This is an optimization exercise on Yosys and OpenROAD, whose aim is small area, not a production implementation.
RTL that was checked went through simulation tests only; none was proved equivalent to the original.
The series may have gaps, and a smaller design here may also do less where the tests do not look.
Function not checked in runs 2 to 4: the RTL went through the layout flow alone.

===== flow/config.mk =====
export PLATFORM = sky130hd
export DESIGN_NAME = fib_table
export DESIGN_NICKNAME = fib_table
export VERILOG_FILES = /design/flow/design.v
export SDC_FILE = /design/flow/constraint.sdc
export NUM_CORES = 8
export LEC_CHECK = 0
export CAP_MARGIN = 20
export CORE_MARGIN = 2
export CORE_UTILIZATION = 40
export SETUP_SLACK_MARGIN = 1.0
export SLEW_MARGIN = 50

===== flow/constraint.sdc =====
create_clock -name core_clock -period 7.0 [get_ports {clk}]
set_input_delay 1.4000 -clock core_clock [delete_from_list [all_inputs] [get_ports {clk}]]
set_output_delay 1.4000 -clock core_clock [all_outputs]
set_load 0.01 [all_outputs]

===== flow/design.v =====
module hash(data, hash, clk, rst);
input [63:0]data;
input rst;
input clk;
output reg [5:0]hash;
parameter reset = 0, hashing = 1;
reg state;
reg next_state;
integer ii;
always @* begin
	next_state = state;
	case(state)
		reset: begin
			hash = 10'd0;
			next_state = hashing;
		end
		hashing: begin
			hash = 10'd0;
			if(data[0]) begin
					hash = hash ^ 6'b101001;
			end
			if(data[1]) begin
					hash = hash ^ 6'b011011;
			end
			if(data[2]) begin
					hash = hash ^ 6'b000010;
			end
			if(data[3]) begin
					hash = hash ^ 6'b010110;
			end
			if(data[4]) begin
					hash = hash ^ 6'b000100;
			end
			if(data[5]) begin
					hash = hash ^ 6'b100101;
			end
			if(data[6]) begin
					hash = hash ^ 6'b010100;
			end
			if(data[7]) begin
					hash = hash ^ 6'b110011;
			end
			if(data[8]) begin
					hash = hash ^ 6'b100111;
			end
			if(data[9]) begin
					hash = hash ^ 6'b001011;
			end
			if(data[10]) begin
					hash = hash ^ 6'b110111;
			end
			if(data[11]) begin
					hash = hash ^ 6'b111010;
			end
			if(data[12]) begin
					hash = hash ^ 6'b000101;
			end
			if(data[13]) begin
					hash = hash ^ 6'b011111;
			end
			if(data[14]) begin
					hash = hash ^ 6'b101111;
			end
			if(data[15]) begin
					hash = hash ^ 6'b001101;
			end
			if(data[16]) begin
					hash = hash ^ 6'b100100;
			end
			if(data[17]) begin
					hash = hash ^ 6'b101100;
			end
			if(data[18]) begin
					hash = hash ^ 6'b101010;
			end
			if(data[19]) begin
					hash = hash ^ 6'b011010;
			end
			if(data[20]) begin
					hash = hash ^ 6'b110000;
			end
			if(data[21]) begin
					hash = hash ^ 6'b100001;
			end
			if(data[22]) begin
					hash = hash ^ 6'b101010;
			end
			if(data[23]) begin
					hash = hash ^ 6'b000111;
			end
			if(data[24]) begin
					hash = hash ^ 6'b111111;
			end
			if(data[25]) begin
					hash = hash ^ 6'b011111;
			end
			if(data[26]) begin
					hash = hash ^ 6'b101001;
			end
			if(data[27]) begin
					hash = hash ^ 6'b001101;
			end
			if(data[28]) begin
					hash = hash ^ 6'b001111;
			end
			if(data[29]) begin
					hash = hash ^ 6'b001111;
			end
			if(data[30]) begin
					hash = hash ^ 6'b011001;
			end
			if(data[31]) begin
					hash = hash ^ 6'b011111;
			end
			if(data[32]) begin
					hash = hash ^ 6'b001100;
			end
			if(data[33]) begin
					hash = hash ^ 6'b000110;
			end
			if(data[34]) begin
					hash = hash ^ 6'b001101;
			end
			if(data[35]) begin
					hash = hash ^ 6'b011000;
			end
			if(data[36]) begin
					hash = hash ^ 6'b010010;
			end
			if(data[37]) begin
					hash = hash ^ 6'b011111;
			end
			if(data[38]) begin
					hash = hash ^ 6'b101001;
			end
			if(data[39]) begin
					hash = hash ^ 6'b001010;
			end
			if(data[40]) begin
					hash = hash ^ 6'b010000;
			end
			if(data[41]) begin
					hash = hash ^ 6'b100111;
			end
			if(data[42]) begin
					hash = hash ^ 6'b001100;
			end
			if(data[43]) begin
					hash = hash ^ 6'b101011;
			end
			if(data[44]) begin
					hash = hash ^ 6'b111010;
			end
			if(data[45]) begin
					hash = hash ^ 6'b110101;
			end
			if(data[46]) begin
					hash = hash ^ 6'b101111;
			end
			if(data[47]) begin
					hash = hash ^ 6'b100010;
			end
			if(data[48]) begin
					hash = hash ^ 6'b001011;
			end
			if(data[49]) begin
					hash = hash ^ 6'b110010;
			end
			if(data[50]) begin
					hash = hash ^ 6'b101000;
			end
			if(data[51]) begin
					hash = hash ^ 6'b100000;
			end
			if(data[52]) begin
					hash = hash ^ 6'b000110;
			end
			if(data[53]) begin
					hash = hash ^ 6'b100000;
			end
			if(data[54]) begin
					hash = hash ^ 6'b110101;
			end
			if(data[55]) begin
					hash = hash ^ 6'b100100;
			end
			if(data[56]) begin
					hash = hash ^ 6'b000100;
			end
			if(data[57]) begin
					hash = hash ^ 6'b001011;
			end
			if(data[58]) begin
					hash = hash ^ 6'b001000;
			end
			if(data[59]) begin
					hash = hash ^ 6'b100001;
			end
			if(data[60]) begin
					hash = hash ^ 6'b010110;
			end
			if(data[61]) begin
					hash = hash ^ 6'b001010;
			end
			if(data[62]) begin
					hash = hash ^ 6'b111010;
			end
			if(data[63]) begin
					hash = hash ^ 6'b001000;
			end
		end
		default: begin
			hash = 10'd0;
			next_state = hashing;
		end
	endcase
end
always @(posedge clk, posedge rst) begin
	if(rst) begin	
		state <= reset;
	end
	else begin
		state <= next_state;
	end
end
endmodule
module fib_table(
    input [63:0] pit_in_prefix,
    input [7:0] pit_in_metadata,
    input rejected,
    input fib_out_bit,
    input start_send_to_pit,
    input [7:0] data_PIT_to_FIB,
    input RX_valid,
    input [7:0] data_SPI_to_FIB,
    input clk,
    input rst,
    output reg [63:0] pit_out_prefix,
    output reg prefix_ready,
    output reg [7:0] pit_out_metadata,
    output reg [7:0] data_FIB_to_PIT,
    output reg FIB_to_SPI_data_flag,  
    output reg [7:0] data_FIB_to_SPI
);
localparam HIGH = 1, LOW = 0;
reg [63:0] hashTable[63:0];
reg [63:0] hash_prefix_in;
reg [5:0] saved_hash_in;
wire [5:0] hash_value_in;
hash HASH_INCOMING(hash_prefix_in, hash_value_in, clk, rst);
parameter wait_state = 0, receive_metadata = 1, receive_prefix = 2, receive_data = 3, wait_for_response = 4, pass_data_to_pit = 5, get_hash_to_save_to_fib = 6, save_data_to_fib = 7;
reg [2:0] incoming_data_state;
reg [2:0] incoming_data_next_state;
reg [63:0] prefix_from_SPI;
reg [7:0] metadata_from_SPI;
reg [255:0] data_from_SPI;
reg isInterestPacket;
reg [2:0] prefix_byte_count;
reg [4:0] data_byte_count;
always @* begin
    incoming_data_next_state = 0;
    hash_prefix_in = 0;
    case (incoming_data_state)
        wait_state: begin
            if (RX_valid) begin
                incoming_data_next_state = receive_metadata;
            end
            else begin
                incoming_data_next_state = wait_state;
            end
        end 
        receive_metadata: begin
            incoming_data_next_state = receive_prefix;
        end
        receive_prefix: begin
            if(prefix_byte_count == 0) begin
                if (isInterestPacket) begin
                    incoming_data_next_state = get_hash_to_save_to_fib;
                end	
                else begin
                    incoming_data_next_state = receive_data;
                end
            end
            else begin
                incoming_data_next_state = receive_prefix;  
            end
        end
        receive_data: begin
            if(data_byte_count == 0) begin
                incoming_data_next_state = wait_for_response;
            end
            else begin
                incoming_data_next_state = receive_data;
            end
        end
        wait_for_response: begin
            if (rejected) begin
                incoming_data_next_state = get_hash_to_save_to_fib;
            end
            else if (start_send_to_pit) begin
                incoming_data_next_state = pass_data_to_pit;
            end
            else begin
                incoming_data_next_state = wait_for_response;
            end
        end
        pass_data_to_pit: begin
            if (data_byte_count == 0) begin
                incoming_data_next_state = get_hash_to_save_to_fib;
            end
            else begin
                incoming_data_next_state = pass_data_to_pit;
            end
        end
        get_hash_to_save_to_fib: begin
            hash_prefix_in = prefix_from_SPI;
            incoming_data_next_state = save_data_to_fib;
        end
        save_data_to_fib: begin
            incoming_data_next_state = wait_state;
        end
        default: begin
            incoming_data_next_state = wait_state;
        end
    endcase
end
integer i;
always@(posedge clk, posedge rst) begin
    if (rst) begin
        for (i=0; i<64; i=i+1) 
            hashTable[i] <= 10'b0000000000;
        incoming_data_state <= wait_state;
        prefix_from_SPI <= 0;
        metadata_from_SPI <= 0;
        data_from_SPI <= 0;
        prefix_byte_count <= 0;
        data_byte_count <= 0;
        isInterestPacket <= 0;
        saved_hash_in <= 0;
        prefix_ready <= 0;
        pit_out_metadata <= 0;
        pit_out_prefix <= 0;
        data_FIB_to_PIT <= 0;
    end
    else begin
        case (incoming_data_state)
            wait_state: begin
                prefix_byte_count <= 7;
                data_byte_count <= 31;
                isInterestPacket <= LOW;  
                incoming_data_state <= incoming_data_next_state;
            end
			receive_metadata: begin
				metadata_from_SPI <= data_SPI_to_FIB;
                isInterestPacket <= data_SPI_to_FIB[6];  
				incoming_data_state <= incoming_data_next_state;
			end
			receive_prefix: begin
                if(prefix_byte_count == 0) begin
                    if (isInterestPacket) begin
                        prefix_ready <= HIGH;
                        pit_out_metadata <= metadata_from_SPI;
                        pit_out_prefix <= (prefix_from_SPI << 8) + data_SPI_to_FIB;  
                    end	
                end
                prefix_from_SPI <= (prefix_from_SPI << 8) + data_SPI_to_FIB;
                prefix_byte_count <= prefix_byte_count - 1;
                incoming_data_state <= incoming_data_next_state;
			end
			receive_data: begin
                if (data_byte_count == 0) begin
                    prefix_ready <= HIGH;
                    pit_out_metadata <= metadata_from_SPI;
                    pit_out_prefix <= prefix_from_SPI;
                end
                data_from_SPI <= (data_from_SPI << 8) + data_SPI_to_FIB;
                data_byte_count <= data_byte_count - 1;
                incoming_data_state <= incoming_data_next_state;
			end 
            wait_for_response: begin
                prefix_ready <= LOW;
                incoming_data_state <= incoming_data_next_state;
                data_byte_count <= 31;
            end
            pass_data_to_pit: begin
                data_FIB_to_PIT <= data_from_SPI[255:248];
                data_from_SPI <= data_from_SPI << 8;
                data_byte_count <= data_byte_count - 1;
                incoming_data_state <= incoming_data_next_state;
            end
            get_hash_to_save_to_fib: begin
                prefix_ready <= LOW;
                saved_hash_in <= hash_value_in;
                incoming_data_state <= incoming_data_next_state;
            end
            save_data_to_fib: begin
                hashTable[metadata_from_SPI[5:0]][saved_hash_in] <= HIGH;
                incoming_data_state <= incoming_data_next_state;
            end
            default: begin
                incoming_data_state <= incoming_data_next_state;
            end
        endcase
    end
end
reg [63:0] hash_prefix_out;
reg [5:0] saved_hash_out;
wire [5:0] hash_value_out;
hash HASH_OUTGOING(hash_prefix_out, hash_value_out, clk, rst);
parameter get_hash = 1, check_for_valid_prefix = 2, send_meta_data_to_spi = 3, send_total_prefix_to_spi = 4, send_longest_prefix_to_spi = 5, receive_data_from_PIT = 6, send_data_to_spi = 7;
reg [2:0] outgoing_state;
reg [2:0] outgoing_next_state;
reg [63:0] prefix;
reg [5:0] length_of_prefix;
reg [7:0] metadata;
reg hashtable_value;
reg [63:0] total_prefix;
reg [2:0] longest_matching_prefix_count;
reg [2:0] total_prefix_count;
reg [255:0] data_to_send;
reg data_packet;
reg [4:0] pit_input_byte_counter;
reg [4:0] fib_to_spi_data_count;
always @* begin
    hashtable_value = 0;
    outgoing_next_state = 0;
    hash_prefix_out = 0;
    case (outgoing_state)
        wait_state: begin
            if (fib_out_bit && !start_send_to_pit) begin
                outgoing_next_state = get_hash;
            end
            else if(fib_out_bit && start_send_to_pit) begin
                outgoing_next_state = receive_data_from_PIT;
            end
            else begin
                outgoing_next_state = wait_state;
            end
        end
        get_hash: begin
            hash_prefix_out = prefix;
            outgoing_next_state = check_for_valid_prefix;
        end
        check_for_valid_prefix: begin
            hashtable_value = hashTable[length_of_prefix][saved_hash_out];
            if (hashtable_value) begin
                outgoing_next_state = send_meta_data_to_spi;
            end
            else if (length_of_prefix == 0) begin
                outgoing_next_state = send_meta_data_to_spi;
            end 
            else begin
                outgoing_next_state = get_hash;
            end
        end
        send_meta_data_to_spi: begin
            outgoing_next_state = send_total_prefix_to_spi;
        end
        send_total_prefix_to_spi: begin
            if (total_prefix_count == 0) begin
                if (data_packet) begin
                    outgoing_next_state = send_data_to_spi;
                end
                else begin
                    outgoing_next_state = send_longest_prefix_to_spi; 
                end 
            end
            else begin
                outgoing_next_state = send_total_prefix_to_spi;
            end
        end
        send_longest_prefix_to_spi: begin
            if (longest_matching_prefix_count == 0) begin
                outgoing_next_state = wait_state;
            end
            else begin
                outgoing_next_state = send_longest_prefix_to_spi;
            end
        end
        receive_data_from_PIT: begin
            if (pit_input_byte_counter == 0) begin
                outgoing_next_state = send_meta_data_to_spi;
            end
            else begin
                outgoing_next_state = receive_data_from_PIT;
            end
        end
        send_data_to_spi: begin
            if (fib_to_spi_data_count == 0) begin
                outgoing_next_state = wait_state;
            end
            else begin
                outgoing_next_state = send_data_to_spi;
            end
        end
        default: begin
            outgoing_next_state = wait_state;
        end
    endcase
end
always @(posedge clk, posedge rst) begin
	if (rst) begin
		outgoing_state <= LOW;
        prefix <= LOW;
        metadata <= LOW;
        saved_hash_out <= LOW;
        total_prefix <= LOW;
        total_prefix_count <= LOW;
        longest_matching_prefix_count <= LOW;
        data_packet <= LOW;
        data_to_send <= LOW;
        pit_input_byte_counter <= LOW;
        fib_to_spi_data_count <= LOW;
        FIB_to_SPI_data_flag <= LOW;
        length_of_prefix <= LOW;
        data_FIB_to_SPI <= LOW;
    end
    else begin
        case (outgoing_state)
            wait_state: begin
                prefix <= pit_in_prefix;
                length_of_prefix <= pit_in_metadata[5:0];
                outgoing_state <= outgoing_next_state;
                total_prefix <= pit_in_prefix;
                metadata <= pit_in_metadata;
                total_prefix_count <= 7;
                longest_matching_prefix_count <= 7;
                data_packet <= LOW;
                pit_input_byte_counter <= 31;
                fib_to_spi_data_count <= 31;
            end
            get_hash: begin
                saved_hash_out <= hash_value_out;
                outgoing_state <= outgoing_next_state;
            end
            check_for_valid_prefix: begin
                if (outgoing_next_state != send_meta_data_to_spi) begin
                    prefix[length_of_prefix] <= 0;
                    length_of_prefix <= length_of_prefix - 1;
                    outgoing_state <= outgoing_next_state;
                end
                else begin
                    FIB_to_SPI_data_flag <= HIGH;
                    outgoing_state <= outgoing_next_state;
                end
            end
            send_meta_data_to_spi: begin
                FIB_to_SPI_data_flag <= LOW;
                data_FIB_to_SPI <= metadata;
                outgoing_state <= outgoing_next_state;
            end
            send_total_prefix_to_spi: begin
                data_FIB_to_SPI <= total_prefix[63:56];  
                total_prefix <= total_prefix << 8;
                outgoing_state <= outgoing_next_state;
                total_prefix_count <= total_prefix_count - 1;
            end
            send_longest_prefix_to_spi: begin
                data_FIB_to_SPI <= prefix[63:56];  
                prefix <= prefix << 8;
                outgoing_state <= outgoing_next_state;
                longest_matching_prefix_count <= longest_matching_prefix_count - 1;
            end
            receive_data_from_PIT: begin
                if (pit_input_byte_counter == 0) begin
                    FIB_to_SPI_data_flag <= HIGH;
                end
                data_packet <= HIGH;
                data_to_send <= (data_to_send << 8) + data_PIT_to_FIB;
                outgoing_state <= outgoing_next_state;
                pit_input_byte_counter <= pit_input_byte_counter - 1;
            end
            send_data_to_spi: begin
                data_FIB_to_SPI <= data_to_send[255:248];     
                data_to_send <= data_to_send << 8;
                outgoing_state <= outgoing_next_state;
                fib_to_spi_data_count <= fib_to_spi_data_count - 1;
            end
            default: begin
                outgoing_state <= outgoing_next_state;
            end
    endcase
    end
end
endmodule

===== flow/run.sh =====
#!/bin/bash
# synth_recipe.tcl (not shown) runs the flow's synth.tcl, then flattens the netlist and writes it again
# the make line also repeats each setting of config.mk as NAME=value (left out here)
make -C /OpenROAD-flow-scripts/flow DESIGN_CONFIG=/design/flow/config.mk WORK_HOME=/design/flow/orfs CLKGATE_MAP_FILE= SYNTH_SCRIPT=/design/flow/synth_recipe.tcl finish

**Run 1: sequential cells grouped by signal name**

Drawn at 1 px/um.
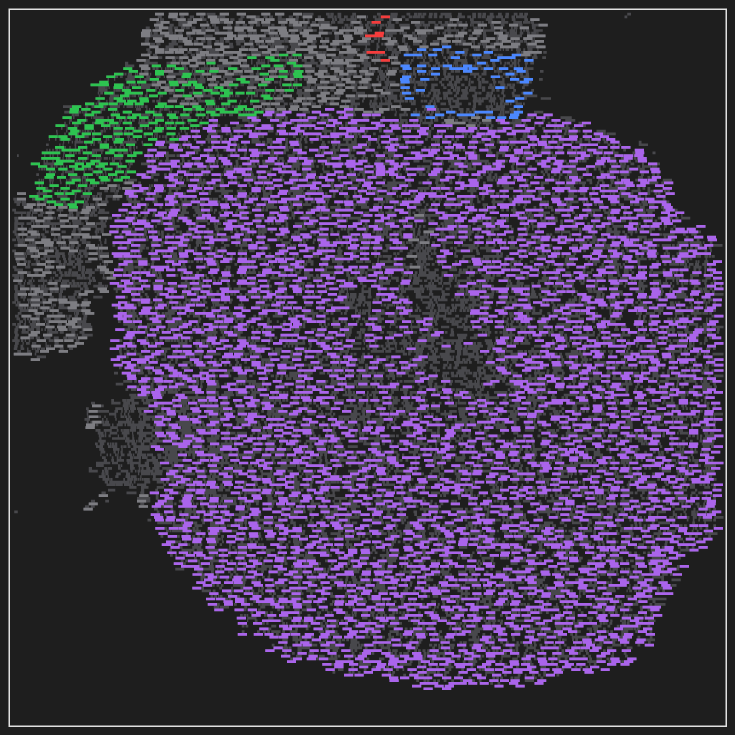
[green] data_from_SPI | sequential cells: 256 | where: north-west
[blue] prefix | sequential cells: 64
[red] data_FIB_to_SPI | sequential cells: 8 | where: north
[purple] hashTable | sequential cells: 4,096 | where: widely spread
not coloured: 533
FF/Latch Area: 0.1241 mm^2
Seq/total area: 51.76%
final core occ: 47.48%

**Run 1: signal wires on met3**

Drawn at 1 px/um.
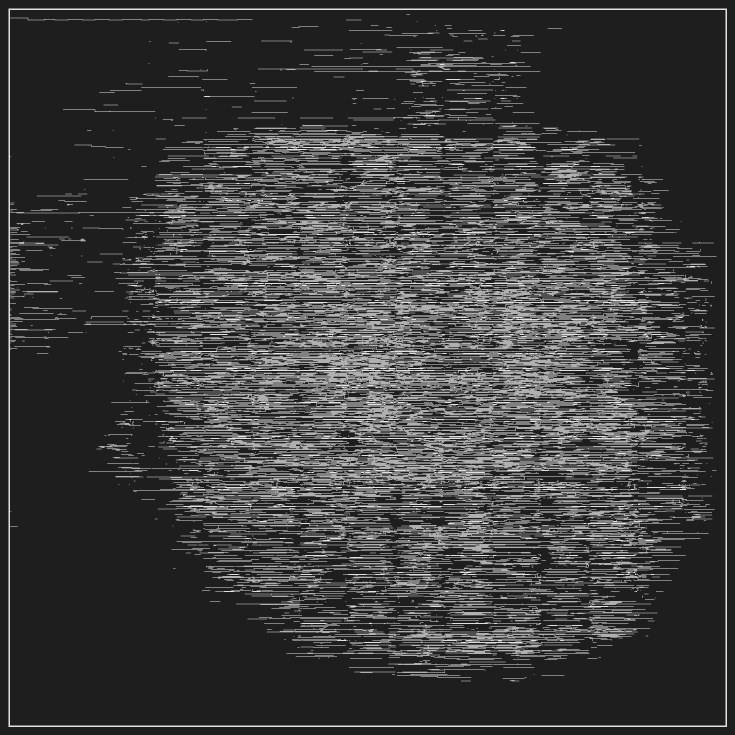
wire length on this layer: 164 mm
share of all routed wire: 17%
main direction: horizontal
nets with wire on the layer: 2,662

**Run 1: routed clock nets over the placement**

Drawn at 1 px/um.
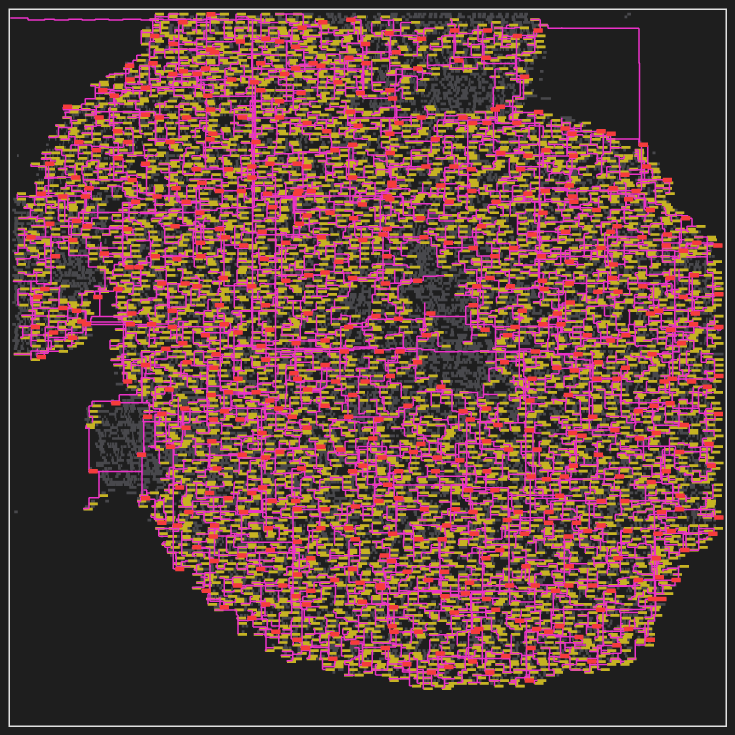
[yellow] flip-flops | count: 4,957
[magenta] clock wires | length: 62.5 mm
[red] clock drivers | count: 536
flops lie: widely spread
routed clock nets: 537
Layout Skew: 0.08141 ns
Worst-Skew Late Latency: 1.13 ns

## run 1: routing by layer
layer	up-vias	part of all wire [%]	track usage (%)
met5	-	0.092	1.009
li1	62790	-	-
met4	52	9.0	26.81
met2	17370	39	50.38
met1	86890	35	48.16
met3	4995	17	17.63
## run 1: stage by stage
step,hold slack [ns],cells,cell area [um^2],TNS (ns),util (%)
after detailed placement,0.4354,23360,220700,0,43.72
after global placement,0.4293,23170,216200,-9.460,42.83
final,0.4342,24470,239700,0,47.48
after global routing,0.4550,24320,239300,0,47.41
after floorplan,0.4198,17110,202500,-,-
after CTS,0.4280,24300,238800,0,47.31
## run 1: how the worst max path moves through the flow
stage / endpoint / slack [ns] / cells after the start
floorplan: FIB_to_SPI_data_flag / -63.53 / 1
global placement: prefix[60] / -0.17 / 15
detailed placement: prefix[61] / 0.33 / 19
CTS: prefix[61] / 1.01 / 20
global route: prefix[62] / 0.99 / 19
finish: prefix[61] / 0.72 / 17
## run 1: cell usage after synthesis, types with 10 or more instances
master,count,share of area [%]
dfrtp_1,4957,61
a21o_1,2760,10
a22oi_1,1410,5.2
nand2_1,1375,2.5
clkbuf_1,1357,2.5
o21bai_1,1339,5.0
nand3_1,438,1.1
and3_1,370,1.1
mux2_2,357,2.0
nor2_1,347,0.64
nand4_1,286,0.88
o21ai_0,223,0.55
xnor2_1,202,0.87
a21oi_1,148,0.37
buf_1,126,0.23
a2111oi_0,125,0.54
a22o_1,121,0.52
a31oi_1,112,0.35
mux2i_1,104,0.51
nor4_1,97,0.30
nor3_1,81,0.20
buf_2,68,0.17
a31o_1,60,0.26
a221oi_1,56,0.24
a222oi_1,49,0.24
inv_1,42,0.078
xor2_1,37,0.16
or4_1,35,0.13
a32oi_1,30,0.13
nand2b_1,28,0.087
nor2b_1,23,0.071
and4_1,21,0.091
a211oi_1,20,0.074
o211ai_1,20,0.074
and2_1,19,0.059
ha_1,18,0.11
buf_6,17,0.095
nor3b_1,13,0.048
o22ai_1,12,0.037
or3_1,12,0.037
o31ai_1,11,0.041
a31o_2,10,0.043
nand3b_1,10,0.037
## run 1: cell families after synthesis
group                    Yosys count
AO/OA/AOI/OAI                   6618
XOR/XNOR                         241
adder cells (fa/ha/maj)           18
buffers and inverters           1618
flip-flops                      4957
multiplexers                     461
other                              1
AND/OR/NAND/NOR                 3196
==> summary.txt, run 1 <==
final critical-path setup slack 0.7247 ns; num rows 261; hold depth 2; Inverters 43; FF-to-FF setup slack 0.72 ns; Clock Tree Root clkbuf_16; worst slew pin tran 0.8885 ns; Syn. warnings 3; commonest cells after routing, fill and taps aside dfrtp_1, a21o_1, a22oi_1, nand2_1, o21bai_1; htree depth 6; first-pass GRT wire length 1,355,000 um; total global routing overflow 0; All-Layer GR Usage 37.89%; status timing/DRC/antenna clean; post-synthesis xor/xnor area fraction 1.056%; Worst Path Arrival 7.25 ns; Final min period 6.275 ns; largest family of logic cells by synthesized area compound AO/OA/AOI/OAI gates; hold endpoint data_from_SPI[164]; r2r endpoint prefix[61]; Die Height 715.5 um; Post-CTS Setup Inserts 5; Filler Cell Count 44,940; CP Cell Sequence inv_1, ha_2, buf_4, and2_4, buf_6, and3_1, a2111oi_1, nand3_1, or4_4, nor4_4, o21bai_1, a311oi_1, o32ai_2, a311o_2, or2_2, buf_12, a31o_2; Synth Register Bits 4,957; Worst EP required 7.98 ns; final setup vio count 0; RSZ-0062 raised after global routing no; dpl ws 0.3316 ns; vias per inst 7.034; Post-Synthesis Cells 17,110; DP HPWL 595,900 um; Worst Hold Class flip-flop to flip-flop; max reg flops 4,096; initial antenna violation count 114; Final period util 89.65%; simple logic cell fraction of the synthesized area 7.532%; syn_nets 17,220; sequential share of the synthesized area 61.26%; Reg clk slew, reported paths 0.06 ns; Worst path slowest cell or4_4; I/O pin count 184
## Run 2: files that changed since run 1, shown whole
==> flow/design.v <==
module hash(data, hash);
input [63:0] data;
output [5:0] hash;
assign hash[0] = data[0] ^ data[1] ^ data[5] ^ data[7] ^ data[8] ^ data[9] ^ data[10] ^ data[12] ^ data[13] ^ data[14] ^ data[15] ^ data[21] ^ data[23] ^ data[24] ^ data[25] ^ data[26] ^ data[27] ^ data[28] ^ data[29] ^ data[30] ^ data[31] ^ data[34] ^ data[37] ^ data[38] ^ data[41] ^ data[43] ^ data[45] ^ data[46] ^ data[48] ^ data[54] ^ data[57] ^ data[59];
assign hash[1] = data[1] ^ data[2] ^ data[3] ^ data[7] ^ data[8] ^ data[9] ^ data[10] ^ data[11] ^ data[13] ^ data[14] ^ data[18] ^ data[19] ^ data[22] ^ data[23] ^ data[24] ^ data[25] ^ data[28] ^ data[29] ^ data[31] ^ data[33] ^ data[36] ^ data[37] ^ data[39] ^ data[41] ^ data[43] ^ data[44] ^ data[46] ^ data[47] ^ data[48] ^ data[49] ^ data[52] ^ data[57] ^ data[60] ^ data[61] ^ data[62];
assign hash[2] = data[3] ^ data[4] ^ data[5] ^ data[6] ^ data[8] ^ data[10] ^ data[12] ^ data[13] ^ data[14] ^ data[15] ^ data[16] ^ data[17] ^ data[23] ^ data[24] ^ data[25] ^ data[27] ^ data[28] ^ data[29] ^ data[31] ^ data[32] ^ data[33] ^ data[34] ^ data[37] ^ data[41] ^ data[42] ^ data[45] ^ data[46] ^ data[52] ^ data[54] ^ data[55] ^ data[56] ^ data[60];
assign hash[3] = data[0] ^ data[1] ^ data[9] ^ data[11] ^ data[13] ^ data[14] ^ data[15] ^ data[17] ^ data[18] ^ data[19] ^ data[22] ^ data[24] ^ data[25] ^ data[26] ^ data[27] ^ data[28] ^ data[29] ^ data[30] ^ data[31] ^ data[32] ^ data[34] ^ data[35] ^ data[37] ^ data[38] ^ data[39] ^ data[42] ^ data[43] ^ data[44] ^ data[46] ^ data[48] ^ data[50] ^ data[57] ^ data[58] ^ data[61] ^ data[62] ^ data[63];
assign hash[4] = data[1] ^ data[3] ^ data[6] ^ data[7] ^ data[10] ^ data[11] ^ data[13] ^ data[19] ^ data[20] ^ data[24] ^ data[25] ^ data[30] ^ data[31] ^ data[35] ^ data[36] ^ data[37] ^ data[40] ^ data[44] ^ data[45] ^ data[49] ^ data[54] ^ data[60] ^ data[62];
assign hash[5] = data[0] ^ data[5] ^ data[7] ^ data[8] ^ data[10] ^ data[11] ^ data[14] ^ data[16] ^ data[17] ^ data[18] ^ data[20] ^ data[21] ^ data[22] ^ data[24] ^ data[26] ^ data[38] ^ data[41] ^ data[43] ^ data[44] ^ data[45] ^ data[46] ^ data[47] ^ data[49] ^ data[50] ^ data[51] ^ data[53] ^ data[54] ^ data[55] ^ data[59] ^ data[62];
endmodule
module hash_const(idx, val);
input [5:0] idx;
output reg [5:0] val;
always @* begin
    case (idx)
        6'd0: val = 6'b101001;
        6'd1: val = 6'b011011;
        6'd2: val = 6'b000010;
        6'd3: val = 6'b010110;
        6'd4: val = 6'b000100;
        6'd5: val = 6'b100101;
        6'd6: val = 6'b010100;
        6'd7: val = 6'b110011;
        6'd8: val = 6'b100111;
        6'd9: val = 6'b001011;
        6'd10: val = 6'b110111;
        6'd11: val = 6'b111010;
        6'd12: val = 6'b000101;
        6'd13: val = 6'b011111;
        6'd14: val = 6'b101111;
        6'd15: val = 6'b001101;
        6'd16: val = 6'b100100;
        6'd17: val = 6'b101100;
        6'd18: val = 6'b101010;
        6'd19: val = 6'b011010;
        6'd20: val = 6'b110000;
        6'd21: val = 6'b100001;
        6'd22: val = 6'b101010;
        6'd23: val = 6'b000111;
        6'd24: val = 6'b111111;
        6'd25: val = 6'b011111;
        6'd26: val = 6'b101001;
        6'd27: val = 6'b001101;
        6'd28: val = 6'b001111;
        6'd29: val = 6'b001111;
        6'd30: val = 6'b011001;
        6'd31: val = 6'b011111;
        6'd32: val = 6'b001100;
        6'd33: val = 6'b000110;
        6'd34: val = 6'b001101;
        6'd35: val = 6'b011000;
        6'd36: val = 6'b010010;
        6'd37: val = 6'b011111;
        6'd38: val = 6'b101001;
        6'd39: val = 6'b001010;
        6'd40: val = 6'b010000;
        6'd41: val = 6'b100111;
        6'd42: val = 6'b001100;
        6'd43: val = 6'b101011;
        6'd44: val = 6'b111010;
        6'd45: val = 6'b110101;
        6'd46: val = 6'b101111;
        6'd47: val = 6'b100010;
        6'd48: val = 6'b001011;
        6'd49: val = 6'b110010;
        6'd50: val = 6'b101000;
        6'd51: val = 6'b100000;
        6'd52: val = 6'b000110;
        6'd53: val = 6'b100000;
        6'd54: val = 6'b110101;
        6'd55: val = 6'b100100;
        6'd56: val = 6'b000100;
        6'd57: val = 6'b001011;
        6'd58: val = 6'b001000;
        6'd59: val = 6'b100001;
        6'd60: val = 6'b010110;
        6'd61: val = 6'b001010;
        6'd62: val = 6'b111010;
        6'd63: val = 6'b001000;
        default: val = 6'b000000;
    endcase
end
endmodule
module fib_table(
    input [63:0] pit_in_prefix,
    input [7:0] pit_in_metadata,
    input rejected,
    input fib_out_bit,
    input start_send_to_pit,
    input [7:0] data_PIT_to_FIB,
    input RX_valid,
    input [7:0] data_SPI_to_FIB,
    input clk,
    input rst,
    output reg [63:0] pit_out_prefix,
    output reg prefix_ready,
    output reg [7:0] pit_out_metadata,
    output reg [7:0] data_FIB_to_PIT,
    output FIB_to_SPI_data_flag,
    output reg [7:0] data_FIB_to_SPI
);
reg [4095:0] table_bits;
wire         table_we;
wire [5:0]   table_wrow;
wire [5:0]   table_wcol;
integer ti;
always @(posedge clk) begin
    for (ti = 0; ti < 4096; ti = ti + 1)
        table_bits[ti] <= (table_bits[ti] & ~rst) |
                          (table_we && table_wrow == ti[11:6] && table_wcol == ti[5:0]);
end
localparam I_WAIT = 3'd0, I_META = 3'd1, I_PFX = 3'd2, I_DATA = 3'd3,
           I_RESP = 3'd4, I_PASS = 3'd5, I_HASH = 3'd6, I_SAVE = 3'd7;
reg [2:0]   ist;
reg [4:0]   icnt;           
reg [7:0]   meta_in;        
reg [63:0]  pfx_ring;       
reg [255:0] din_ring;       
reg [4:0]   din_ptr;        
reg [5:0]   hash_in;
wire icnt_end = (icnt == 5'd7);
wire [5:0] hash_in_value;
hash HASH_INCOMING(.data(pit_out_prefix), .hash(hash_in_value));
assign table_we   = (ist == I_SAVE);
assign table_wrow = pit_out_metadata[5:0];
assign table_wcol = hash_in;
always @(posedge clk, posedge rst) begin
    if (rst) begin
        ist <= I_WAIT;
        prefix_ready <= 1'b0;
        pit_out_prefix <= 64'd0;
        pit_out_metadata <= 8'd0;
        data_FIB_to_PIT <= 8'd0;
    end
    else begin
        prefix_ready <= icnt_end && ((ist == I_PFX && meta_in[6]) || ist == I_DATA);
        if (icnt_end && ist == I_PFX && meta_in[6]) begin
            pit_out_metadata <= meta_in;
            pit_out_prefix <= {pfx_ring[55:0], data_SPI_to_FIB};
        end
        if (icnt_end && ist == I_DATA) begin
            pit_out_metadata <= meta_in;
            pit_out_prefix <= {pfx_ring[55:0], pfx_ring[63:56]};
        end
        if (ist == I_PASS)
            data_FIB_to_PIT <= din_ring[din_ptr*8 +: 8];
        case (ist)
            I_WAIT: if (RX_valid) ist <= I_META;
            I_META: ist <= I_PFX;
            I_PFX:  if (icnt_end) ist <= meta_in[6] ? I_HASH : I_DATA;
            I_DATA: if (icnt_end) ist <= I_RESP;
            I_RESP: if (rejected) ist <= I_HASH;
                    else if (start_send_to_pit) ist <= I_PASS;
            I_PASS: if (icnt_end) ist <= I_HASH;
            I_HASH: ist <= I_SAVE;
            default: ist <= I_WAIT;
        endcase
    end
end
always @(posedge clk) begin
    if (ist == I_WAIT)
        icnt <= 5'd0;
    else if (ist == I_PFX || ist == I_DATA || ist == I_PASS)
        icnt <= icnt + 5'd1;
    if (ist == I_META)
        meta_in <= data_SPI_to_FIB;
    pfx_ring <= {pfx_ring[55:0], (ist == I_PFX) ? data_SPI_to_FIB : pfx_ring[63:56]};
    din_ring <= {(ist == I_DATA) ? data_SPI_to_FIB : din_ring[7:0], din_ring[255:8]};
    if (ist == I_DATA)
        din_ptr <= 5'd0;
    else if (ist == I_RESP)
        din_ptr <= din_ptr - 5'd1;
    if (ist == I_HASH)
        hash_in <= hash_in_value;
end
localparam O_WAIT = 3'd0, O_GETHASH = 3'd1, O_CHECK = 3'd2, O_META = 3'd3,
           O_TOTAL = 3'd4, O_LONGEST = 3'd5, O_RECV = 3'd6, O_DATA = 3'd7;
reg [2:0]   ost;
reg [4:0]   ocnt;           
reg [63:0]  req_prefix;     
reg [7:0]   req_meta;
reg [5:0]   len;            
reg [5:0]   hash_out;       
reg         data_packet;
reg [255:0] dout_ring;      
assign FIB_to_SPI_data_flag = (ost == O_META);
wire [5:0] hash_req_value;
hash HASH_OUTGOING(.data(pit_in_prefix), .hash(hash_req_value));
wire [5:0] hash_bit_value;
hash_const HASH_BIT(.idx(len), .val(hash_bit_value));
wire hit = table_bits[{len, hash_out}];
wire search_done = hit || (len == 6'd0);
wire [2:0] byte_idx = ~ocnt[2:0];
wire [7:0] req_byte = req_prefix[byte_idx*8 +: 8];
reg [7:0] short_byte;
integer bj;
always @* begin
    for (bj = 0; bj < 8; bj = bj + 1)
        short_byte[bj] = req_byte[bj] &
                         ~(({byte_idx, bj[2:0]} > len) && ({byte_idx, bj[2:0]} <= req_meta[5:0]));
end
always @(posedge clk, posedge rst) begin
    if (rst) begin
        ost <= O_WAIT;
        data_FIB_to_SPI <= 8'd0;
    end
    else begin
        case (ost)
            O_WAIT:    if (fib_out_bit) ost <= start_send_to_pit ? O_RECV : O_GETHASH;
            O_GETHASH: ost <= O_CHECK;
            O_CHECK:   ost <= search_done ? O_META : O_GETHASH;
            O_META:    ost <= O_TOTAL;
            O_TOTAL:   if (ocnt[2:0] == 3'd7) ost <= data_packet ? O_DATA : O_LONGEST;
            O_LONGEST: if (ocnt[2:0] == 3'd7) ost <= O_WAIT;
            O_RECV:    if (ocnt == 5'd31) ost <= O_META;
            default:   if (ocnt == 5'd7) ost <= O_WAIT;
        endcase
        case (ost)
            O_META:    data_FIB_to_SPI <= req_meta;
            O_TOTAL:   data_FIB_to_SPI <= req_byte;
            O_LONGEST: data_FIB_to_SPI <= short_byte;
            O_DATA:    data_FIB_to_SPI <= dout_ring[23*8 +: 8];
            default:   ;
        endcase
    end
end
always @(posedge clk) begin
    if (ost == O_WAIT) begin
        req_prefix <= pit_in_prefix;
        req_meta <= pit_in_metadata;
        data_packet <= 1'b0;
    end
    else if (ost == O_RECV)
        data_packet <= 1'b1;
    if (ost == O_WAIT)
        ocnt <= 5'd0;
    else if (ost == O_TOTAL || ost == O_LONGEST || ost == O_RECV || ost == O_DATA)
        ocnt <= ocnt + 5'd1;
    if (ost == O_WAIT) begin
        len <= pit_in_metadata[5:0];
        hash_out <= hash_req_value;
    end
    else if (ost == O_CHECK && !search_done) begin
        len <= len - 6'd1;
        hash_out <= hash_out ^ (req_prefix[len] ? hash_bit_value : 6'd0);
    end
    dout_ring <= {(ost == O_RECV) ? data_PIT_to_FIB : dout_ring[7:0], dout_ring[255:8]};
end
endmodule
**Run 2: sequential cells grouped by signal name**

Drawn at 1 px/um.
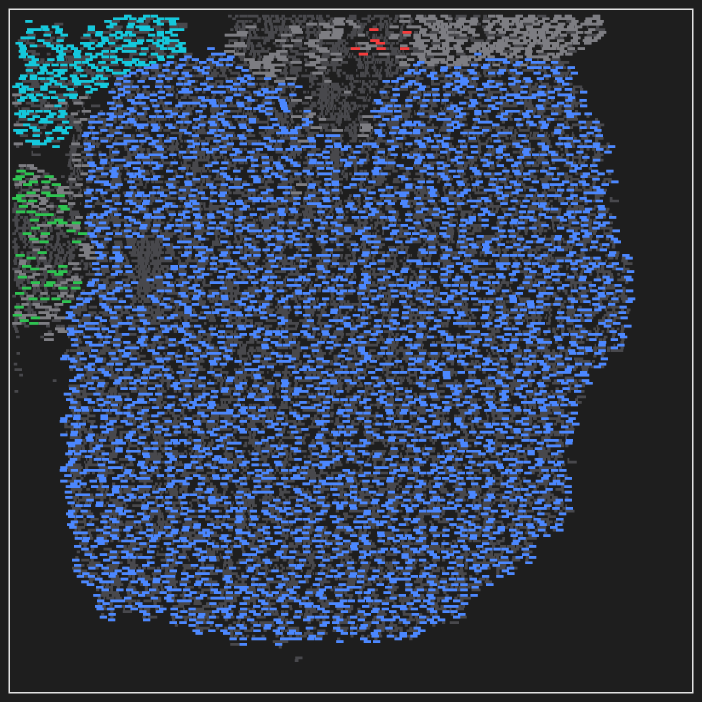
[blue] table_bits | sequential cells: 4,096 | where: widely spread
[cyan] din_ring | sequential cells: 256 | where: north-west
[green] pit_out_prefix | sequential cells: 64
[red] data_FIB_to_SPI | sequential cells: 8 | where: north
Seq/total area: 46.73%
FF/Latch Area: 0.09930 mm^2

**Run 2: signal wires on met3**

Drawn at 1 px/um.
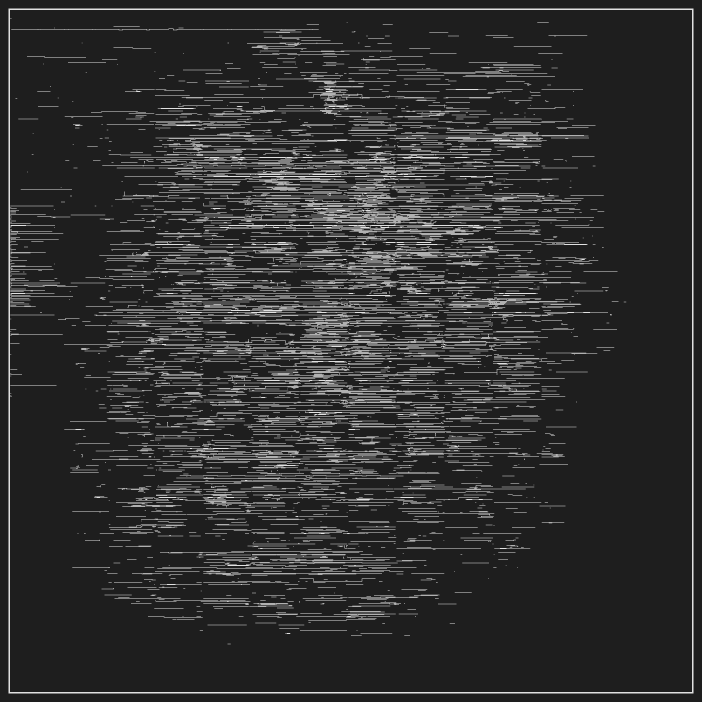
nets with wire on the layer: 1,740
longest straight run: 314 um
share of all routed wire: 11%
wire length on this layer: 79.0 mm

**Run 2: routed clock nets over the placement**

Drawn at 1 px/um.
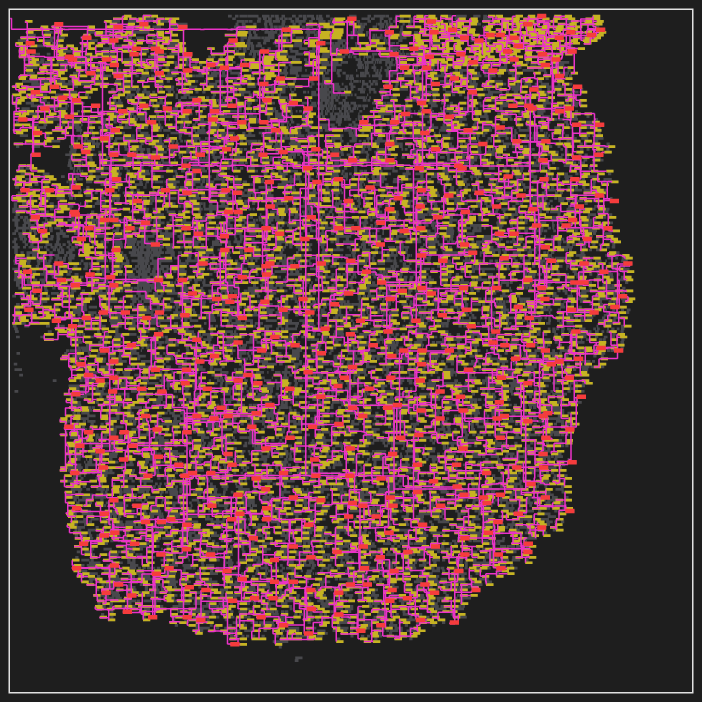
[red] clock drivers | count: 520
[magenta] clock wires | length: 57.1 mm
[yellow] flip-flops | count: 4,887
flops lie: widely spread

==> summary.txt, run 2 <==
Synth Register Bits 4,887; htree depth 6; Layout Skew 0.05086 ns; FF-to-FF setup slack 0.86 ns; Worst path slowest cell edfxtp_1; status timing/DRC/antenna clean; total global routing overflow 0; post-synth top area share 51.11%; I/O pin count 184; Die Height 682.0 um; Reg clk slew, reported paths 0.06 ns; DP HPWL 403,500 um; Worst EP required 7.94 ns; Post-Synthesis Cells 14,190; top cells by count, synth dfxtp_1, o2bb2ai_1, clkbuf_1; DP Area 0.1938 mm^2; final critical-path setup slack 0.8567 ns; max reg flops 4,096; initial antenna violation count 54; final core occ 46.49%; syn_nets 14,310; CP Cell Sequence buf_4, nor2b_4, buf_8, buf_12, a31oi_1, a41oi_1, buf_4, a211o_1, nor4_4, a221oi_2, buf_4, nor2_4, or2_1, mux2_4, nand2_4, ha_1, xnor2_1, nor3_1, or4_1, o2111a_1; Worst-Skew Late Latency 1.08 ns; post-synthesis xor/xnor area fraction 1.048%; largest family of logic cells by synthesized area compound AO/OA/AOI/OAI gates; vias per inst 6.556; Cell Count, Final, Fillers Out 20,460; RSZ-0062 raised after global routing yes; commonest cells after routing, fill and taps aside dfxtp_1, o2bb2ai_1, mux4_2, clkbuf_16, buf_4; All-Layer GR Usage 28.87%
-- run 2: cell type report --
| class | count | area (um^2) | share of cell area [%] |
|---|---|---|---|
| antenna | 23 | 57.56 | 0.02709 |
| clock buffer | 761 | 15160 | 7.133 |
| clock inverter | 158 | 2054 | 0.9668 |
| inverter | 37 | 187.7 | 0.08832 |
| multi-input combinational | 7559 | 78050 | 36.73 |
| sequential | 4887 | 99300 | 46.73 |
| tap | 6125 | 7664 | 3.607 |
| timing repair buffer | 911 | 10020 | 4.717 |
-- run 2: per-stage QoR --
stage / hold WS, ns / setup TNS, ns
after floorplan: 0.3096 / 0
after global placement: 0.3096 / -1.389
after detailed placement: 0.3121 / -0.06264
after CTS: 0.3141 / 0
after global routing: 0.3181 / 0
final: 0.3149 / 0
-- run 2: path summary, 6_finish.rpt --
path | end | cells past startpoint
min in group asynchronous | pit_out_metadata[6] | 3
max in group asynchronous | data_FIB_to_SPI[6] | 4
min | dout_ring[107] | 0
min reg2reg | dout_ring[107] | 0
max | hash_bit_value[2] | 20
max reg2reg | hash_bit_value[2] | 20
-- run 2: cell families (layout without fill, tap and decap cells) --
| kind of cell | after synthesis | count (layout) |
|---|---|---|
| flops | 4887 | 4887 |
| simple gates | 881 | 881 |
| xor+xnor | 220 | 220 |
| fa+ha+maj | 25 | 25 |
| compound gates | 4900 | 4900 |
| mux | 1533 | 1533 |
| other cells | 0 | 23 |
| buf+inv | 1745 | 1867 |
-- run 2: what timing repair did --
item,4_1_cts,5_1_grt
gates cloned,11,4
resized for setup,36,52
setup endpoints to repair,7,6
buffers inserted,21,9
pin swaps,5,10
-- run 2: layer usage --
metal	GRT usage [%]	part of all wire, %
met1	39.84	40
met2	42.43	43
met3	7.120	11
met4	13.63	5.5
met5	0	0.027
## Run 3: what changed since run 2
--- a/flow/design.v
+++ b/flow/design.v
@@ -99,15 +99,15 @@
     output FIB_to_SPI_data_flag,
     output reg [7:0] data_FIB_to_SPI
 );
-reg [4095:0] table_bits;
+reg [4095:0] table_empty;
 wire         table_we;
 wire [5:0]   table_wrow;
 wire [5:0]   table_wcol;
 integer ti;
 always @(posedge clk) begin
     for (ti = 0; ti < 4096; ti = ti + 1)
-        table_bits[ti] <= (table_bits[ti] & ~rst) |
-                          (table_we && table_wrow == ti[11:6] && table_wcol == ti[5:0]);
+        table_empty[ti] <= (table_empty[ti] | rst) &
+                           ~(table_we && table_wrow == ti[11:6] && table_wcol == ti[5:0]);
 end
 localparam I_WAIT = 3'd0, I_META = 3'd1, I_PFX = 3'd2, I_DATA = 3'd3,
            I_RESP = 3'd4, I_PASS = 3'd5, I_HASH = 3'd6, I_SAVE = 3'd7;
@@ -188,7 +188,17 @@
 hash HASH_OUTGOING(.data(pit_in_prefix), .hash(hash_req_value));
 wire [5:0] hash_bit_value;
 hash_const HASH_BIT(.idx(len), .val(hash_bit_value));
-wire hit = table_bits[{len, hash_out}];
+reg  [63:0] rd_col_sel, rd_row_sel, rd_row_hit;
+integer ri, rj;
+always @* begin
+    for (rj = 0; rj < 64; rj = rj + 1) begin
+        rd_col_sel[rj] = (hash_out == rj[5:0]);
+        rd_row_sel[rj] = (len == rj[5:0]);
+    end
+    for (ri = 0; ri < 64; ri = ri + 1)
+        rd_row_hit[ri] = |(~table_empty[ri*64 +: 64] & rd_col_sel);
+end
+wire hit = |(rd_row_hit & rd_row_sel);
 wire search_done = hit || (len == 6'd0);
 wire [2:0] byte_idx = ~ocnt[2:0];
 wire [7:0] req_byte = req_prefix[byte_idx*8 +: 8];
==> flow/config.mk (replaced) <==
export PLATFORM = sky130hd
export DESIGN_NAME = fib_table
export DESIGN_NICKNAME = fib_table
export VERILOG_FILES = /design/flow/design.v
export SDC_FILE = /design/flow/constraint.sdc
export NUM_CORES = 8
export LEC_CHECK = 0
export CAP_MARGIN = 10
export CORE_MARGIN = 2
export CORE_UTILIZATION = 55
export CTS_BUF_LIST = sky130_fd_sc_hd__clkbuf_4 sky130_fd_sc_hd__clkbuf_8
export SETUP_SLACK_MARGIN = 0
export SLEW_MARGIN = 10
**Run 3: routed clock nets over the placement**

Drawn at 1 px/um.
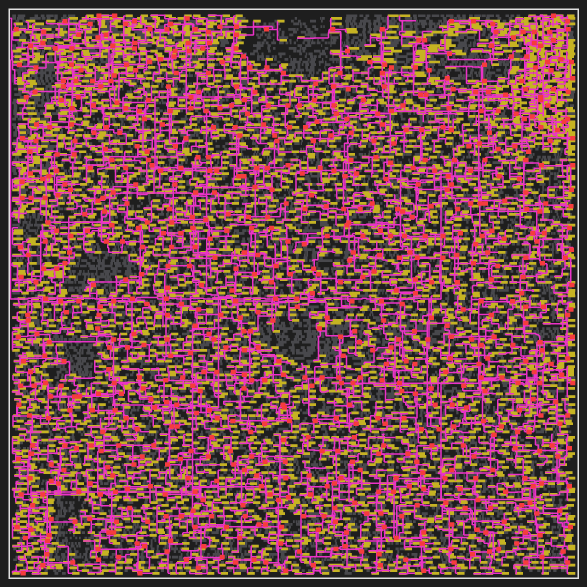
[magenta] clock wires | length: 58.7 mm
[yellow] flip-flops | count: 4,823
[red] clock drivers | count: 758
routed clock nets: 759
flops lie: widely spread
Layout Skew: 0.07882 ns
Worst-Skew Late Latency: 1.39 ns

**Run 3: sequential cells grouped by signal name**

Drawn at 1 px/um.
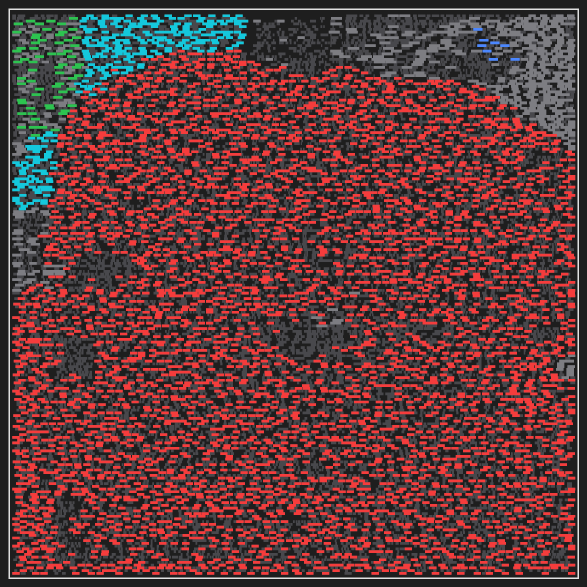
[cyan] din_ring | sequential cells: 256
[blue] data_FIB_to_SPI | sequential cells: 8 | where: north-east
[green] pit_out_prefix | sequential cells: 64 | where: north-west
[red] table_empty | sequential cells: 4,032 | where: widely spread
not coloured: 463
final core occ: 63.27%
FF/Latch Area: 0.09801 mm^2
Seq/total area: 49.10%

**Run 3: signal wires on met3**

Drawn at 1 px/um.
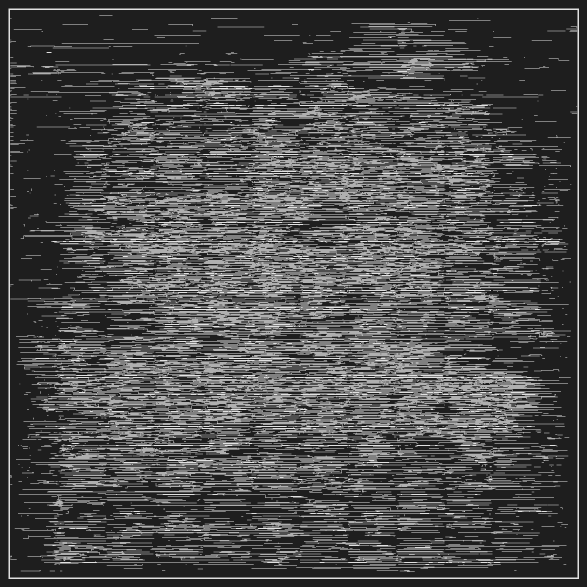
share of all routed wire: 17%
wire length on this layer: 151 mm
longest straight run: 256 um
met3 Use GR: 22.70%
routed vias: 167,000
WL final: 877,700 um

==> summary.txt, run 3 <==
Failing Checks setup timing; worst slew pin tran 1.446 ns; top-count cell post-synth dfxtp_1; All-Layer GR Usage 51.80%; syn_nets 18,010; WL met2 334,300 um; Worst path slowest cell o31ai_1; CP Cell Sequence buf_12, nor2_4, buf_4, nand2_4, buf_4, o22ai_1, nor4_1, nand3_1, o31ai_1, o2111ai_1, nor3_4, buf_4, o311a_2, a21oi_2, mux2i_1, inv_1, ha_1, inv_1, or4_1, o31ai_1, a2111oi_0, o31a_1; Syn. warnings 2; met1 usage 67.72%; Clock Tree Root clkbuf_8; sequential share of the synthesized area 56.13%; DP Area 0.1832 mm^2; final critical-path setup slack -0.3684 ns; Cell Count, Final, Fillers Out 22,550; met2 usage in global routing 67.93%; Post-Synthesis Cells 17,890; status finished with violations; final setup vio count 6; Final min period 7.368 ns; met3 wire len 151,200 um; top sig layer met5; largest cells by area after synthesis dfxtp_1, o22a_1, a21oi_1, nor2_1, o22ai_1; Worst EP required 8.21 ns; Final TNS setup -1.594 ns; Synth Register Bits 4,823; post-synth top area share 53.08%; commonest cells after routing, fill and taps aside dfxtp_1, nor2_1, o22a_1, a21oi_1, o22ai_1; Final period util 105.3%; I/O pin count 184; Worst Hold Class flip-flop to flip-flop; Die Height 567.4 um; post-route cell area 0.1996 mm^2; dpl ws -0.3317 ns; Worst Reg-to-Reg Cells 22; DP HPWL 514,600 um; max reg flops 4,032; first-pass GRT wire length 1,180,000 um; initial antenna violation count 102; hold depth 0; Reg clk slew, reported paths 0.06 ns; RSZ-0062 raised after global routing no
==> run 3: cell count changes after synthesis, sizes merged, moves of 112 or more <==
| cell | previous run | this run |
|---|---|---|
| a21oi | 122 | 2062 |
| a22oi | 192 | 3 |
| buf | 318 | 520 |
| mux2i | 373 | 153 |
| mux4 | 1040 | 105 |
| nand4 | 34 | 146 |
| nor2 | 145 | 2323 |
| nor3 | 55 | 1109 |
| nor4 | 18 | 442 |
| o22a | 8 | 2109 |
| o22ai | 79 | 1229 |
| o2bb2ai | 4097 | 4 |
==> run 3: what timing repair did <==
action | CTS | global route
pin swaps | 0 | 2
gates resized for setup | 1 | 10
endpoints found under the setup margin | 6 | 6
cloned | 0 | 2
buffers inserted | 0 | 4
==> run 3: through the flow <==
step | hold WS (ns) | utilization, %
final | 0.3113 | 63.27
after floorplan | 0.3096 | -
after detailed placement | 0.3121 | 58.06
after global placement | 0.3096 | 58.06
after global routing | 0.3238 | 63.20
after CTS | 0.3188 | 63.16
==> run 3: final cells by class <==
cell class	instances	area (um^2)	area share, %
Multi-Input combinational cell	11130	70820	35.48
Clock buffer	1240	15070	7.550
Antenna cell	98	245.2	0.1229
Timing Repair Buffer	963	9106	4.562
Clock inverter	100	1020	0.5108
Sequential cell	4823	98010	49.10
Tap cell	4160	5205	2.608
Inverter	33	133.9	0.06707
==> run 3: final timing paths <==
kind                                start            endpoint  slack, ns
setup reg to reg              hash_out[0]   hash_bit_value[1]      -0.37
max in group asynchronous             rst  data_FIB_to_SPI[3]       4.84
min in group asynchronous             rst  data_FIB_to_PIT[2]       0.85
hold reg to reg            dout_ring[129]      dout_ring[121]       0.31
setup / recovery              hash_out[0]   hash_bit_value[1]      -0.37
hold / removal             dout_ring[129]      dout_ring[121]       0.31
==> run 3: worst max-delay path, delay by kind of cell, from the launching register on <==
| kind | cells | cell delay (ns) |
|---|---|---|
| buffers and inverters | 6 | 1.49 |
| adders and majority gates | 1 | 0.19 |
| and+or+nand+nor | 6 | 2.55 |
| muxes | 1 | 0.20 |
| DFF | 1 | 0.37 |
| AOI/OAI and AO/OA | 8 | 2.30 |
==> run 3: kinds of logic after synthesis <==
kind of cell	after synthesis	synth area share, %
adder cells (fa/ha/maj)	25	0.1791
buffers and inverters	1938	4.465
AO/OA/AOI/OAI	5763	22.51
AND/OR/NAND/NOR	4751	12.62
multiplexers	378	3.005
flip-flops	4823	56.13
XOR/XNOR	213	1.084
## Run 4: files that changed since run 3, shown whole
removed: flow/run.sh
==> flow/design.v <==
module hash(data, hash);
input [63:0] data;
output [5:0] hash;
assign hash[0] = data[0] ^ data[1] ^ data[5] ^ data[7] ^ data[8] ^ data[9] ^ data[10] ^ data[12] ^ data[13] ^ data[14] ^ data[15] ^ data[21] ^ data[23] ^ data[24] ^ data[25] ^ data[26] ^ data[27] ^ data[28] ^ data[29] ^ data[30] ^ data[31] ^ data[34] ^ data[37] ^ data[38] ^ data[41] ^ data[43] ^ data[45] ^ data[46] ^ data[48] ^ data[54] ^ data[57] ^ data[59];
assign hash[1] = data[1] ^ data[2] ^ data[3] ^ data[7] ^ data[8] ^ data[9] ^ data[10] ^ data[11] ^ data[13] ^ data[14] ^ data[18] ^ data[19] ^ data[22] ^ data[23] ^ data[24] ^ data[25] ^ data[28] ^ data[29] ^ data[31] ^ data[33] ^ data[36] ^ data[37] ^ data[39] ^ data[41] ^ data[43] ^ data[44] ^ data[46] ^ data[47] ^ data[48] ^ data[49] ^ data[52] ^ data[57] ^ data[60] ^ data[61] ^ data[62];
assign hash[2] = data[3] ^ data[4] ^ data[5] ^ data[6] ^ data[8] ^ data[10] ^ data[12] ^ data[13] ^ data[14] ^ data[15] ^ data[16] ^ data[17] ^ data[23] ^ data[24] ^ data[25] ^ data[27] ^ data[28] ^ data[29] ^ data[31] ^ data[32] ^ data[33] ^ data[34] ^ data[37] ^ data[41] ^ data[42] ^ data[45] ^ data[46] ^ data[52] ^ data[54] ^ data[55] ^ data[56] ^ data[60];
assign hash[3] = data[0] ^ data[1] ^ data[9] ^ data[11] ^ data[13] ^ data[14] ^ data[15] ^ data[17] ^ data[18] ^ data[19] ^ data[22] ^ data[24] ^ data[25] ^ data[26] ^ data[27] ^ data[28] ^ data[29] ^ data[30] ^ data[31] ^ data[32] ^ data[34] ^ data[35] ^ data[37] ^ data[38] ^ data[39] ^ data[42] ^ data[43] ^ data[44] ^ data[46] ^ data[48] ^ data[50] ^ data[57] ^ data[58] ^ data[61] ^ data[62] ^ data[63];
assign hash[4] = data[1] ^ data[3] ^ data[6] ^ data[7] ^ data[10] ^ data[11] ^ data[13] ^ data[19] ^ data[20] ^ data[24] ^ data[25] ^ data[30] ^ data[31] ^ data[35] ^ data[36] ^ data[37] ^ data[40] ^ data[44] ^ data[45] ^ data[49] ^ data[54] ^ data[60] ^ data[62];
assign hash[5] = data[0] ^ data[5] ^ data[7] ^ data[8] ^ data[10] ^ data[11] ^ data[14] ^ data[16] ^ data[17] ^ data[18] ^ data[20] ^ data[21] ^ data[22] ^ data[24] ^ data[26] ^ data[38] ^ data[41] ^ data[43] ^ data[44] ^ data[45] ^ data[46] ^ data[47] ^ data[49] ^ data[50] ^ data[51] ^ data[53] ^ data[54] ^ data[55] ^ data[59] ^ data[62];
endmodule
module hash_const(idx, val);
input [5:0] idx;
output [5:0] val;
wire [63:0] col0 = 64'h0a416a64ffa0f7a3;
wire [63:0] col1 = 64'h7213dab2b3cc6f8e;
wire [63:0] col2 = 64'h11d06627bb83f578;
wire [63:0] col3 = 64'he6055cedff4eea03;
wire [63:0] col4 = 64'h50423138c3182cca;
wire [63:0] col5 = 64'h48eefa4005774da1;
assign val[0] = col0[idx];
assign val[1] = col1[idx];
assign val[2] = col2[idx];
assign val[3] = col3[idx];
assign val[4] = col4[idx];
assign val[5] = col5[idx];
endmodule
module fib_table(
    input [63:0] pit_in_prefix,
    input [7:0] pit_in_metadata,
    input rejected,
    input fib_out_bit,
    input start_send_to_pit,
    input [7:0] data_PIT_to_FIB,
    input RX_valid,
    input [7:0] data_SPI_to_FIB,
    input clk,
    input rst,
    output reg [63:0] pit_out_prefix,
    output reg prefix_ready,
    output reg [7:0] pit_out_metadata,
    output reg [7:0] data_FIB_to_PIT,
    output FIB_to_SPI_data_flag,
    output reg [7:0] data_FIB_to_SPI
);
reg [4095:64] table_empty;
wire         table_we;
wire [5:0]   table_wrow;
wire [5:0]   table_wcol;
integer ti;
always @(posedge clk) begin
    for (ti = 64; ti < 4096; ti = ti + 1)
        table_empty[ti] <= (table_empty[ti] | rst) &
                           ~(table_we && table_wrow == ti[11:6] && table_wcol == ti[5:0]);
end
localparam I_WAIT = 3'd0, I_META = 3'd1, I_PFX = 3'd2, I_DATA = 3'd3,
           I_RESP = 3'd4, I_PASS = 3'd5, I_HASH = 3'd6, I_SAVE = 3'd7;
reg [2:0]   ist;
reg [4:0]   icnt;           
reg [7:0]   meta_in;        
reg [63:0]  pfx_ring;       
reg [255:0] din_ring;       
reg [4:0]   din_ptr;        
wire icnt_end = (icnt == 5'd7);
wire [5:0] hash_in_value;
hash HASH_INCOMING(.data(pit_out_prefix), .hash(hash_in_value));
assign table_we   = (ist == I_SAVE);
assign table_wrow = pit_out_metadata[5:0];
assign table_wcol = hash_in_value;    
always @(posedge clk, posedge rst) begin
    if (rst) begin
        ist <= I_WAIT;
        prefix_ready <= 1'b0;
        pit_out_prefix <= 64'd0;
        pit_out_metadata <= 8'd0;
        data_FIB_to_PIT <= 8'd0;
    end
    else begin
        prefix_ready <= icnt_end && ((ist == I_PFX && meta_in[6]) || ist == I_DATA);
        if (icnt_end && ist == I_PFX && meta_in[6]) begin
            pit_out_metadata <= meta_in;
            pit_out_prefix <= {pfx_ring[55:0], data_SPI_to_FIB};
        end
        if (icnt_end && ist == I_DATA) begin
            pit_out_metadata <= meta_in;
            pit_out_prefix <= {pfx_ring[55:0], pfx_ring[63:56]};
        end
        if (ist == I_PASS)
            data_FIB_to_PIT <= din_ring[din_ptr*8 +: 8];
        case (ist)
            I_WAIT: if (RX_valid) ist <= I_META;
            I_META: ist <= I_PFX;
            I_PFX:  if (icnt_end) ist <= meta_in[6] ? I_HASH : I_DATA;
            I_DATA: if (icnt_end) ist <= I_RESP;
            I_RESP: if (rejected) ist <= I_HASH;
                    else if (start_send_to_pit) ist <= I_PASS;
            I_PASS: if (icnt_end) ist <= I_HASH;
            I_HASH: ist <= I_SAVE;
            default: ist <= I_WAIT;
        endcase
    end
end
always @(posedge clk) begin
    if (ist == I_WAIT)
        icnt <= 5'd0;
    else if (ist == I_PFX || ist == I_DATA || ist == I_PASS)
        icnt <= icnt + 5'd1;
    if (ist == I_META)
        meta_in <= data_SPI_to_FIB;
    pfx_ring <= {pfx_ring[55:0], (ist == I_PFX) ? data_SPI_to_FIB : pfx_ring[63:56]};
    din_ring <= {(ist == I_DATA) ? data_SPI_to_FIB : din_ring[7:0], din_ring[255:8]};
    if (ist == I_DATA)
        din_ptr <= 5'd0;
    else if (ist == I_RESP)
        din_ptr <= din_ptr - 5'd1;
end
localparam O_WAIT = 3'd0, O_GETHASH = 3'd1, O_CHECK = 3'd2, O_META = 3'd3,
           O_TOTAL = 3'd4, O_LONGEST = 3'd5, O_RECV = 3'd6, O_DATA = 3'd7;
reg [2:0]   ost;
reg [4:0]   ocnt;           
reg [63:0]  req_prefix;     
reg [7:0]   req_meta;
reg [5:0]   len;            
reg [5:0]   hash_out;       
reg         data_packet;
reg [255:0] dout_ring;      
assign FIB_to_SPI_data_flag = (ost == O_META);
wire [5:0] hash_req_value;
hash HASH_OUTGOING(.data(pit_in_prefix), .hash(hash_req_value));
wire [5:0] hash_bit_value;
hash_const HASH_BIT(.idx(len), .val(hash_bit_value));
reg  [63:0] rd_col_sel;
reg  [63:1] rd_row_sel, rd_row_hit;
integer ri, rj;
always @* begin
    for (rj = 0; rj < 64; rj = rj + 1)
        rd_col_sel[rj] = (hash_out == rj[5:0]);
    for (ri = 1; ri < 64; ri = ri + 1) begin
        rd_row_sel[ri] = (len == ri[5:0]);
        rd_row_hit[ri] = |(~table_empty[ri*64 +: 64] & rd_col_sel);
    end
end
reg hit;
always @(posedge clk)
    hit <= |(rd_row_hit & rd_row_sel) ||
           (table_we && table_wrow == len && table_wcol == hash_out);
wire search_done = hit || (len == 6'd0);
wire [2:0] byte_idx = ~ocnt[2:0];
wire [7:0] req_byte = req_prefix[byte_idx*8 +: 8];
reg [7:0] short_byte;
integer bj;
always @* begin
    for (bj = 0; bj < 8; bj = bj + 1)
        short_byte[bj] = req_byte[bj] &
                         ~(({byte_idx, bj[2:0]} > len) && ({byte_idx, bj[2:0]} <= req_meta[5:0]));
end
always @(posedge clk, posedge rst) begin
    if (rst) begin
        ost <= O_WAIT;
        data_FIB_to_SPI <= 8'd0;
    end
    else begin
        case (ost)
            O_WAIT:    if (fib_out_bit) ost <= start_send_to_pit ? O_RECV : O_GETHASH;
            O_GETHASH: ost <= O_CHECK;
            O_CHECK:   ost <= search_done ? O_META : O_GETHASH;
            O_META:    ost <= O_TOTAL;
            O_TOTAL:   if (ocnt[2:0] == 3'd7) ost <= data_packet ? O_DATA : O_LONGEST;
            O_LONGEST: if (ocnt[2:0] == 3'd7) ost <= O_WAIT;
            O_RECV:    if (ocnt == 5'd31) ost <= O_META;
            default:   if (ocnt == 5'd7) ost <= O_WAIT;
        endcase
        case (ost)
            O_META:    data_FIB_to_SPI <= req_meta;
            O_TOTAL:   data_FIB_to_SPI <= req_byte;
            O_LONGEST: data_FIB_to_SPI <= short_byte;
            O_DATA:    data_FIB_to_SPI <= dout_ring[23*8 +: 8];
            default:   ;
        endcase
    end
end
always @(posedge clk) begin
    if (ost == O_WAIT) begin
        req_prefix <= pit_in_prefix;
        req_meta <= pit_in_metadata;
        data_packet <= 1'b0;
    end
    else if (ost == O_RECV)
        data_packet <= 1'b1;
    if (ost == O_WAIT)
        ocnt <= 5'd0;
    else if (ost == O_TOTAL || ost == O_LONGEST || ost == O_RECV || ost == O_DATA)
        ocnt <= ocnt + 5'd1;
    if (ost == O_WAIT) begin
        len <= pit_in_metadata[5:0];
        hash_out <= hash_req_value;
    end
    else if (ost == O_CHECK && !search_done) begin
        len <= len - 6'd1;
        hash_out <= hash_out ^ (req_prefix[len] ? hash_bit_value : 6'd0);
    end
    dout_ring <= {(ost == O_RECV) ? data_PIT_to_FIB : dout_ring[7:0], dout_ring[255:8]};
end
endmodule
==> flow/flow/run.sh <==
#!/bin/bash
# Layout flow: the standard flow (standard.sh) with two changes:
#  - ABC maps the logic for area (flow/abc_area.script) instead of for speed;
#    everything else in synthesis is synth_recipe.tcl unchanged;
#  - clock tree synthesis without dummy loads, with larger sink clusters.
# Each tool's output stays in ORFS's own logs under orfs/logs; make's output
# goes to standard.log.
set -euo pipefail
W=$PWD
{ head -n 1 synth_recipe.tcl
  echo "proc abc {args} { set i [lsearch -exact \$args -script]; if {\$i >= 0} { lset args [expr {\$i + 1}] $W/flow/abc_area.script }; yosys abc {*}\$args }"
  tail -n +2 synth_recipe.tcl; } > area_synth.tcl
bash standard.sh SYNTH_SCRIPT=$W/area_synth.tcl \
  "CTS_ARGS=-sink_clustering_enable -repair_clock_nets -dont_use_dummy_load -sink_clustering_size 14 -sink_clustering_max_diameter 50 -buf_list sky130_fd_sc_hd__clkbuf_8" \
  finish > standard.log 2>&1
==> flow/flow/abc_area.script <==
&get -n
&st
&syn2
&dch -f
&nf -a -R 1000
&put
==> flow/standard.sh <==
#!/bin/bash
# synth_recipe.tcl (not shown) runs the flow's synth.tcl, then flattens the netlist and writes it again
# the make line also repeats each setting of config.mk as NAME=value (left out here)
make -C /OpenROAD-flow-scripts/flow DESIGN_CONFIG=/design/flow/config.mk WORK_HOME=/design/flow/orfs CLKGATE_MAP_FILE= SYNTH_SCRIPT=/design/flow/synth_recipe.tcl "${@:-finish}"
==> flow/config.mk <==
export PLATFORM = sky130hd
export DESIGN_NAME = fib_table
export DESIGN_NICKNAME = fib_table
export VERILOG_FILES = /design/flow/design.v
export SDC_FILE = /design/flow/constraint.sdc
export NUM_CORES = 8
export LEC_CHECK = 0
export CAP_MARGIN = 10
export CORE_MARGIN = 2
export CORE_UTILIZATION = 45
export SETUP_SLACK_MARGIN = 0.2
export SLEW_MARGIN = 10
==> summary.txt, run 4 <==
status finished with violations; Failing Checks capacitance limit, slew limit; Synth Register Bits 4,812; All-Layer GR Usage 39.16%; hold depth 0; count of final max-slew check failures 2; FF-to-FF setup slack 0.75 ns; post-route cell area 0.1815 mm^2; largest cells by area after synthesis dfxtp_1, o22a_1, o22ai_1, a21oi_1, nor2_1; FF-to-FF Start hash_out[4]; total global routing overflow 0; WL final 745,400 um; Syn. warnings 1; Post-Synthesis Cells 14,990; initial antenna violation count 54; I/O pin count 184; DP HPWL 446,200 um; syn_nets 15,110; commonest cells after routing, fill and taps aside dfxtp_1, nor2_1, o22a_1, a21oi_1, o22ai_1; Worst Path Arrival 7.37 ns; htree depth 5; post-synth top area cell dfxtp_1; Final TNS setup 0 ns; top-count cell post-synth dfxtp_1; Final min period 6.252 ns; Max Cap Viol 1; num rows 219
-- run 4: changes by cell type after synthesis, moves of 121 or more --
cell and change:
mux2i_1 -121, buf_2 -265, clkbuf_1 -1384, buf_1 -222, o22ai_1 +675, nor3_1 -982
-- run 4: cell families after synthesis --
group | Yosys count | synth area share, %
and+or+nand+nor | 3380 | 9.052
DFF | 4812 | 60.98
xor gates and xnor gates | 203 | 1.118
adders and majority gates | 27 | 0.2108
buffers and inverters | 39 | 0.09135
muxes | 199 | 1.992
AOI/OAI and AO/OA | 6326 | 26.55
-- run 4: cell type report --
cell class              count  area [um^2]
repair buffers            759         7300
well taps                4751         5944
inverters                  39        148.9
fillers                 32980       173600
multi-input cells       10140        63900
flip-flops and latches   4812        97740
diodes                     43        107.6
clock buffers             463         6372
-- run 4: worst max-delay path by stage --
stage | slack, ns | to | cells past startpoint | start
floorplan | 1.61 | hash_out[5] | 3 | ost[0]
global placement | 1.15 | hit | 14 | hash_out[4]
detailed placement | 1.23 | hit | 14 | hash_out[4]
CTS | 1.26 | hit | 14 | hash_out[4]
global route | 1.04 | hit | 14 | hash_out[4]
finish | 0.75 | hit | 14 | hash_out[4]
-- run 4: metrics by stage --
stage               hold slack [ns]  worst slack (ns)  std cells  utilization [%]
finish                       0.2895            0.7481      21000            51.11
global route                 0.3048             1.041      20970            51.08
CTS                          0.2906             1.260      20960            51.07
detailed placement           0.3121             1.226      20500            49.28
global placement             0.3097             1.154      20490            49.27
floorplan                    0.3096             1.610      14990                -
-- run 4: worst max-delay path: stages (launching register included) --
cell and delay, ns:
edfxtp_1 0.58, nor2b_1 0.22, buf_4 0.24, and3b_1 0.30, nand3_4 0.75, buf_4 0.59
o22ai_1 0.17, nor4_1 0.68, nand4_1 0.24, nor3_1 0.65, nor3_1 0.09, nor3_1 1.04
nand4_1 0.24, nor3_1 0.27, nand2_1 0.08
-- run 4: per-layer routing --
layer  GRT usage (%)  share of wire (%)
met1           52.42                 38
met2           55.25                 41
met3           11.84                 14
met4           23.74                7.2
met5          0.3171              0.046
**Run 4: signal wires on met3**

Drawn at 1 px/um.
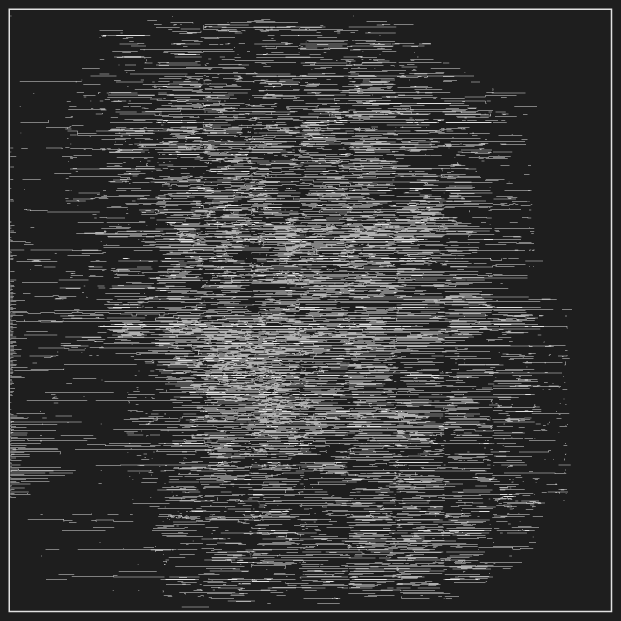
longest straight run: 287 um
share of all routed wire: 14%
wire length on this layer: 104 mm

**Run 4: routed clock nets over the placement**

Drawn at 1 px/um.
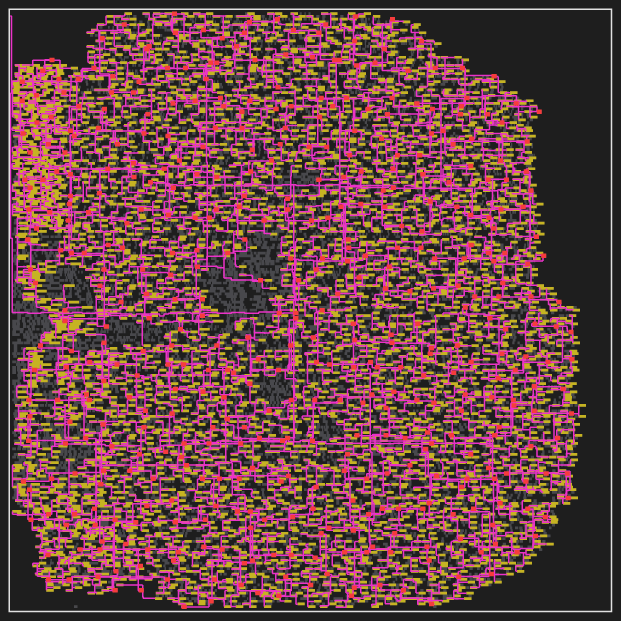
[yellow] flip-flops | count: 4,812
[magenta] clock wires | length: 52.9 mm
[red] clock drivers | count: 463
flops lie: widely spread
routed clock nets: 464

**Run 4: pin map**

Pins as bars across the die edge, other pins in grey.
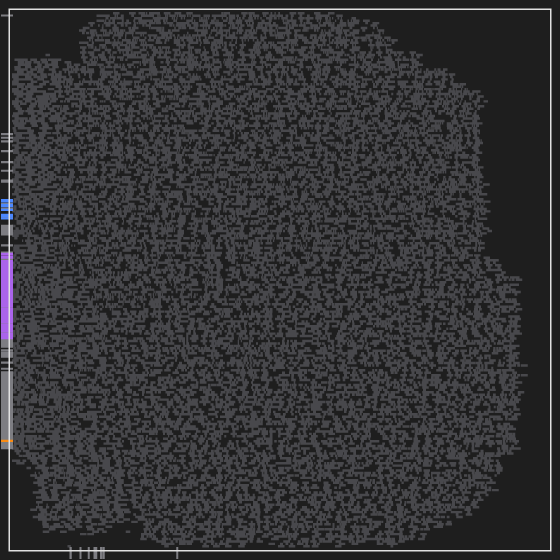
[blue] data_FIB_to_SPI | pins: 8 | direction: output | edge: west
[purple] pit_in_prefix | pins: 64 | direction: input | edge: west
[orange] prefix_ready | pins: 1 | direction: output | edge: west
all pins by edge: 176 west, 8 south
# port buffers: 183
Die Height: 600.8 um

## Run 5: what changed since run 4
--- a/flow/design.v
+++ b/flow/design.v
@@ -46,11 +46,12 @@
 wire         table_we;
 wire [5:0]   table_wrow;
 wire [5:0]   table_wcol;
-integer ti;
+wire [63:0]  table_wmask = 64'd1 << table_wcol;
+integer tr;
 always @(posedge clk) begin
-    for (ti = 64; ti < 4096; ti = ti + 1)
-        table_empty[ti] <= (table_empty[ti] | rst) &
-                           ~(table_we && table_wrow == ti[11:6] && table_wcol == ti[5:0]);
+    for (tr = 1; tr < 64; tr = tr + 1)
+        table_empty[tr*64 +: 64] <= (table_empty[tr*64 +: 64] | {64{rst}}) &
+                                    ~({64{table_we && table_wrow == tr[5:0]}} & table_wmask);
 end
 localparam I_WAIT = 3'd0, I_META = 3'd1, I_PFX = 3'd2, I_DATA = 3'd3,
            I_RESP = 3'd4, I_PASS = 3'd5, I_HASH = 3'd6, I_SAVE = 3'd7;
@@ -128,12 +129,10 @@
 hash HASH_OUTGOING(.data(pit_in_prefix), .hash(hash_req_value));
 wire [5:0] hash_bit_value;
 hash_const HASH_BIT(.idx(len), .val(hash_bit_value));
-reg  [63:0] rd_col_sel;
+wire [63:0] rd_col_sel = 64'd1 << hash_out;
 reg  [63:1] rd_row_sel, rd_row_hit;
-integer ri, rj;
+integer ri;
 always @* begin
-    for (rj = 0; rj < 64; rj = rj + 1)
-        rd_col_sel[rj] = (hash_out == rj[5:0]);
     for (ri = 1; ri < 64; ri = ri + 1) begin
         rd_row_sel[ri] = (len == ri[5:0]);
         rd_row_hit[ri] = |(~table_empty[ri*64 +: 64] & rd_col_sel);
--- a/flow/config.mk
+++ b/flow/config.mk
@@ -5,8 +5,9 @@
 export SDC_FILE = /design/flow/constraint.sdc
 export NUM_CORES = 8
 export LEC_CHECK = 0
-export CAP_MARGIN = 10
+export CAP_MARGIN = 30
 export CORE_MARGIN = 2
 export CORE_UTILIZATION = 45
+export PLACE_DENSITY = 0.7
 export SETUP_SLACK_MARGIN = 0.2
-export SLEW_MARGIN = 10
+export SLEW_MARGIN = 30
**Run 5: routed clock nets over the placement**

Drawn at 1 px/um.
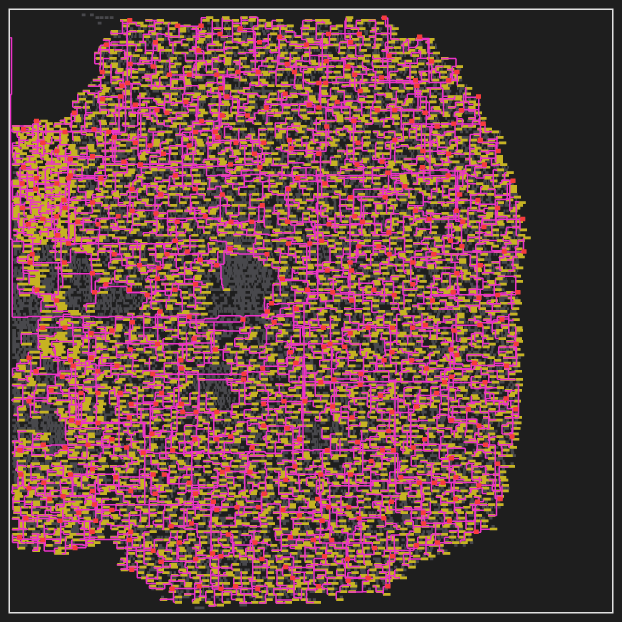
[magenta] clock wires | length: 50.1 mm
[red] clock drivers | count: 424
[yellow] flip-flops | count: 4,812
routed clock nets: 425
flops lie: widely spread

**Run 5: cell placement**

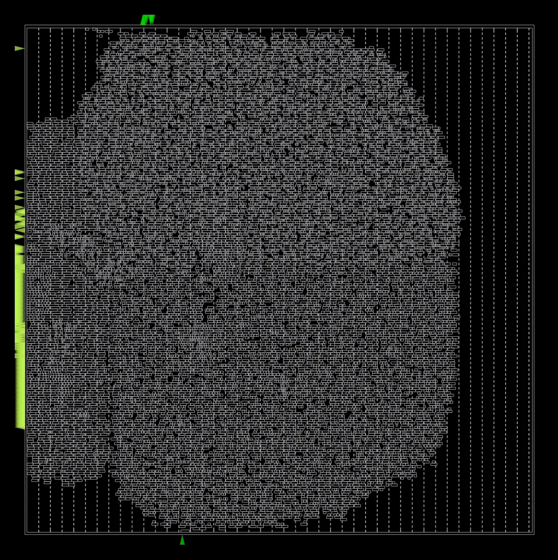
num rows: 219
tap cell count: 4,751
Seq cells: 4,812
Filler Cell Count: 31,940

==> summary.txt, run 5 <==
largest family of logic cells by synthesized area compound AO/OA/AOI/OAI gates; hold depth 0; FF-to-FF Start hash_out[5]; Worst Path Arrival 7.53 ns; worst slew pin tran 1.196 ns; I/O pin count 184; Hold Startpoint din_ring[177]; max incr delay on CP 0.75 ns; max reg flops 4,032; total global routing overflow 0; count of final max-slew check failures 0; Post-CTS Setup Inserts 0; routed vias 150,000; post-synthesis xor/xnor area fraction 1.149%; Synth Register Bits 4,812; Worst path slowest cell nor4_1; commonest cells after routing, fill and taps aside dfxtp_1, o22a_1, nor2_1, a21oi_1, o22ai_1; Syn. warnings 1; vias per inst 7.141; Layout Skew 0.1203 ns; mux share of post-synthesis cell area 1.991%; Worst Hold Class flip-flop to flip-flop; first-pass GRT wire length 989,600 um; largest cells by area after synthesis dfxtp_1, o22a_1, a21oi_1, o22ai_1, nor2_1; Clock Tree Root clkbuf_8; initial antenna violation count 61; Max Cap Viol 0; CTS resizes 0; FF-to-FF setup slack 0.56 ns; dpl ws 1.271 ns; DP HPWL 422,200 um; status timing/DRC/antenna clean
**Run 5: signal wires on met3**

Drawn at 1 px/um.
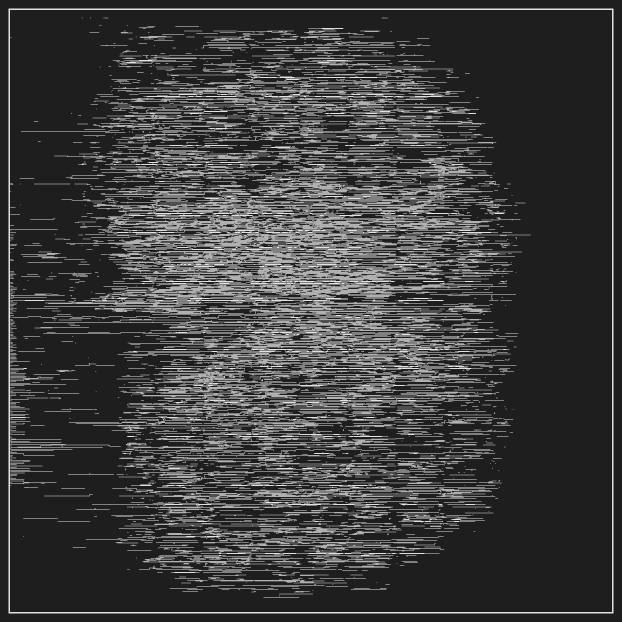
main direction: horizontal
longest straight run: 216 um
share of all routed wire: 17%

run 5: changes by cell type after synthesis, sizes merged, moves of 6 or more:
cell,before,now
nand2,309,325
o22a,2115,2264
a21oi,2046,2036
nand4,141,132
nor4,435,257
nor2,2270,2324
clkinv,39,30
o22ai,1904,1604
o21ai,81,75
o221ai,72,215
nor3,127,276
nand3,30,39
run 5: worst max-delay path by stage:
stage                           start           to  slack, ns  cells after the start
after floorplan                ost[0]  hash_out[4]       1.62                      3
after CTS                 hash_out[1]          hit       1.18                     14
after detailed placement  hash_out[1]          hit       1.27                     14
after global placement    hash_out[3]          hit       1.17                     13
after global routing      hash_out[5]          hit       0.78                     14
final                     hash_out[5]          hit       0.56                     14
run 5: cell families after synthesis:
group,Yosys count
AO/OA/AOI/OAI,6305
flip-flops,4812
XOR/XNOR,211
AND/OR/NAND/NOR,3438
adder cells (fa/ha/maj),27
multiplexers,200
buffers and inverters,30
run 5: metal layers:
| layer | global-route usage (%) | wire length (um) | vias to the layer above |
|---|---|---|---|
| met5 | 0.1321 | 474 | - |
| met4 | 27.10 | 62160 | 54 |
| met3 | 15.05 | 118200 | 3409 |
| met2 | 51.03 | 280000 | 13510 |
| met1 | 47.43 | 253000 | 72620 |
| li1 | - | - | 60380 |
run 5: critical path, delay by kind of cell, from the launching register on:
kind,cells,cell delay [ns]
compound gates,4,1.45
buf+inv,2,0.80
simple gates,8,3.34
flops,1,0.64
run 5: area by class of cell:
class	instances	area, um^2	share of cell area (%)
Antenna cell	67	167.7	0.09216
Clock buffer	424	5836	3.208
Inverter	30	115.1	0.06327
Multi-Input combinational cell	10180	64710	35.57
Sequential cell	4812	97740	53.72
Tap cell	4751	5944	3.268
Timing Repair Buffer	736	7411	4.074
run 5: stage by stage:
stage	hold slack [ns]	cell area, um^2	cells
finish	0.2926	181900	21000
global route	0.2890	181800	20940
CTS	0.2934	181600	20930
detailed placement	0.3121	175800	20510
global placement	0.3099	174900	20480
floorplan	0.3096	160900	15020
**Run 5: pin map**

Pins as bars across the die edge, other pins in grey.
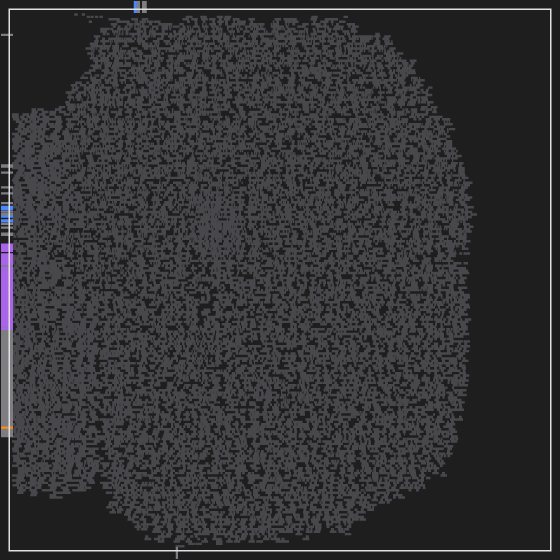

## Run 6: what changed since run 5
--- a/flow/config.mk
+++ b/flow/config.mk
@@ -8,6 +8,5 @@
 export CAP_MARGIN = 30
 export CORE_MARGIN = 2
 export CORE_UTILIZATION = 45
-export PLACE_DENSITY = 0.7
 export SETUP_SLACK_MARGIN = 0.2
 export SLEW_MARGIN = 30
**Run 6: pin map**

Pins as bars across the die edge, other pins in grey.
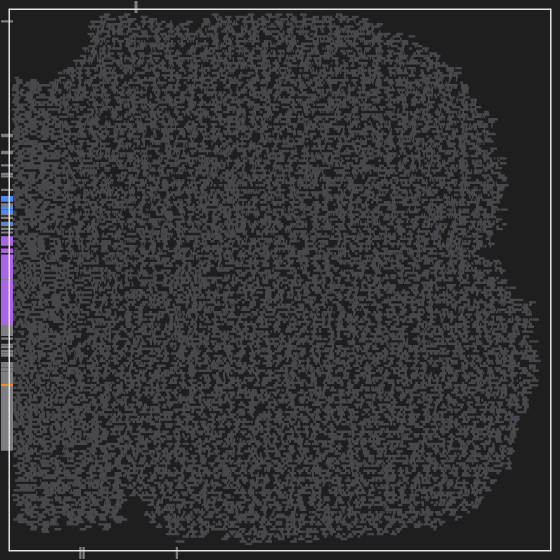
[blue] data_FIB_to_SPI | pins: 8 | direction: output | edge: west
[purple] pit_in_prefix | pins: 64 | direction: input | edge: west
[orange] prefix_ready | pins: 1 | direction: output | edge: west
all pins by edge: 179 west, 3 south, 2 north

**Run 6: cell placement**

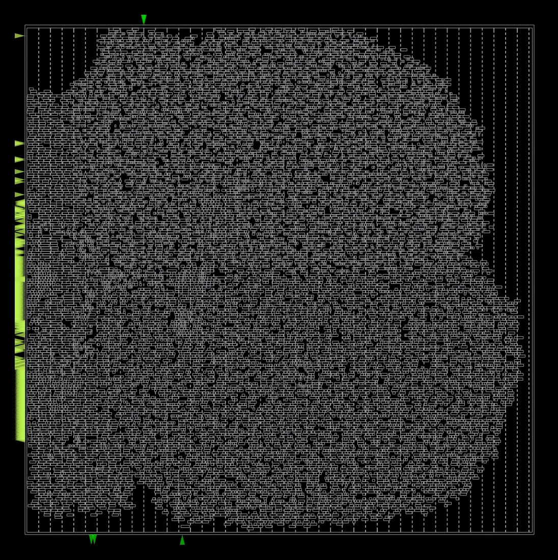
Cell Count, Final, Fillers Out: 21,020
Seq/total area: 53.53%

==> summary.txt, run 6 <==
status timing/DRC/antenna clean; max reg flops 4,032; routed vias 147,800; CTS resizes 0; Hold WS 0.2573 ns; hold endpoint dout_ring[128]; WL final 746,700 um; hold depth 0; Layout Skew 0.1624 ns; Worst Reg-to-Reg Cells 15; Worst Hold Class flip-flop to flip-flop; placed cell count 20,500; top cells by count, synth dfxtp_1, nor2_1, o22a_1; largest cells by area after synthesis dfxtp_1, o22a_1, a21oi_1, o22ai_1, nor2_1; Post-Synthesis Cells 15,020; Syn. warnings 1; first-pass GRT wire length 1,025,000 um; Final min period 6.415 ns; # port buffers 183; Filler Cell Count 32,510; FF-to-FF setup slack 0.59 ns; final setup vio count 0; sequential share of the synthesized area 60.74%; initial antenna violation count 46; Clock Tree Root clkbuf_8
**Run 6: sequential cells grouped by signal name**

Drawn at 1 px/um.
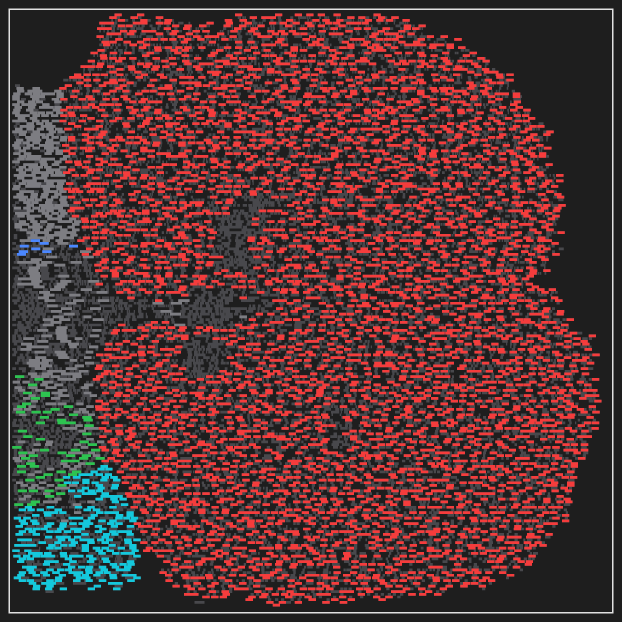
[cyan] din_ring | sequential cells: 256 | where: south-west
[green] pit_out_prefix | sequential cells: 64 | where: south-west
[red] table_empty | sequential cells: 4,032 | where: widely spread
[blue] data_FIB_to_SPI | sequential cells: 8 | where: west
not coloured: 452
final core occ: 51.29%

-- run 6: cell counts after synthesis --
Identical to the previous run, type by type.
-- run 6: worst max-delay path: cells and delay by family, from the launching register on --
| kind | cells | cell delay (ns) |
|---|---|---|
| and+or+nand+nor | 9 | 3.52 |
| AOI/OAI and AO/OA | 4 | 1.36 |
| buffers and inverters | 2 | 0.69 |
| DFF | 1 | 0.63 |
-- run 6: cells by family after synthesis --
logic type	synth area share [%]
flops	60.74
simple gates	9.010
buf+inv	0.06999
compound gates	26.83
xor+xnor	1.149
mux	1.991
fa+ha+maj	0.2100
-- run 6: final cells by class --
type                            count  area [um^2]  area share (%)
Tap cell                         4751         5944           3.256
Inverter                           30        115.1         0.06305
Timing Repair Buffer              733         7256           3.974
Clock buffer                      471         6482           3.551
Antenna cell                       46        115.1         0.06305
Multi-Input combinational cell  10180        64930           35.56
Sequential cell                  4812        97740           53.53
-- run 6: worst max-delay path by stage --
stage	to	slack, ns	cells after the start
global route	hit	0.68	15
floorplan	hash_out[4]	1.62	3
detailed placement	hit	1.23	15
finish	hit	0.59	15
CTS	hit	1.16	15
global placement	hit	1.17	14
-- run 6: stage by stage --
step / utilization [%] / area [um^2]
floorplan: - / 160900
global placement: 49.20 / 175100
detailed placement: 49.36 / 175700
CTS: 51.18 / 182200
global route: 51.26 / 182500
finish: 51.29 / 182600
-- run 6: routing by layer --
metal	wire length [um]	GRT usage [%]	up-vias	part of all wire, %
met2	299200	54.58	11720	40
met5	342	0.1321	-	0.046
met1	285200	52.64	72870	38
met3	107500	12.29	2726	14
met4	54510	24.53	38	7.3
li1	-	-	60440	-
## Run 7: what changed since run 6
==> flow/flow/abc_area.script (replaced) <==
&get -n
&st
&syn2
&dch -f
&nf -a -R 2000 -C 24
&put
--- a/flow/config.mk
+++ b/flow/config.mk
@@ -8,5 +8,6 @@
 export CAP_MARGIN = 30
 export CORE_MARGIN = 2
 export CORE_UTILIZATION = 45
+export PLACE_DENSITY = 0.7
 export SETUP_SLACK_MARGIN = 0.2
 export SLEW_MARGIN = 30
**Run 7: routed clock nets over the placement**

Drawn at 1 px/um.
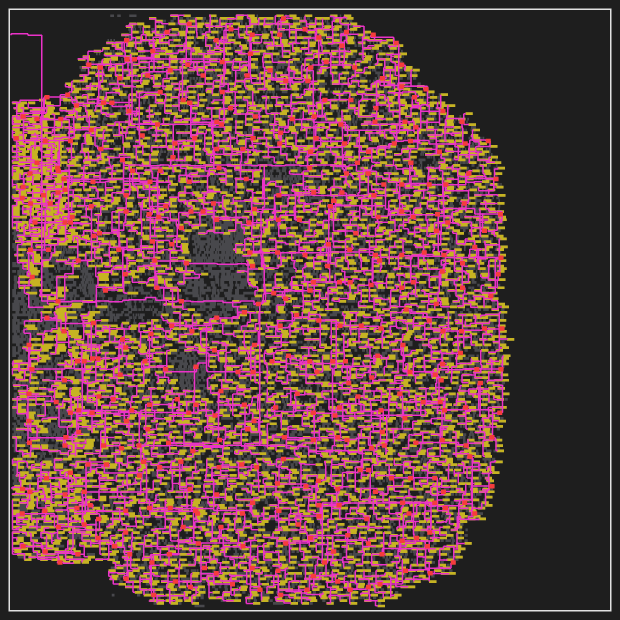
[red] clock drivers | count: 414
[magenta] clock wires | length: 49.6 mm
[yellow] flip-flops | count: 4,812
routed clock nets: 415
flops lie: widely spread
Layout Skew: 0.1436 ns
Worst-Skew Late Latency: 1.12 ns

**Run 7: sequential cells grouped by signal name**

Drawn at 1 px/um.
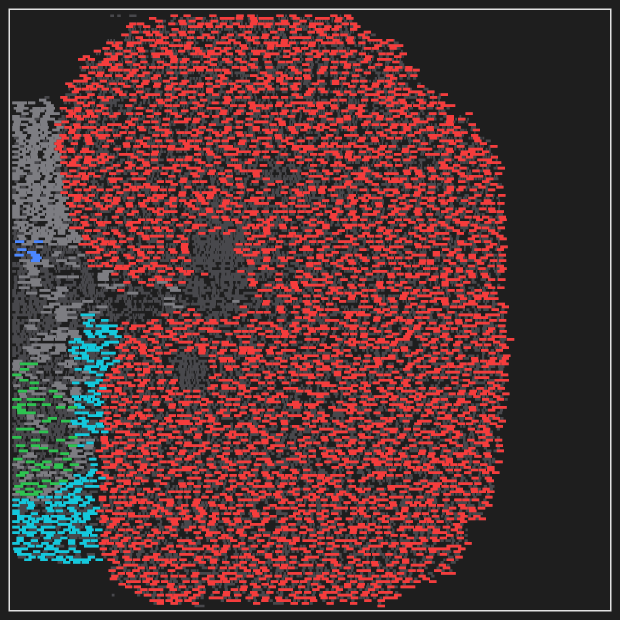
[red] table_empty | sequential cells: 4,032
[cyan] din_ring | sequential cells: 256 | where: south-west
[blue] data_FIB_to_SPI | sequential cells: 8 | where: west
[green] pit_out_prefix | sequential cells: 64 | where: south-west
not coloured: 452
final core occ: 51.41%
FF/Latch Area: 0.09773 mm^2
Seq/total area: 53.82%

**Run 7: cell placement**

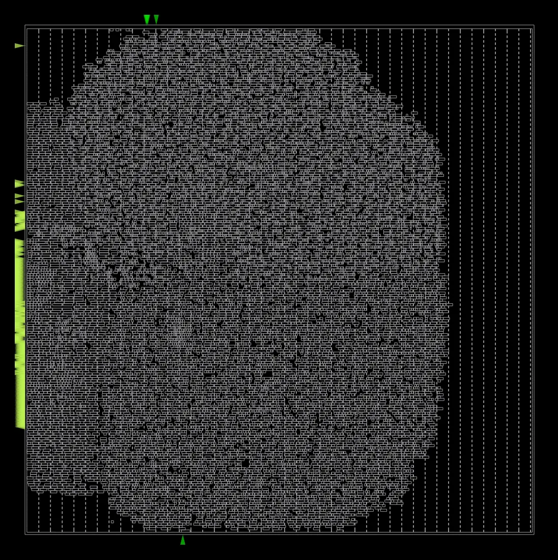
Filler Cell Count: 31,530
core area: 0.3532 mm^2

==> summary.txt, run 7 <==
Worst Path Arrival 7.29 ns; routed vias 153,400; sequential share of the synthesized area 61.12%; first-pass GRT wire length 1,027,000 um; Post-Synthesis Cells 14,900; All-Layer GR Usage 39.72%; Setup crit end hit; I/O pin count 184; critical path's top delay family simple AND/OR/NAND/NOR gates; worst slew pin tran 1.315 ns; Max Cap Viol 0; Synth Register Bits 4,812; post-synth top area cell dfxtp_1; r2r endpoint hit; final setup vio count 0; CTS resizes 0; Reg clk slew, reported paths 0.09 ns; FF-to-FF setup slack 0.69 ns; post-route cell area 0.1816 mm^2; # port buffers 183; FF-to-FF Start hash_out[0]; status timing/DRC/antenna clean; Clock Tree Root clkbuf_8; vias per inst 7.335; Worst path slowest cell nor2_1; commonest cells after routing, fill and taps aside dfxtp_1, nor2_1, o22a_1, a21oi_1, o22ai_1; hold endpoint pfx_ring[37]; top cells by count, synth dfxtp_1, nor2_1, o22a_1; DP HPWL 439,000 um; Cell Count, Final, Fillers Out 20,920; Final period util 90.17%; Worst EP required 7.98 ns; max incr delay on CP 0.75 ns; htree depth 5; WL final 749,200 um; hold depth 0; Die Height 600.1 um; CP Cell Sequence nand2b_1, nor2_1, nand2_4, buf_4, o22ai_1, nor4_1, nand4_1, nor2_1, o2111ai_1, nor4_1, buf_4, nand4_1, nor4_1, o41ai_1; total global routing overflow 0
[run 7: changes by cell type after synthesis, moves of 16 or more]
cell      change
nor2_1       -95
o22ai_1     +412
mux4_2       +16
nor4_1      +248
o221ai_1    -204
o22a_1      -208
nor3_1      -231
[run 7: through the flow]
| step | setup slack, ns | util (%) |
|---|---|---|
| 3_3_place_gp | 1.333 | 49.45 |
| 4_1_cts | 1.405 | 51.30 |
| 3_5_place_dp | 1.472 | 49.69 |
| 6_report | 0.6884 | 51.41 |
| 2_1_floorplan | 1.586 | - |
| 5_1_grt | 0.9875 | 51.35 |
[run 7: cell type report]
| type | instances | area, um^2 | share of cell area [%] |
|---|---|---|---|
| Timing Repair Buffer | 787 | 8135 | 4.480 |
| Clock buffer | 414 | 5698 | 3.138 |
| Sequential cell | 4812 | 97730 | 53.82 |
| Multi-Input combinational cell | 10060 | 63800 | 35.13 |
| Inverter | 21 | 81.33 | 0.04479 |
| Antenna cell | 90 | 225.2 | 0.1240 |
| Tap cell | 4730 | 5918 | 3.259 |
[run 7: kinds of logic (layout without fill, tap and decap cells)]
kind of cell,after synthesis,count (layout),synth area share (%)
AOI/OAI and AO/OA,6278,6278,26.26
DFF,4812,4812,61.12
and+or+nand+nor,3341,3341,9.043
xor gates and xnor gates,210,210,1.150
muxes,206,206,2.166
adders and majority gates,27,27,0.2113
buffers and inverters,21,1222,0.04930
other,0,90,0
[run 7: metal layers]
layer	wire [um]	track usage (%)	vias to the layer above
met5	714	0.4679	-
met4	72340	29.98	70
met3	133300	17.57	4385
met2	284400	52.65	15540
met1	258500	50.17	73270
li1	-	-	60150
**Run 7: pin map**

Pins as bars across the die edge, other pins in grey.
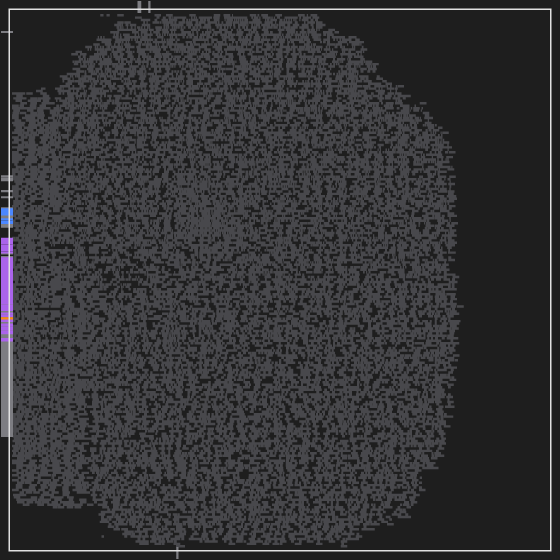

## Run 8: what changed since run 7
--- a/flow/flow/run.sh
+++ b/flow/flow/run.sh
@@ -2,7 +2,8 @@
 # Layout flow: the standard flow (standard.sh) with two changes:
 #  - ABC maps the logic for area (flow/abc_area.script) instead of for speed;
 #    everything else in synthesis is synth_recipe.tcl unchanged;
-#  - clock tree synthesis without dummy loads, with larger sink clusters.
+#  - clock tree synthesis without dummy loads, with larger sink clusters;
+#  - port buffers use the smallest buffer cell (buf_1).
 # Each tool's output stays in ORFS's own logs under orfs/logs; make's output
 # goes to standard.log.
 set -euo pipefail
@@ -12,4 +13,5 @@
   tail -n +2 synth_recipe.tcl; } > area_synth.tcl
 bash standard.sh SYNTH_SCRIPT=$W/area_synth.tcl \
   "CTS_ARGS=-sink_clustering_enable -repair_clock_nets -dont_use_dummy_load -sink_clustering_size 14 -sink_clustering_max_diameter 50 -buf_list sky130_fd_sc_hd__clkbuf_8" \
+  "BUFFER_PORTS_ARGS=-buffer_cell sky130_fd_sc_hd__buf_1" \
   finish > standard.log 2>&1
**Run 8: pin map**

Pins as bars across the die edge, other pins in grey.
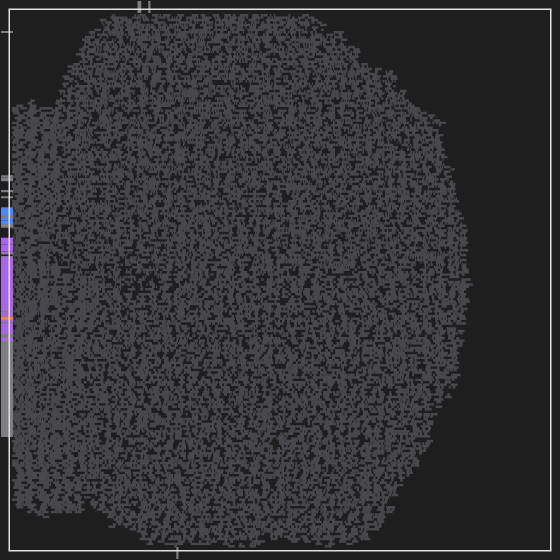
[blue] data_FIB_to_SPI | pins: 8 | direction: output | edge: west
[purple] pit_in_prefix | pins: 64 | direction: input | edge: west
[orange] prefix_ready | pins: 1 | direction: output | edge: west
Die Height: 600.1 um
die width: 600.1 um

**Run 8: sequential cells grouped by signal name**

Drawn at 1 px/um.
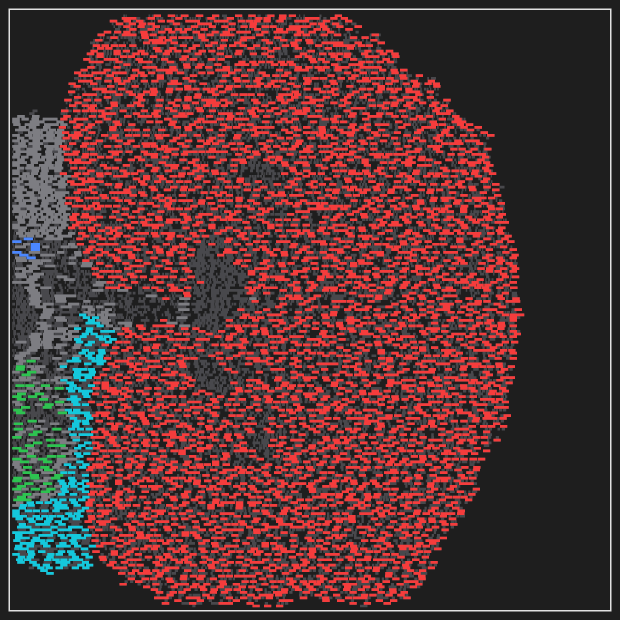
[red] table_empty | sequential cells: 4,032
[green] pit_out_prefix | sequential cells: 64 | where: south-west
[cyan] din_ring | sequential cells: 256 | where: south-west
[blue] data_FIB_to_SPI | sequential cells: 8 | where: west
not coloured: 452

==> summary.txt, run 8 <==
Final min period 6.391 ns; core area 0.3532 mm^2; Layout Skew 0.1386 ns; I/O pin count 184; Final period util 91.30%; sequential share of the synthesized area 61.12%; post-synth top area cell dfxtp_1; CP Cell Sequence nor2b_1, buf_4, and3_1, nand2_4, buf_12, buf_4, o22ai_1, nor4_1, nand4_1, nor2_1, or4_1, o2111ai_1, a2111oi_1, nand2_1, nor4_1, o41ai_1; Worst Path Arrival 7.49 ns; post-synthesis xor/xnor area fraction 1.150%; status timing/DRC/antenna clean; Synth Register Bits 4,812; Synth Area in Adders 0.2113%; final setup vio count 0; Max Cap Viol 0; Worst-Skew Late Latency 1.24 ns; Hold WS 0.2604 ns; commonest cells after routing, fill and taps aside dfxtp_1, nor2_1, o22a_1, a21oi_1, o22ai_1; # port buffers 183; WL final 757,100 um; simple logic cell fraction of the synthesized area 9.043%; syn_nets 15,020; top cells by count, synth dfxtp_1, nor2_1, o22a_1; CTS resizes 0; num rows 218; DP Area 0.1742 mm^2; Worst path slowest cell a2111oi_1
**Run 8: signal wires on met3**

Drawn at 1 px/um.
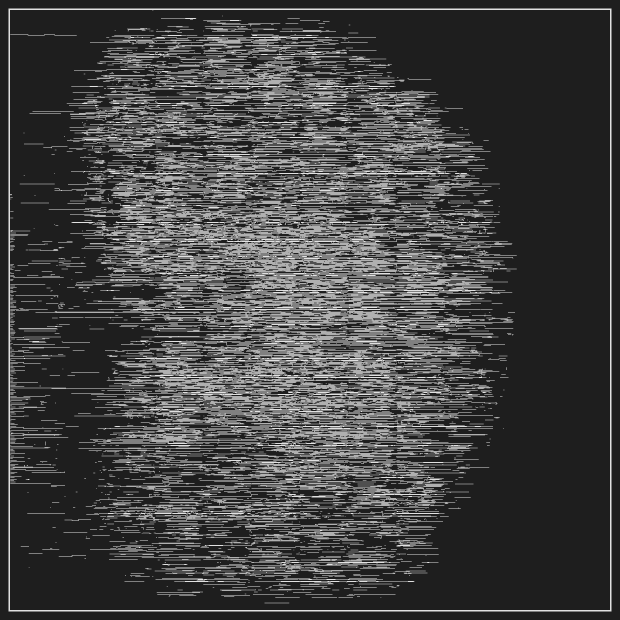
main direction: horizontal
wire length on this layer: 134 mm

-- run 8: cell counts after synthesis --
Identical to the previous run, type by type.
-- run 8: kinds of logic (layout without fill, tap and decap cells) --
family / count (synthesis) / after routing
compound gates: 6278 / 6278
flops: 4812 / 4812
simple gates: 3341 / 3341
xor+xnor: 210 / 210
mux: 206 / 206
fa+ha+maj: 27 / 27
buf+inv: 21 / 1273
other cells: 0 / 100
-- run 8: stage by stage --
step,cells,util [%],setup slack (ns)
after floorplan,14900,-,1.586
after global placement,20440,49.22,0.7565
after detailed placement,20450,49.32,0.9833
after CTS,20870,50.95,0.9393
after global routing,20890,51.02,0.9831
final,20980,51.08,0.6092
-- run 8: worst reg2reg max path: cells and delay by family (launching register included) --
family,cells,cell delay (ns)
and+or+nand+nor,9,3.43
buffers and inverters,3,0.98
DFF,1,0.60
AOI/OAI and AO/OA,4,1.25
-- run 8: layout make-up --
cell class                      instances  area, um^2  share of cell area, %
Inverter                               21       81.33                0.04508
Antenna cell                          100       250.2                 0.1387
Clock buffer                          417        5739                  3.181
Multi-Input combinational cell      10060       63810                  35.37
Tap cell                             4730        5918                  3.280
Timing Repair Buffer                  835        6895                  3.822
Sequential cell                      4812       97730                  54.17
-- run 8: worst paths after layout --
path | startpoint | endpoint | slack, ns | depth (start not counted)
setup / recovery | hash_out[3] | hit | 0.61 | 16
hold / removal | dout_ring[65] | dout_ring[57] | 0.26 | 0
setup reg to reg | hash_out[3] | hit | 0.61 | 16
hold reg to reg | dout_ring[65] | dout_ring[57] | 0.26 | 0
max in group asynchronous | rst | pit_out_prefix[53] | 4.66 | 4
min in group asynchronous | rst | data_FIB_to_PIT[5] | 1.17 | 3
-- run 8: routing by layer --
layer	global-route usage [%]	wire length, um	up-vias
li1	-	-	60250
met3	17.68	133700	4602
met5	0.9492	683	-
met2	53.08	288800	16100
met4	31.44	74690	42
met1	50.23	259300	74040
## Run 9: what changed since run 8
--- a/flow/flow/run.sh
+++ b/flow/flow/run.sh
@@ -1,5 +1,5 @@
 #!/bin/bash
-# Layout flow: the standard flow (standard.sh) with two changes:
+# Layout flow: the standard flow (standard.sh) with three changes:
 #  - ABC maps the logic for area (flow/abc_area.script) instead of for speed;
 #    everything else in synthesis is synth_recipe.tcl unchanged;
 #  - clock tree synthesis without dummy loads, with larger sink clusters;
==> summary.txt, run 9 <==
Worst Hold Class flip-flop to flip-flop; htree depth 5; Worst EP required 8.10 ns; Worst-Skew Late Latency 1.24 ns; met1 WL 259,300 um; WL met2 288,800 um; dpl ws 0.9833 ns; Final min period 6.391 ns; CTS resizes 0; I/O pin count 184; top-count cell post-synth dfxtp_1; FF-to-FF Start hash_out[3]; Die Height 600.1 um; core area 0.3532 mm^2; worst slew pin tran 1.272 ns; vias per inst 7.391; total global routing overflow 0; largest cells by area after synthesis dfxtp_1, o22a_1, o22ai_1, a21oi_1, nor2_1; status timing/DRC/antenna clean; top cells by count, synth dfxtp_1, nor2_1, o22a_1; Max Cap Viol 0; Post-Synthesis Cells 14,900; # port buffers 183; Hold Startpoint dout_ring[65]; post-synth top area cell dfxtp_1; first-pass GRT wire length 1,037,000 um
[run 9: cell counts after synthesis]
Identical to the previous run, type by type.
[run 9: routing by layer]
metal / GRT usage, % / up-vias
met1: 50.23 / 74040
met3: 17.68 / 4602
met2: 53.08 / 16100
met4: 31.44 / 42
li1: - / 60250
met5: 0.9492 / -
[run 9: kinds of logic (layout without fill, tap and decap cells)]
family,count (synthesis),in the layout,synth area share [%]
flip-flops,4812,4812,61.12
multiplexers,206,206,2.166
AND/OR/NAND/NOR,3341,3341,9.043
other,0,100,0
XOR/XNOR,210,210,1.150
buffers and inverters,21,1273,0.04930
adder cells (fa/ha/maj),27,27,0.2113
AO/OA/AOI/OAI,6278,6278,26.26
[run 9: final cells by class]
cell class,instances,area [um^2]
Tap cell,4730,5918
Fill cell,31870,172800
Clock buffer,417,5739
Timing Repair Buffer,835,6895
Inverter,21,81.33
Sequential cell,4812,97730
Antenna cell,100,250.2
Multi-Input combinational cell,10060,63810
[run 9: worst max-delay path by stage]
stage	startpoint	cells after the start	endpoint
after floorplan	ost[0]	3	hash_out[0]
after global placement	hash_out[5]	13	hit
after detailed placement	hash_out[4]	12	hit
after CTS	hash_out[4]	12	hit
after global routing	hash_out[3]	16	hit
final	hash_out[3]	16	hit
[run 9: worst max-delay path, cell delays in order, from the launching register on]
cell	delay, ns
edfxtp_1	0.60
nor2b_1	0.23
buf_4	0.24
and3_1	0.33
nand2_4	0.43
buf_12	0.33
buf_4	0.37
o22ai_1	0.12
nor4_1	0.68
nand4_1	0.28
nor2_1	0.37
or4_1	0.46
o2111ai_1	0.18
a2111oi_1	0.78
nand2_1	0.14
nor4_1	0.50
o41ai_1	0.16
[run 9: per-stage QoR]
step | instances | util (%) | instance area (um^2)
detailed placement | 20450 | 49.32 | 174200
global route | 20890 | 51.02 | 180200
global placement | 20440 | 49.22 | 173900
floorplan | 14900 | - | 159900
CTS | 20870 | 50.95 | 180000
finish | 20980 | 51.08 | 180400
**Run 9: cell placement**

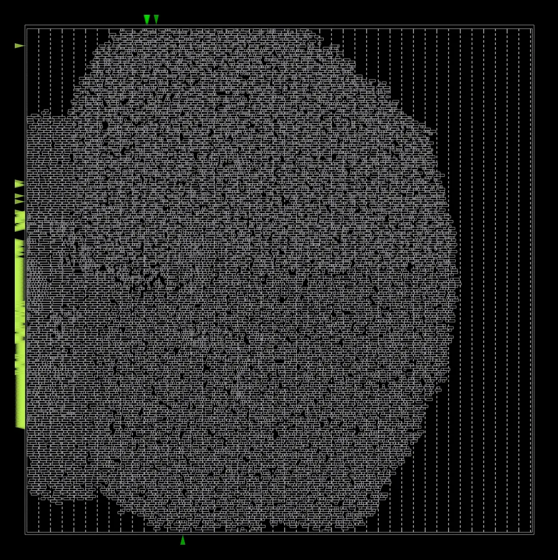
num rows: 218
tap cell count: 4,730
Filler Cell Count: 31,870

**Run 9: routed clock nets over the placement**

Drawn at 1 px/um.
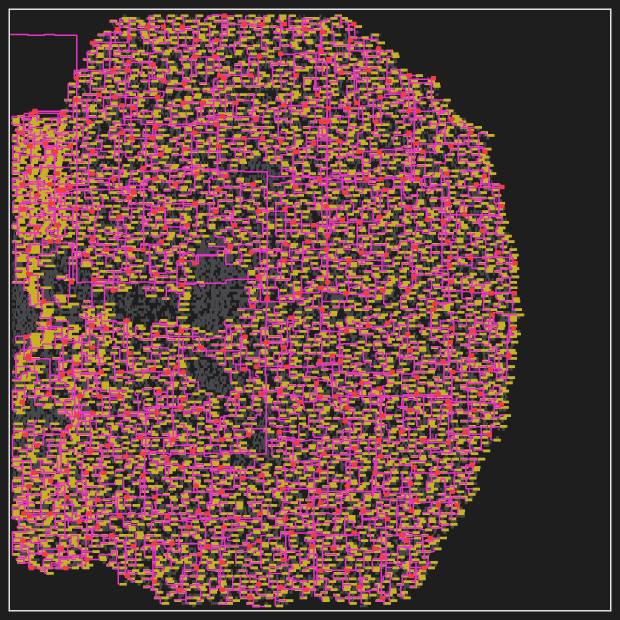
[yellow] flip-flops | count: 4,812
[magenta] clock wires | length: 49.6 mm
[red] clock drivers | count: 417
flops lie: widely spread
Layout Skew: 0.1386 ns

## Run 10: what changed since run 9
--- a/flow/flow/run.sh
+++ b/flow/flow/run.sh
@@ -12,6 +12,6 @@
   echo "proc abc {args} { set i [lsearch -exact \$args -script]; if {\$i >= 0} { lset args [expr {\$i + 1}] $W/flow/abc_area.script }; yosys abc {*}\$args }"
   tail -n +2 synth_recipe.tcl; } > area_synth.tcl
 bash standard.sh SYNTH_SCRIPT=$W/area_synth.tcl \
-  "CTS_ARGS=-sink_clustering_enable -repair_clock_nets -dont_use_dummy_load -sink_clustering_size 14 -sink_clustering_max_diameter 50 -buf_list sky130_fd_sc_hd__clkbuf_8" \
+  "CTS_ARGS=-sink_clustering_enable -repair_clock_nets -dont_use_dummy_load -sink_clustering_size 8 -sink_clustering_max_diameter 35 -buf_list sky130_fd_sc_hd__clkbuf_4" \
   "BUFFER_PORTS_ARGS=-buffer_cell sky130_fd_sc_hd__buf_1" \
   finish > standard.log 2>&1
**Run 10: sequential cells grouped by signal name**

Drawn at 1 px/um.
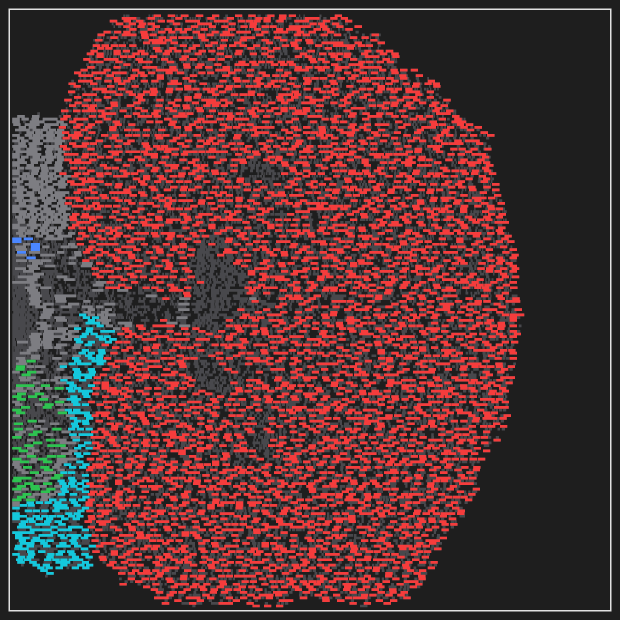
[green] pit_out_prefix | sequential cells: 64 | where: south-west
[cyan] din_ring | sequential cells: 256 | where: south-west
[red] table_empty | sequential cells: 4,032
[blue] data_FIB_to_SPI | sequential cells: 8 | where: west
not coloured: 452
final core occ: 51.19%
Seq/total area: 54.05%

**Run 10: pin map**

Pins as bars across the die edge, other pins in grey.
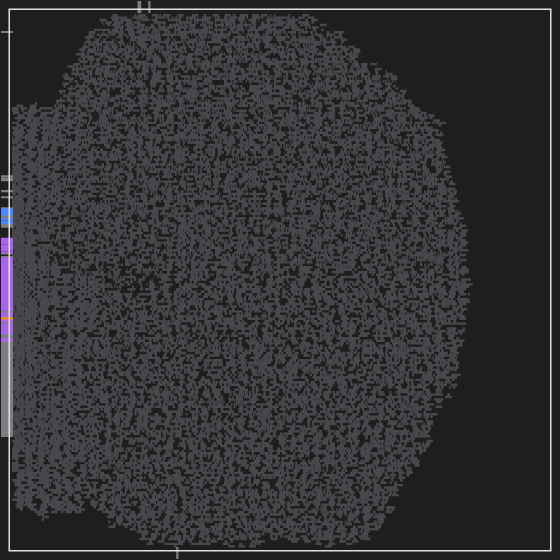
[purple] pit_in_prefix | pins: 64 | direction: input | edge: west
[orange] prefix_ready | pins: 1 | direction: output | edge: west
[blue] data_FIB_to_SPI | pins: 8 | direction: output | edge: west

==> summary.txt, run 10 <==
Max Cap Viol 0; Final period util 94.34%; Reg clk slew, reported paths 0.09 ns; top cells by count, synth dfxtp_1, nor2_1, o22a_1; WL final 764,000 um; Post-Synthesis Cells 14,900; Layout Skew 0.2106 ns; Worst Hold Class primary input to flip-flop; vias per inst 7.359; Hold WS 0.01543 ns; # port buffers 183; num rows 218; first-pass GRT wire length 1,046,000 um; Die Height 600.1 um; max reg flops 4,032; critical path's top delay family simple AND/OR/NAND/NOR gates; Final TNS setup 0 ns; commonest cells after routing, fill and taps aside dfxtp_1, nor2_1, o22a_1, a21oi_1, o22ai_1; DP HPWL 448,700 um; max incr delay on CP 1.01 ns; htree depth 6; Worst-Skew Late Latency 1.82 ns; routed vias 157,100; status timing/DRC/antenna clean; total global routing overflow 0
**Run 10: cell placement**

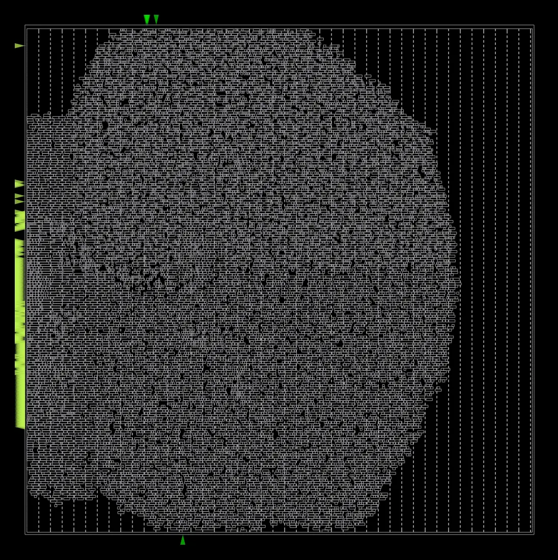
Filler Cell Count: 31,850
Cell Count, Final, Fillers Out: 21,350

[run 10: cell counts after synthesis]
No cell type changed its count.
[run 10: what timing repair did]
action / in CTS / in global routing
endpoints found under the hold margin: 80 / 1
hold buffers: 75 / 1
resized for setup: 0 / 0
[run 10: logic make-up (layout without fill, tap and decap cells)]
group,Yosys count,count (layout),synth area share (%)
AND/OR/NAND/NOR,3341,3341,9.043
buffers and inverters,21,1641,0.04930
flip-flops,4812,4812,61.12
XOR/XNOR,210,210,1.150
adder cells (fa/ha/maj),27,27,0.2113
AO/OA/AOI/OAI,6278,6278,26.26
multiplexers,206,206,2.166
other,0,107,0
[run 10: final cells by class]
cell class | count | area, um^2
Fill cell | 31850 | 172400
Clock buffer | 708 | 5315
Antenna cell | 107 | 267.8
Sequential cell | 4812 | 97730
Multi-Input combinational cell | 10060 | 63810
Timing Repair Buffer | 912 | 7684
Inverter | 21 | 81.33
Tap cell | 4730 | 5918
[run 10: path summary, 6_finish.rpt]
kind | cells after the start | slack, ns | start | endpoint
hold reg to reg | 0 | 0.24 | dout_ring[76] | dout_ring[68]
setup reg to reg | 16 | 0.40 | hash_out[3] | hit
min in group asynchronous | 3 | 0.61 | rst | data_FIB_to_PIT[4]
max in group asynchronous | 4 | 5.24 | rst | pit_out_prefix[51]
hold / removal | 1 | 0.02 | pit_in_metadata[5] | req_meta[5]
setup / recovery | 16 | 0.40 | hash_out[3] | hit
[run 10: per-stage QoR]
stage,util [%],setup slack [ns],instance area (um^2)
2_1_floorplan,-,1.586,159900
3_3_place_gp,49.22,0.7565,173900
3_5_place_dp,49.32,0.9833,174200
4_1_cts,51.04,0.9585,180300
5_1_grt,51.12,0.8829,180600
6_report,51.19,0.3960,180800
[run 10: metal layers]
layer / GRT usage (%) / wire [um] / up-vias
met2: 54.05 / 291200 / 16450
met5: 0.4278 / 649 / -
met4: 30.28 / 73730 / 52
met3: 18.43 / 138300 / 4607
met1: 50.29 / 260100 / 74770
li1: - / - / 61240

==> gallery <==
Pin map.
picture 1
Pins as bars across the die edge, other pins in grey.
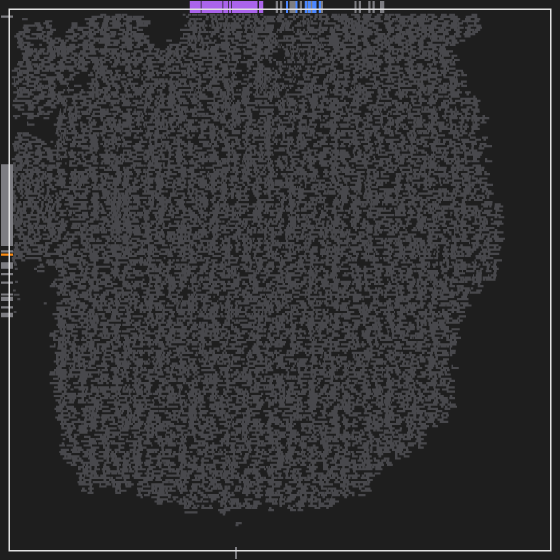
picture 2
Pins as bars across the die edge, other pins in grey.
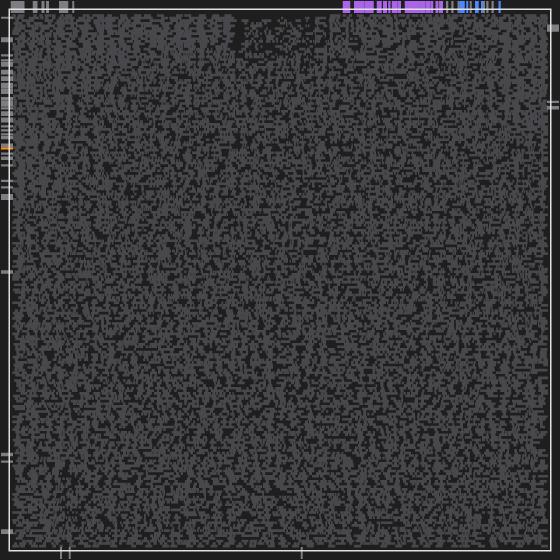
picture 3
Drawn at 0.5 px/um. Pins as bars across the die edge, other pins in grey.
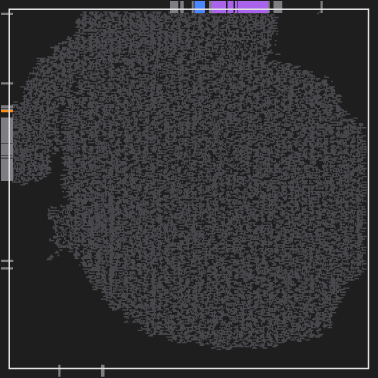
- picture 1 = run 2
- picture 2 = run 3
- picture 3 = run 1

Key to picture 3:
[purple] pit_in_prefix | pins: 64 | direction: input | edge: north
[orange] prefix_ready | pins: 1 | direction: output | edge: west
[blue] data_FIB_to_SPI | pins: 8 | direction: output | edge: north
all pins by edge: 99 north, 81 west, 4 south

[re-timing with driven ports]
The results above use ideal ports. As a check the final layouts listed here were re-extracted and re-timed, cells and wires unchanged. Step 1 (the two cells are an assumption about what drives the block):
set clk [get_ports {clk}]
set_driving_cell -lib_cell sky130_fd_sc_hd__clkbuf_16 $clk
set_driving_cell -lib_cell sky130_fd_sc_hd__buf_2 [delete_from_list [all_inputs] $clk]
Step 2 moves the port delays by t, midway between the first and last clock arrival at a register: inputs arrive t later, outputs are due t later. That takes back most of the time a late clock gives input paths. a / b / c = ideal / step 1 / step 2; a / b = the first two.
run | t (ns) | setup WS [ns] | hold slack, ns | latest minus earliest clock arrival (ns)
run 1 | 1.223 | 0.725 / 0.725 / 0.725 | 0.434 / 0.434 / 0.434 | 0.091 / 0.091
run 2 | 1.175 | 0.857 / 0.857 / 0.857 | 0.315 / 0.315 / 0.315 | 0.056 / 0.057
run 3 | 1.463 | -0.368 / -0.368 / -0.368 | 0.311 / 0.311 / 0.311 | 0.079 / 0.079
run 4 | 1.294 | 0.748 / 0.748 / 0.748 | 0.289 / 0.289 / 0.289 | 0.146 / 0.146
run 5 | 1.285 | 0.560 / 0.560 / 0.560 | 0.293 / 0.293 / 0.293 | 0.166 / 0.167
run 6 | 1.309 | 0.585 / 0.585 / 0.585 | 0.257 / 0.257 / 0.257 | 0.212 / 0.212
run 7 | 1.183 | 0.688 / 0.688 / 0.688 | 0.297 / 0.297 / 0.297 | 0.192 / 0.193
run 8 | 1.296 | 0.609 / 0.609 / 0.609 | 0.260 / 0.260 / 0.260 | 0.173 / 0.173
run 9 | 1.296 | 0.609 / 0.609 / 0.609 | 0.260 / 0.260 / 0.260 | 0.173 / 0.173
run 10 | 1.836 | 0.396 / 0.396 / 0.396 | 0.015 / -0.066 / 0.244 | 0.230 / 0.230
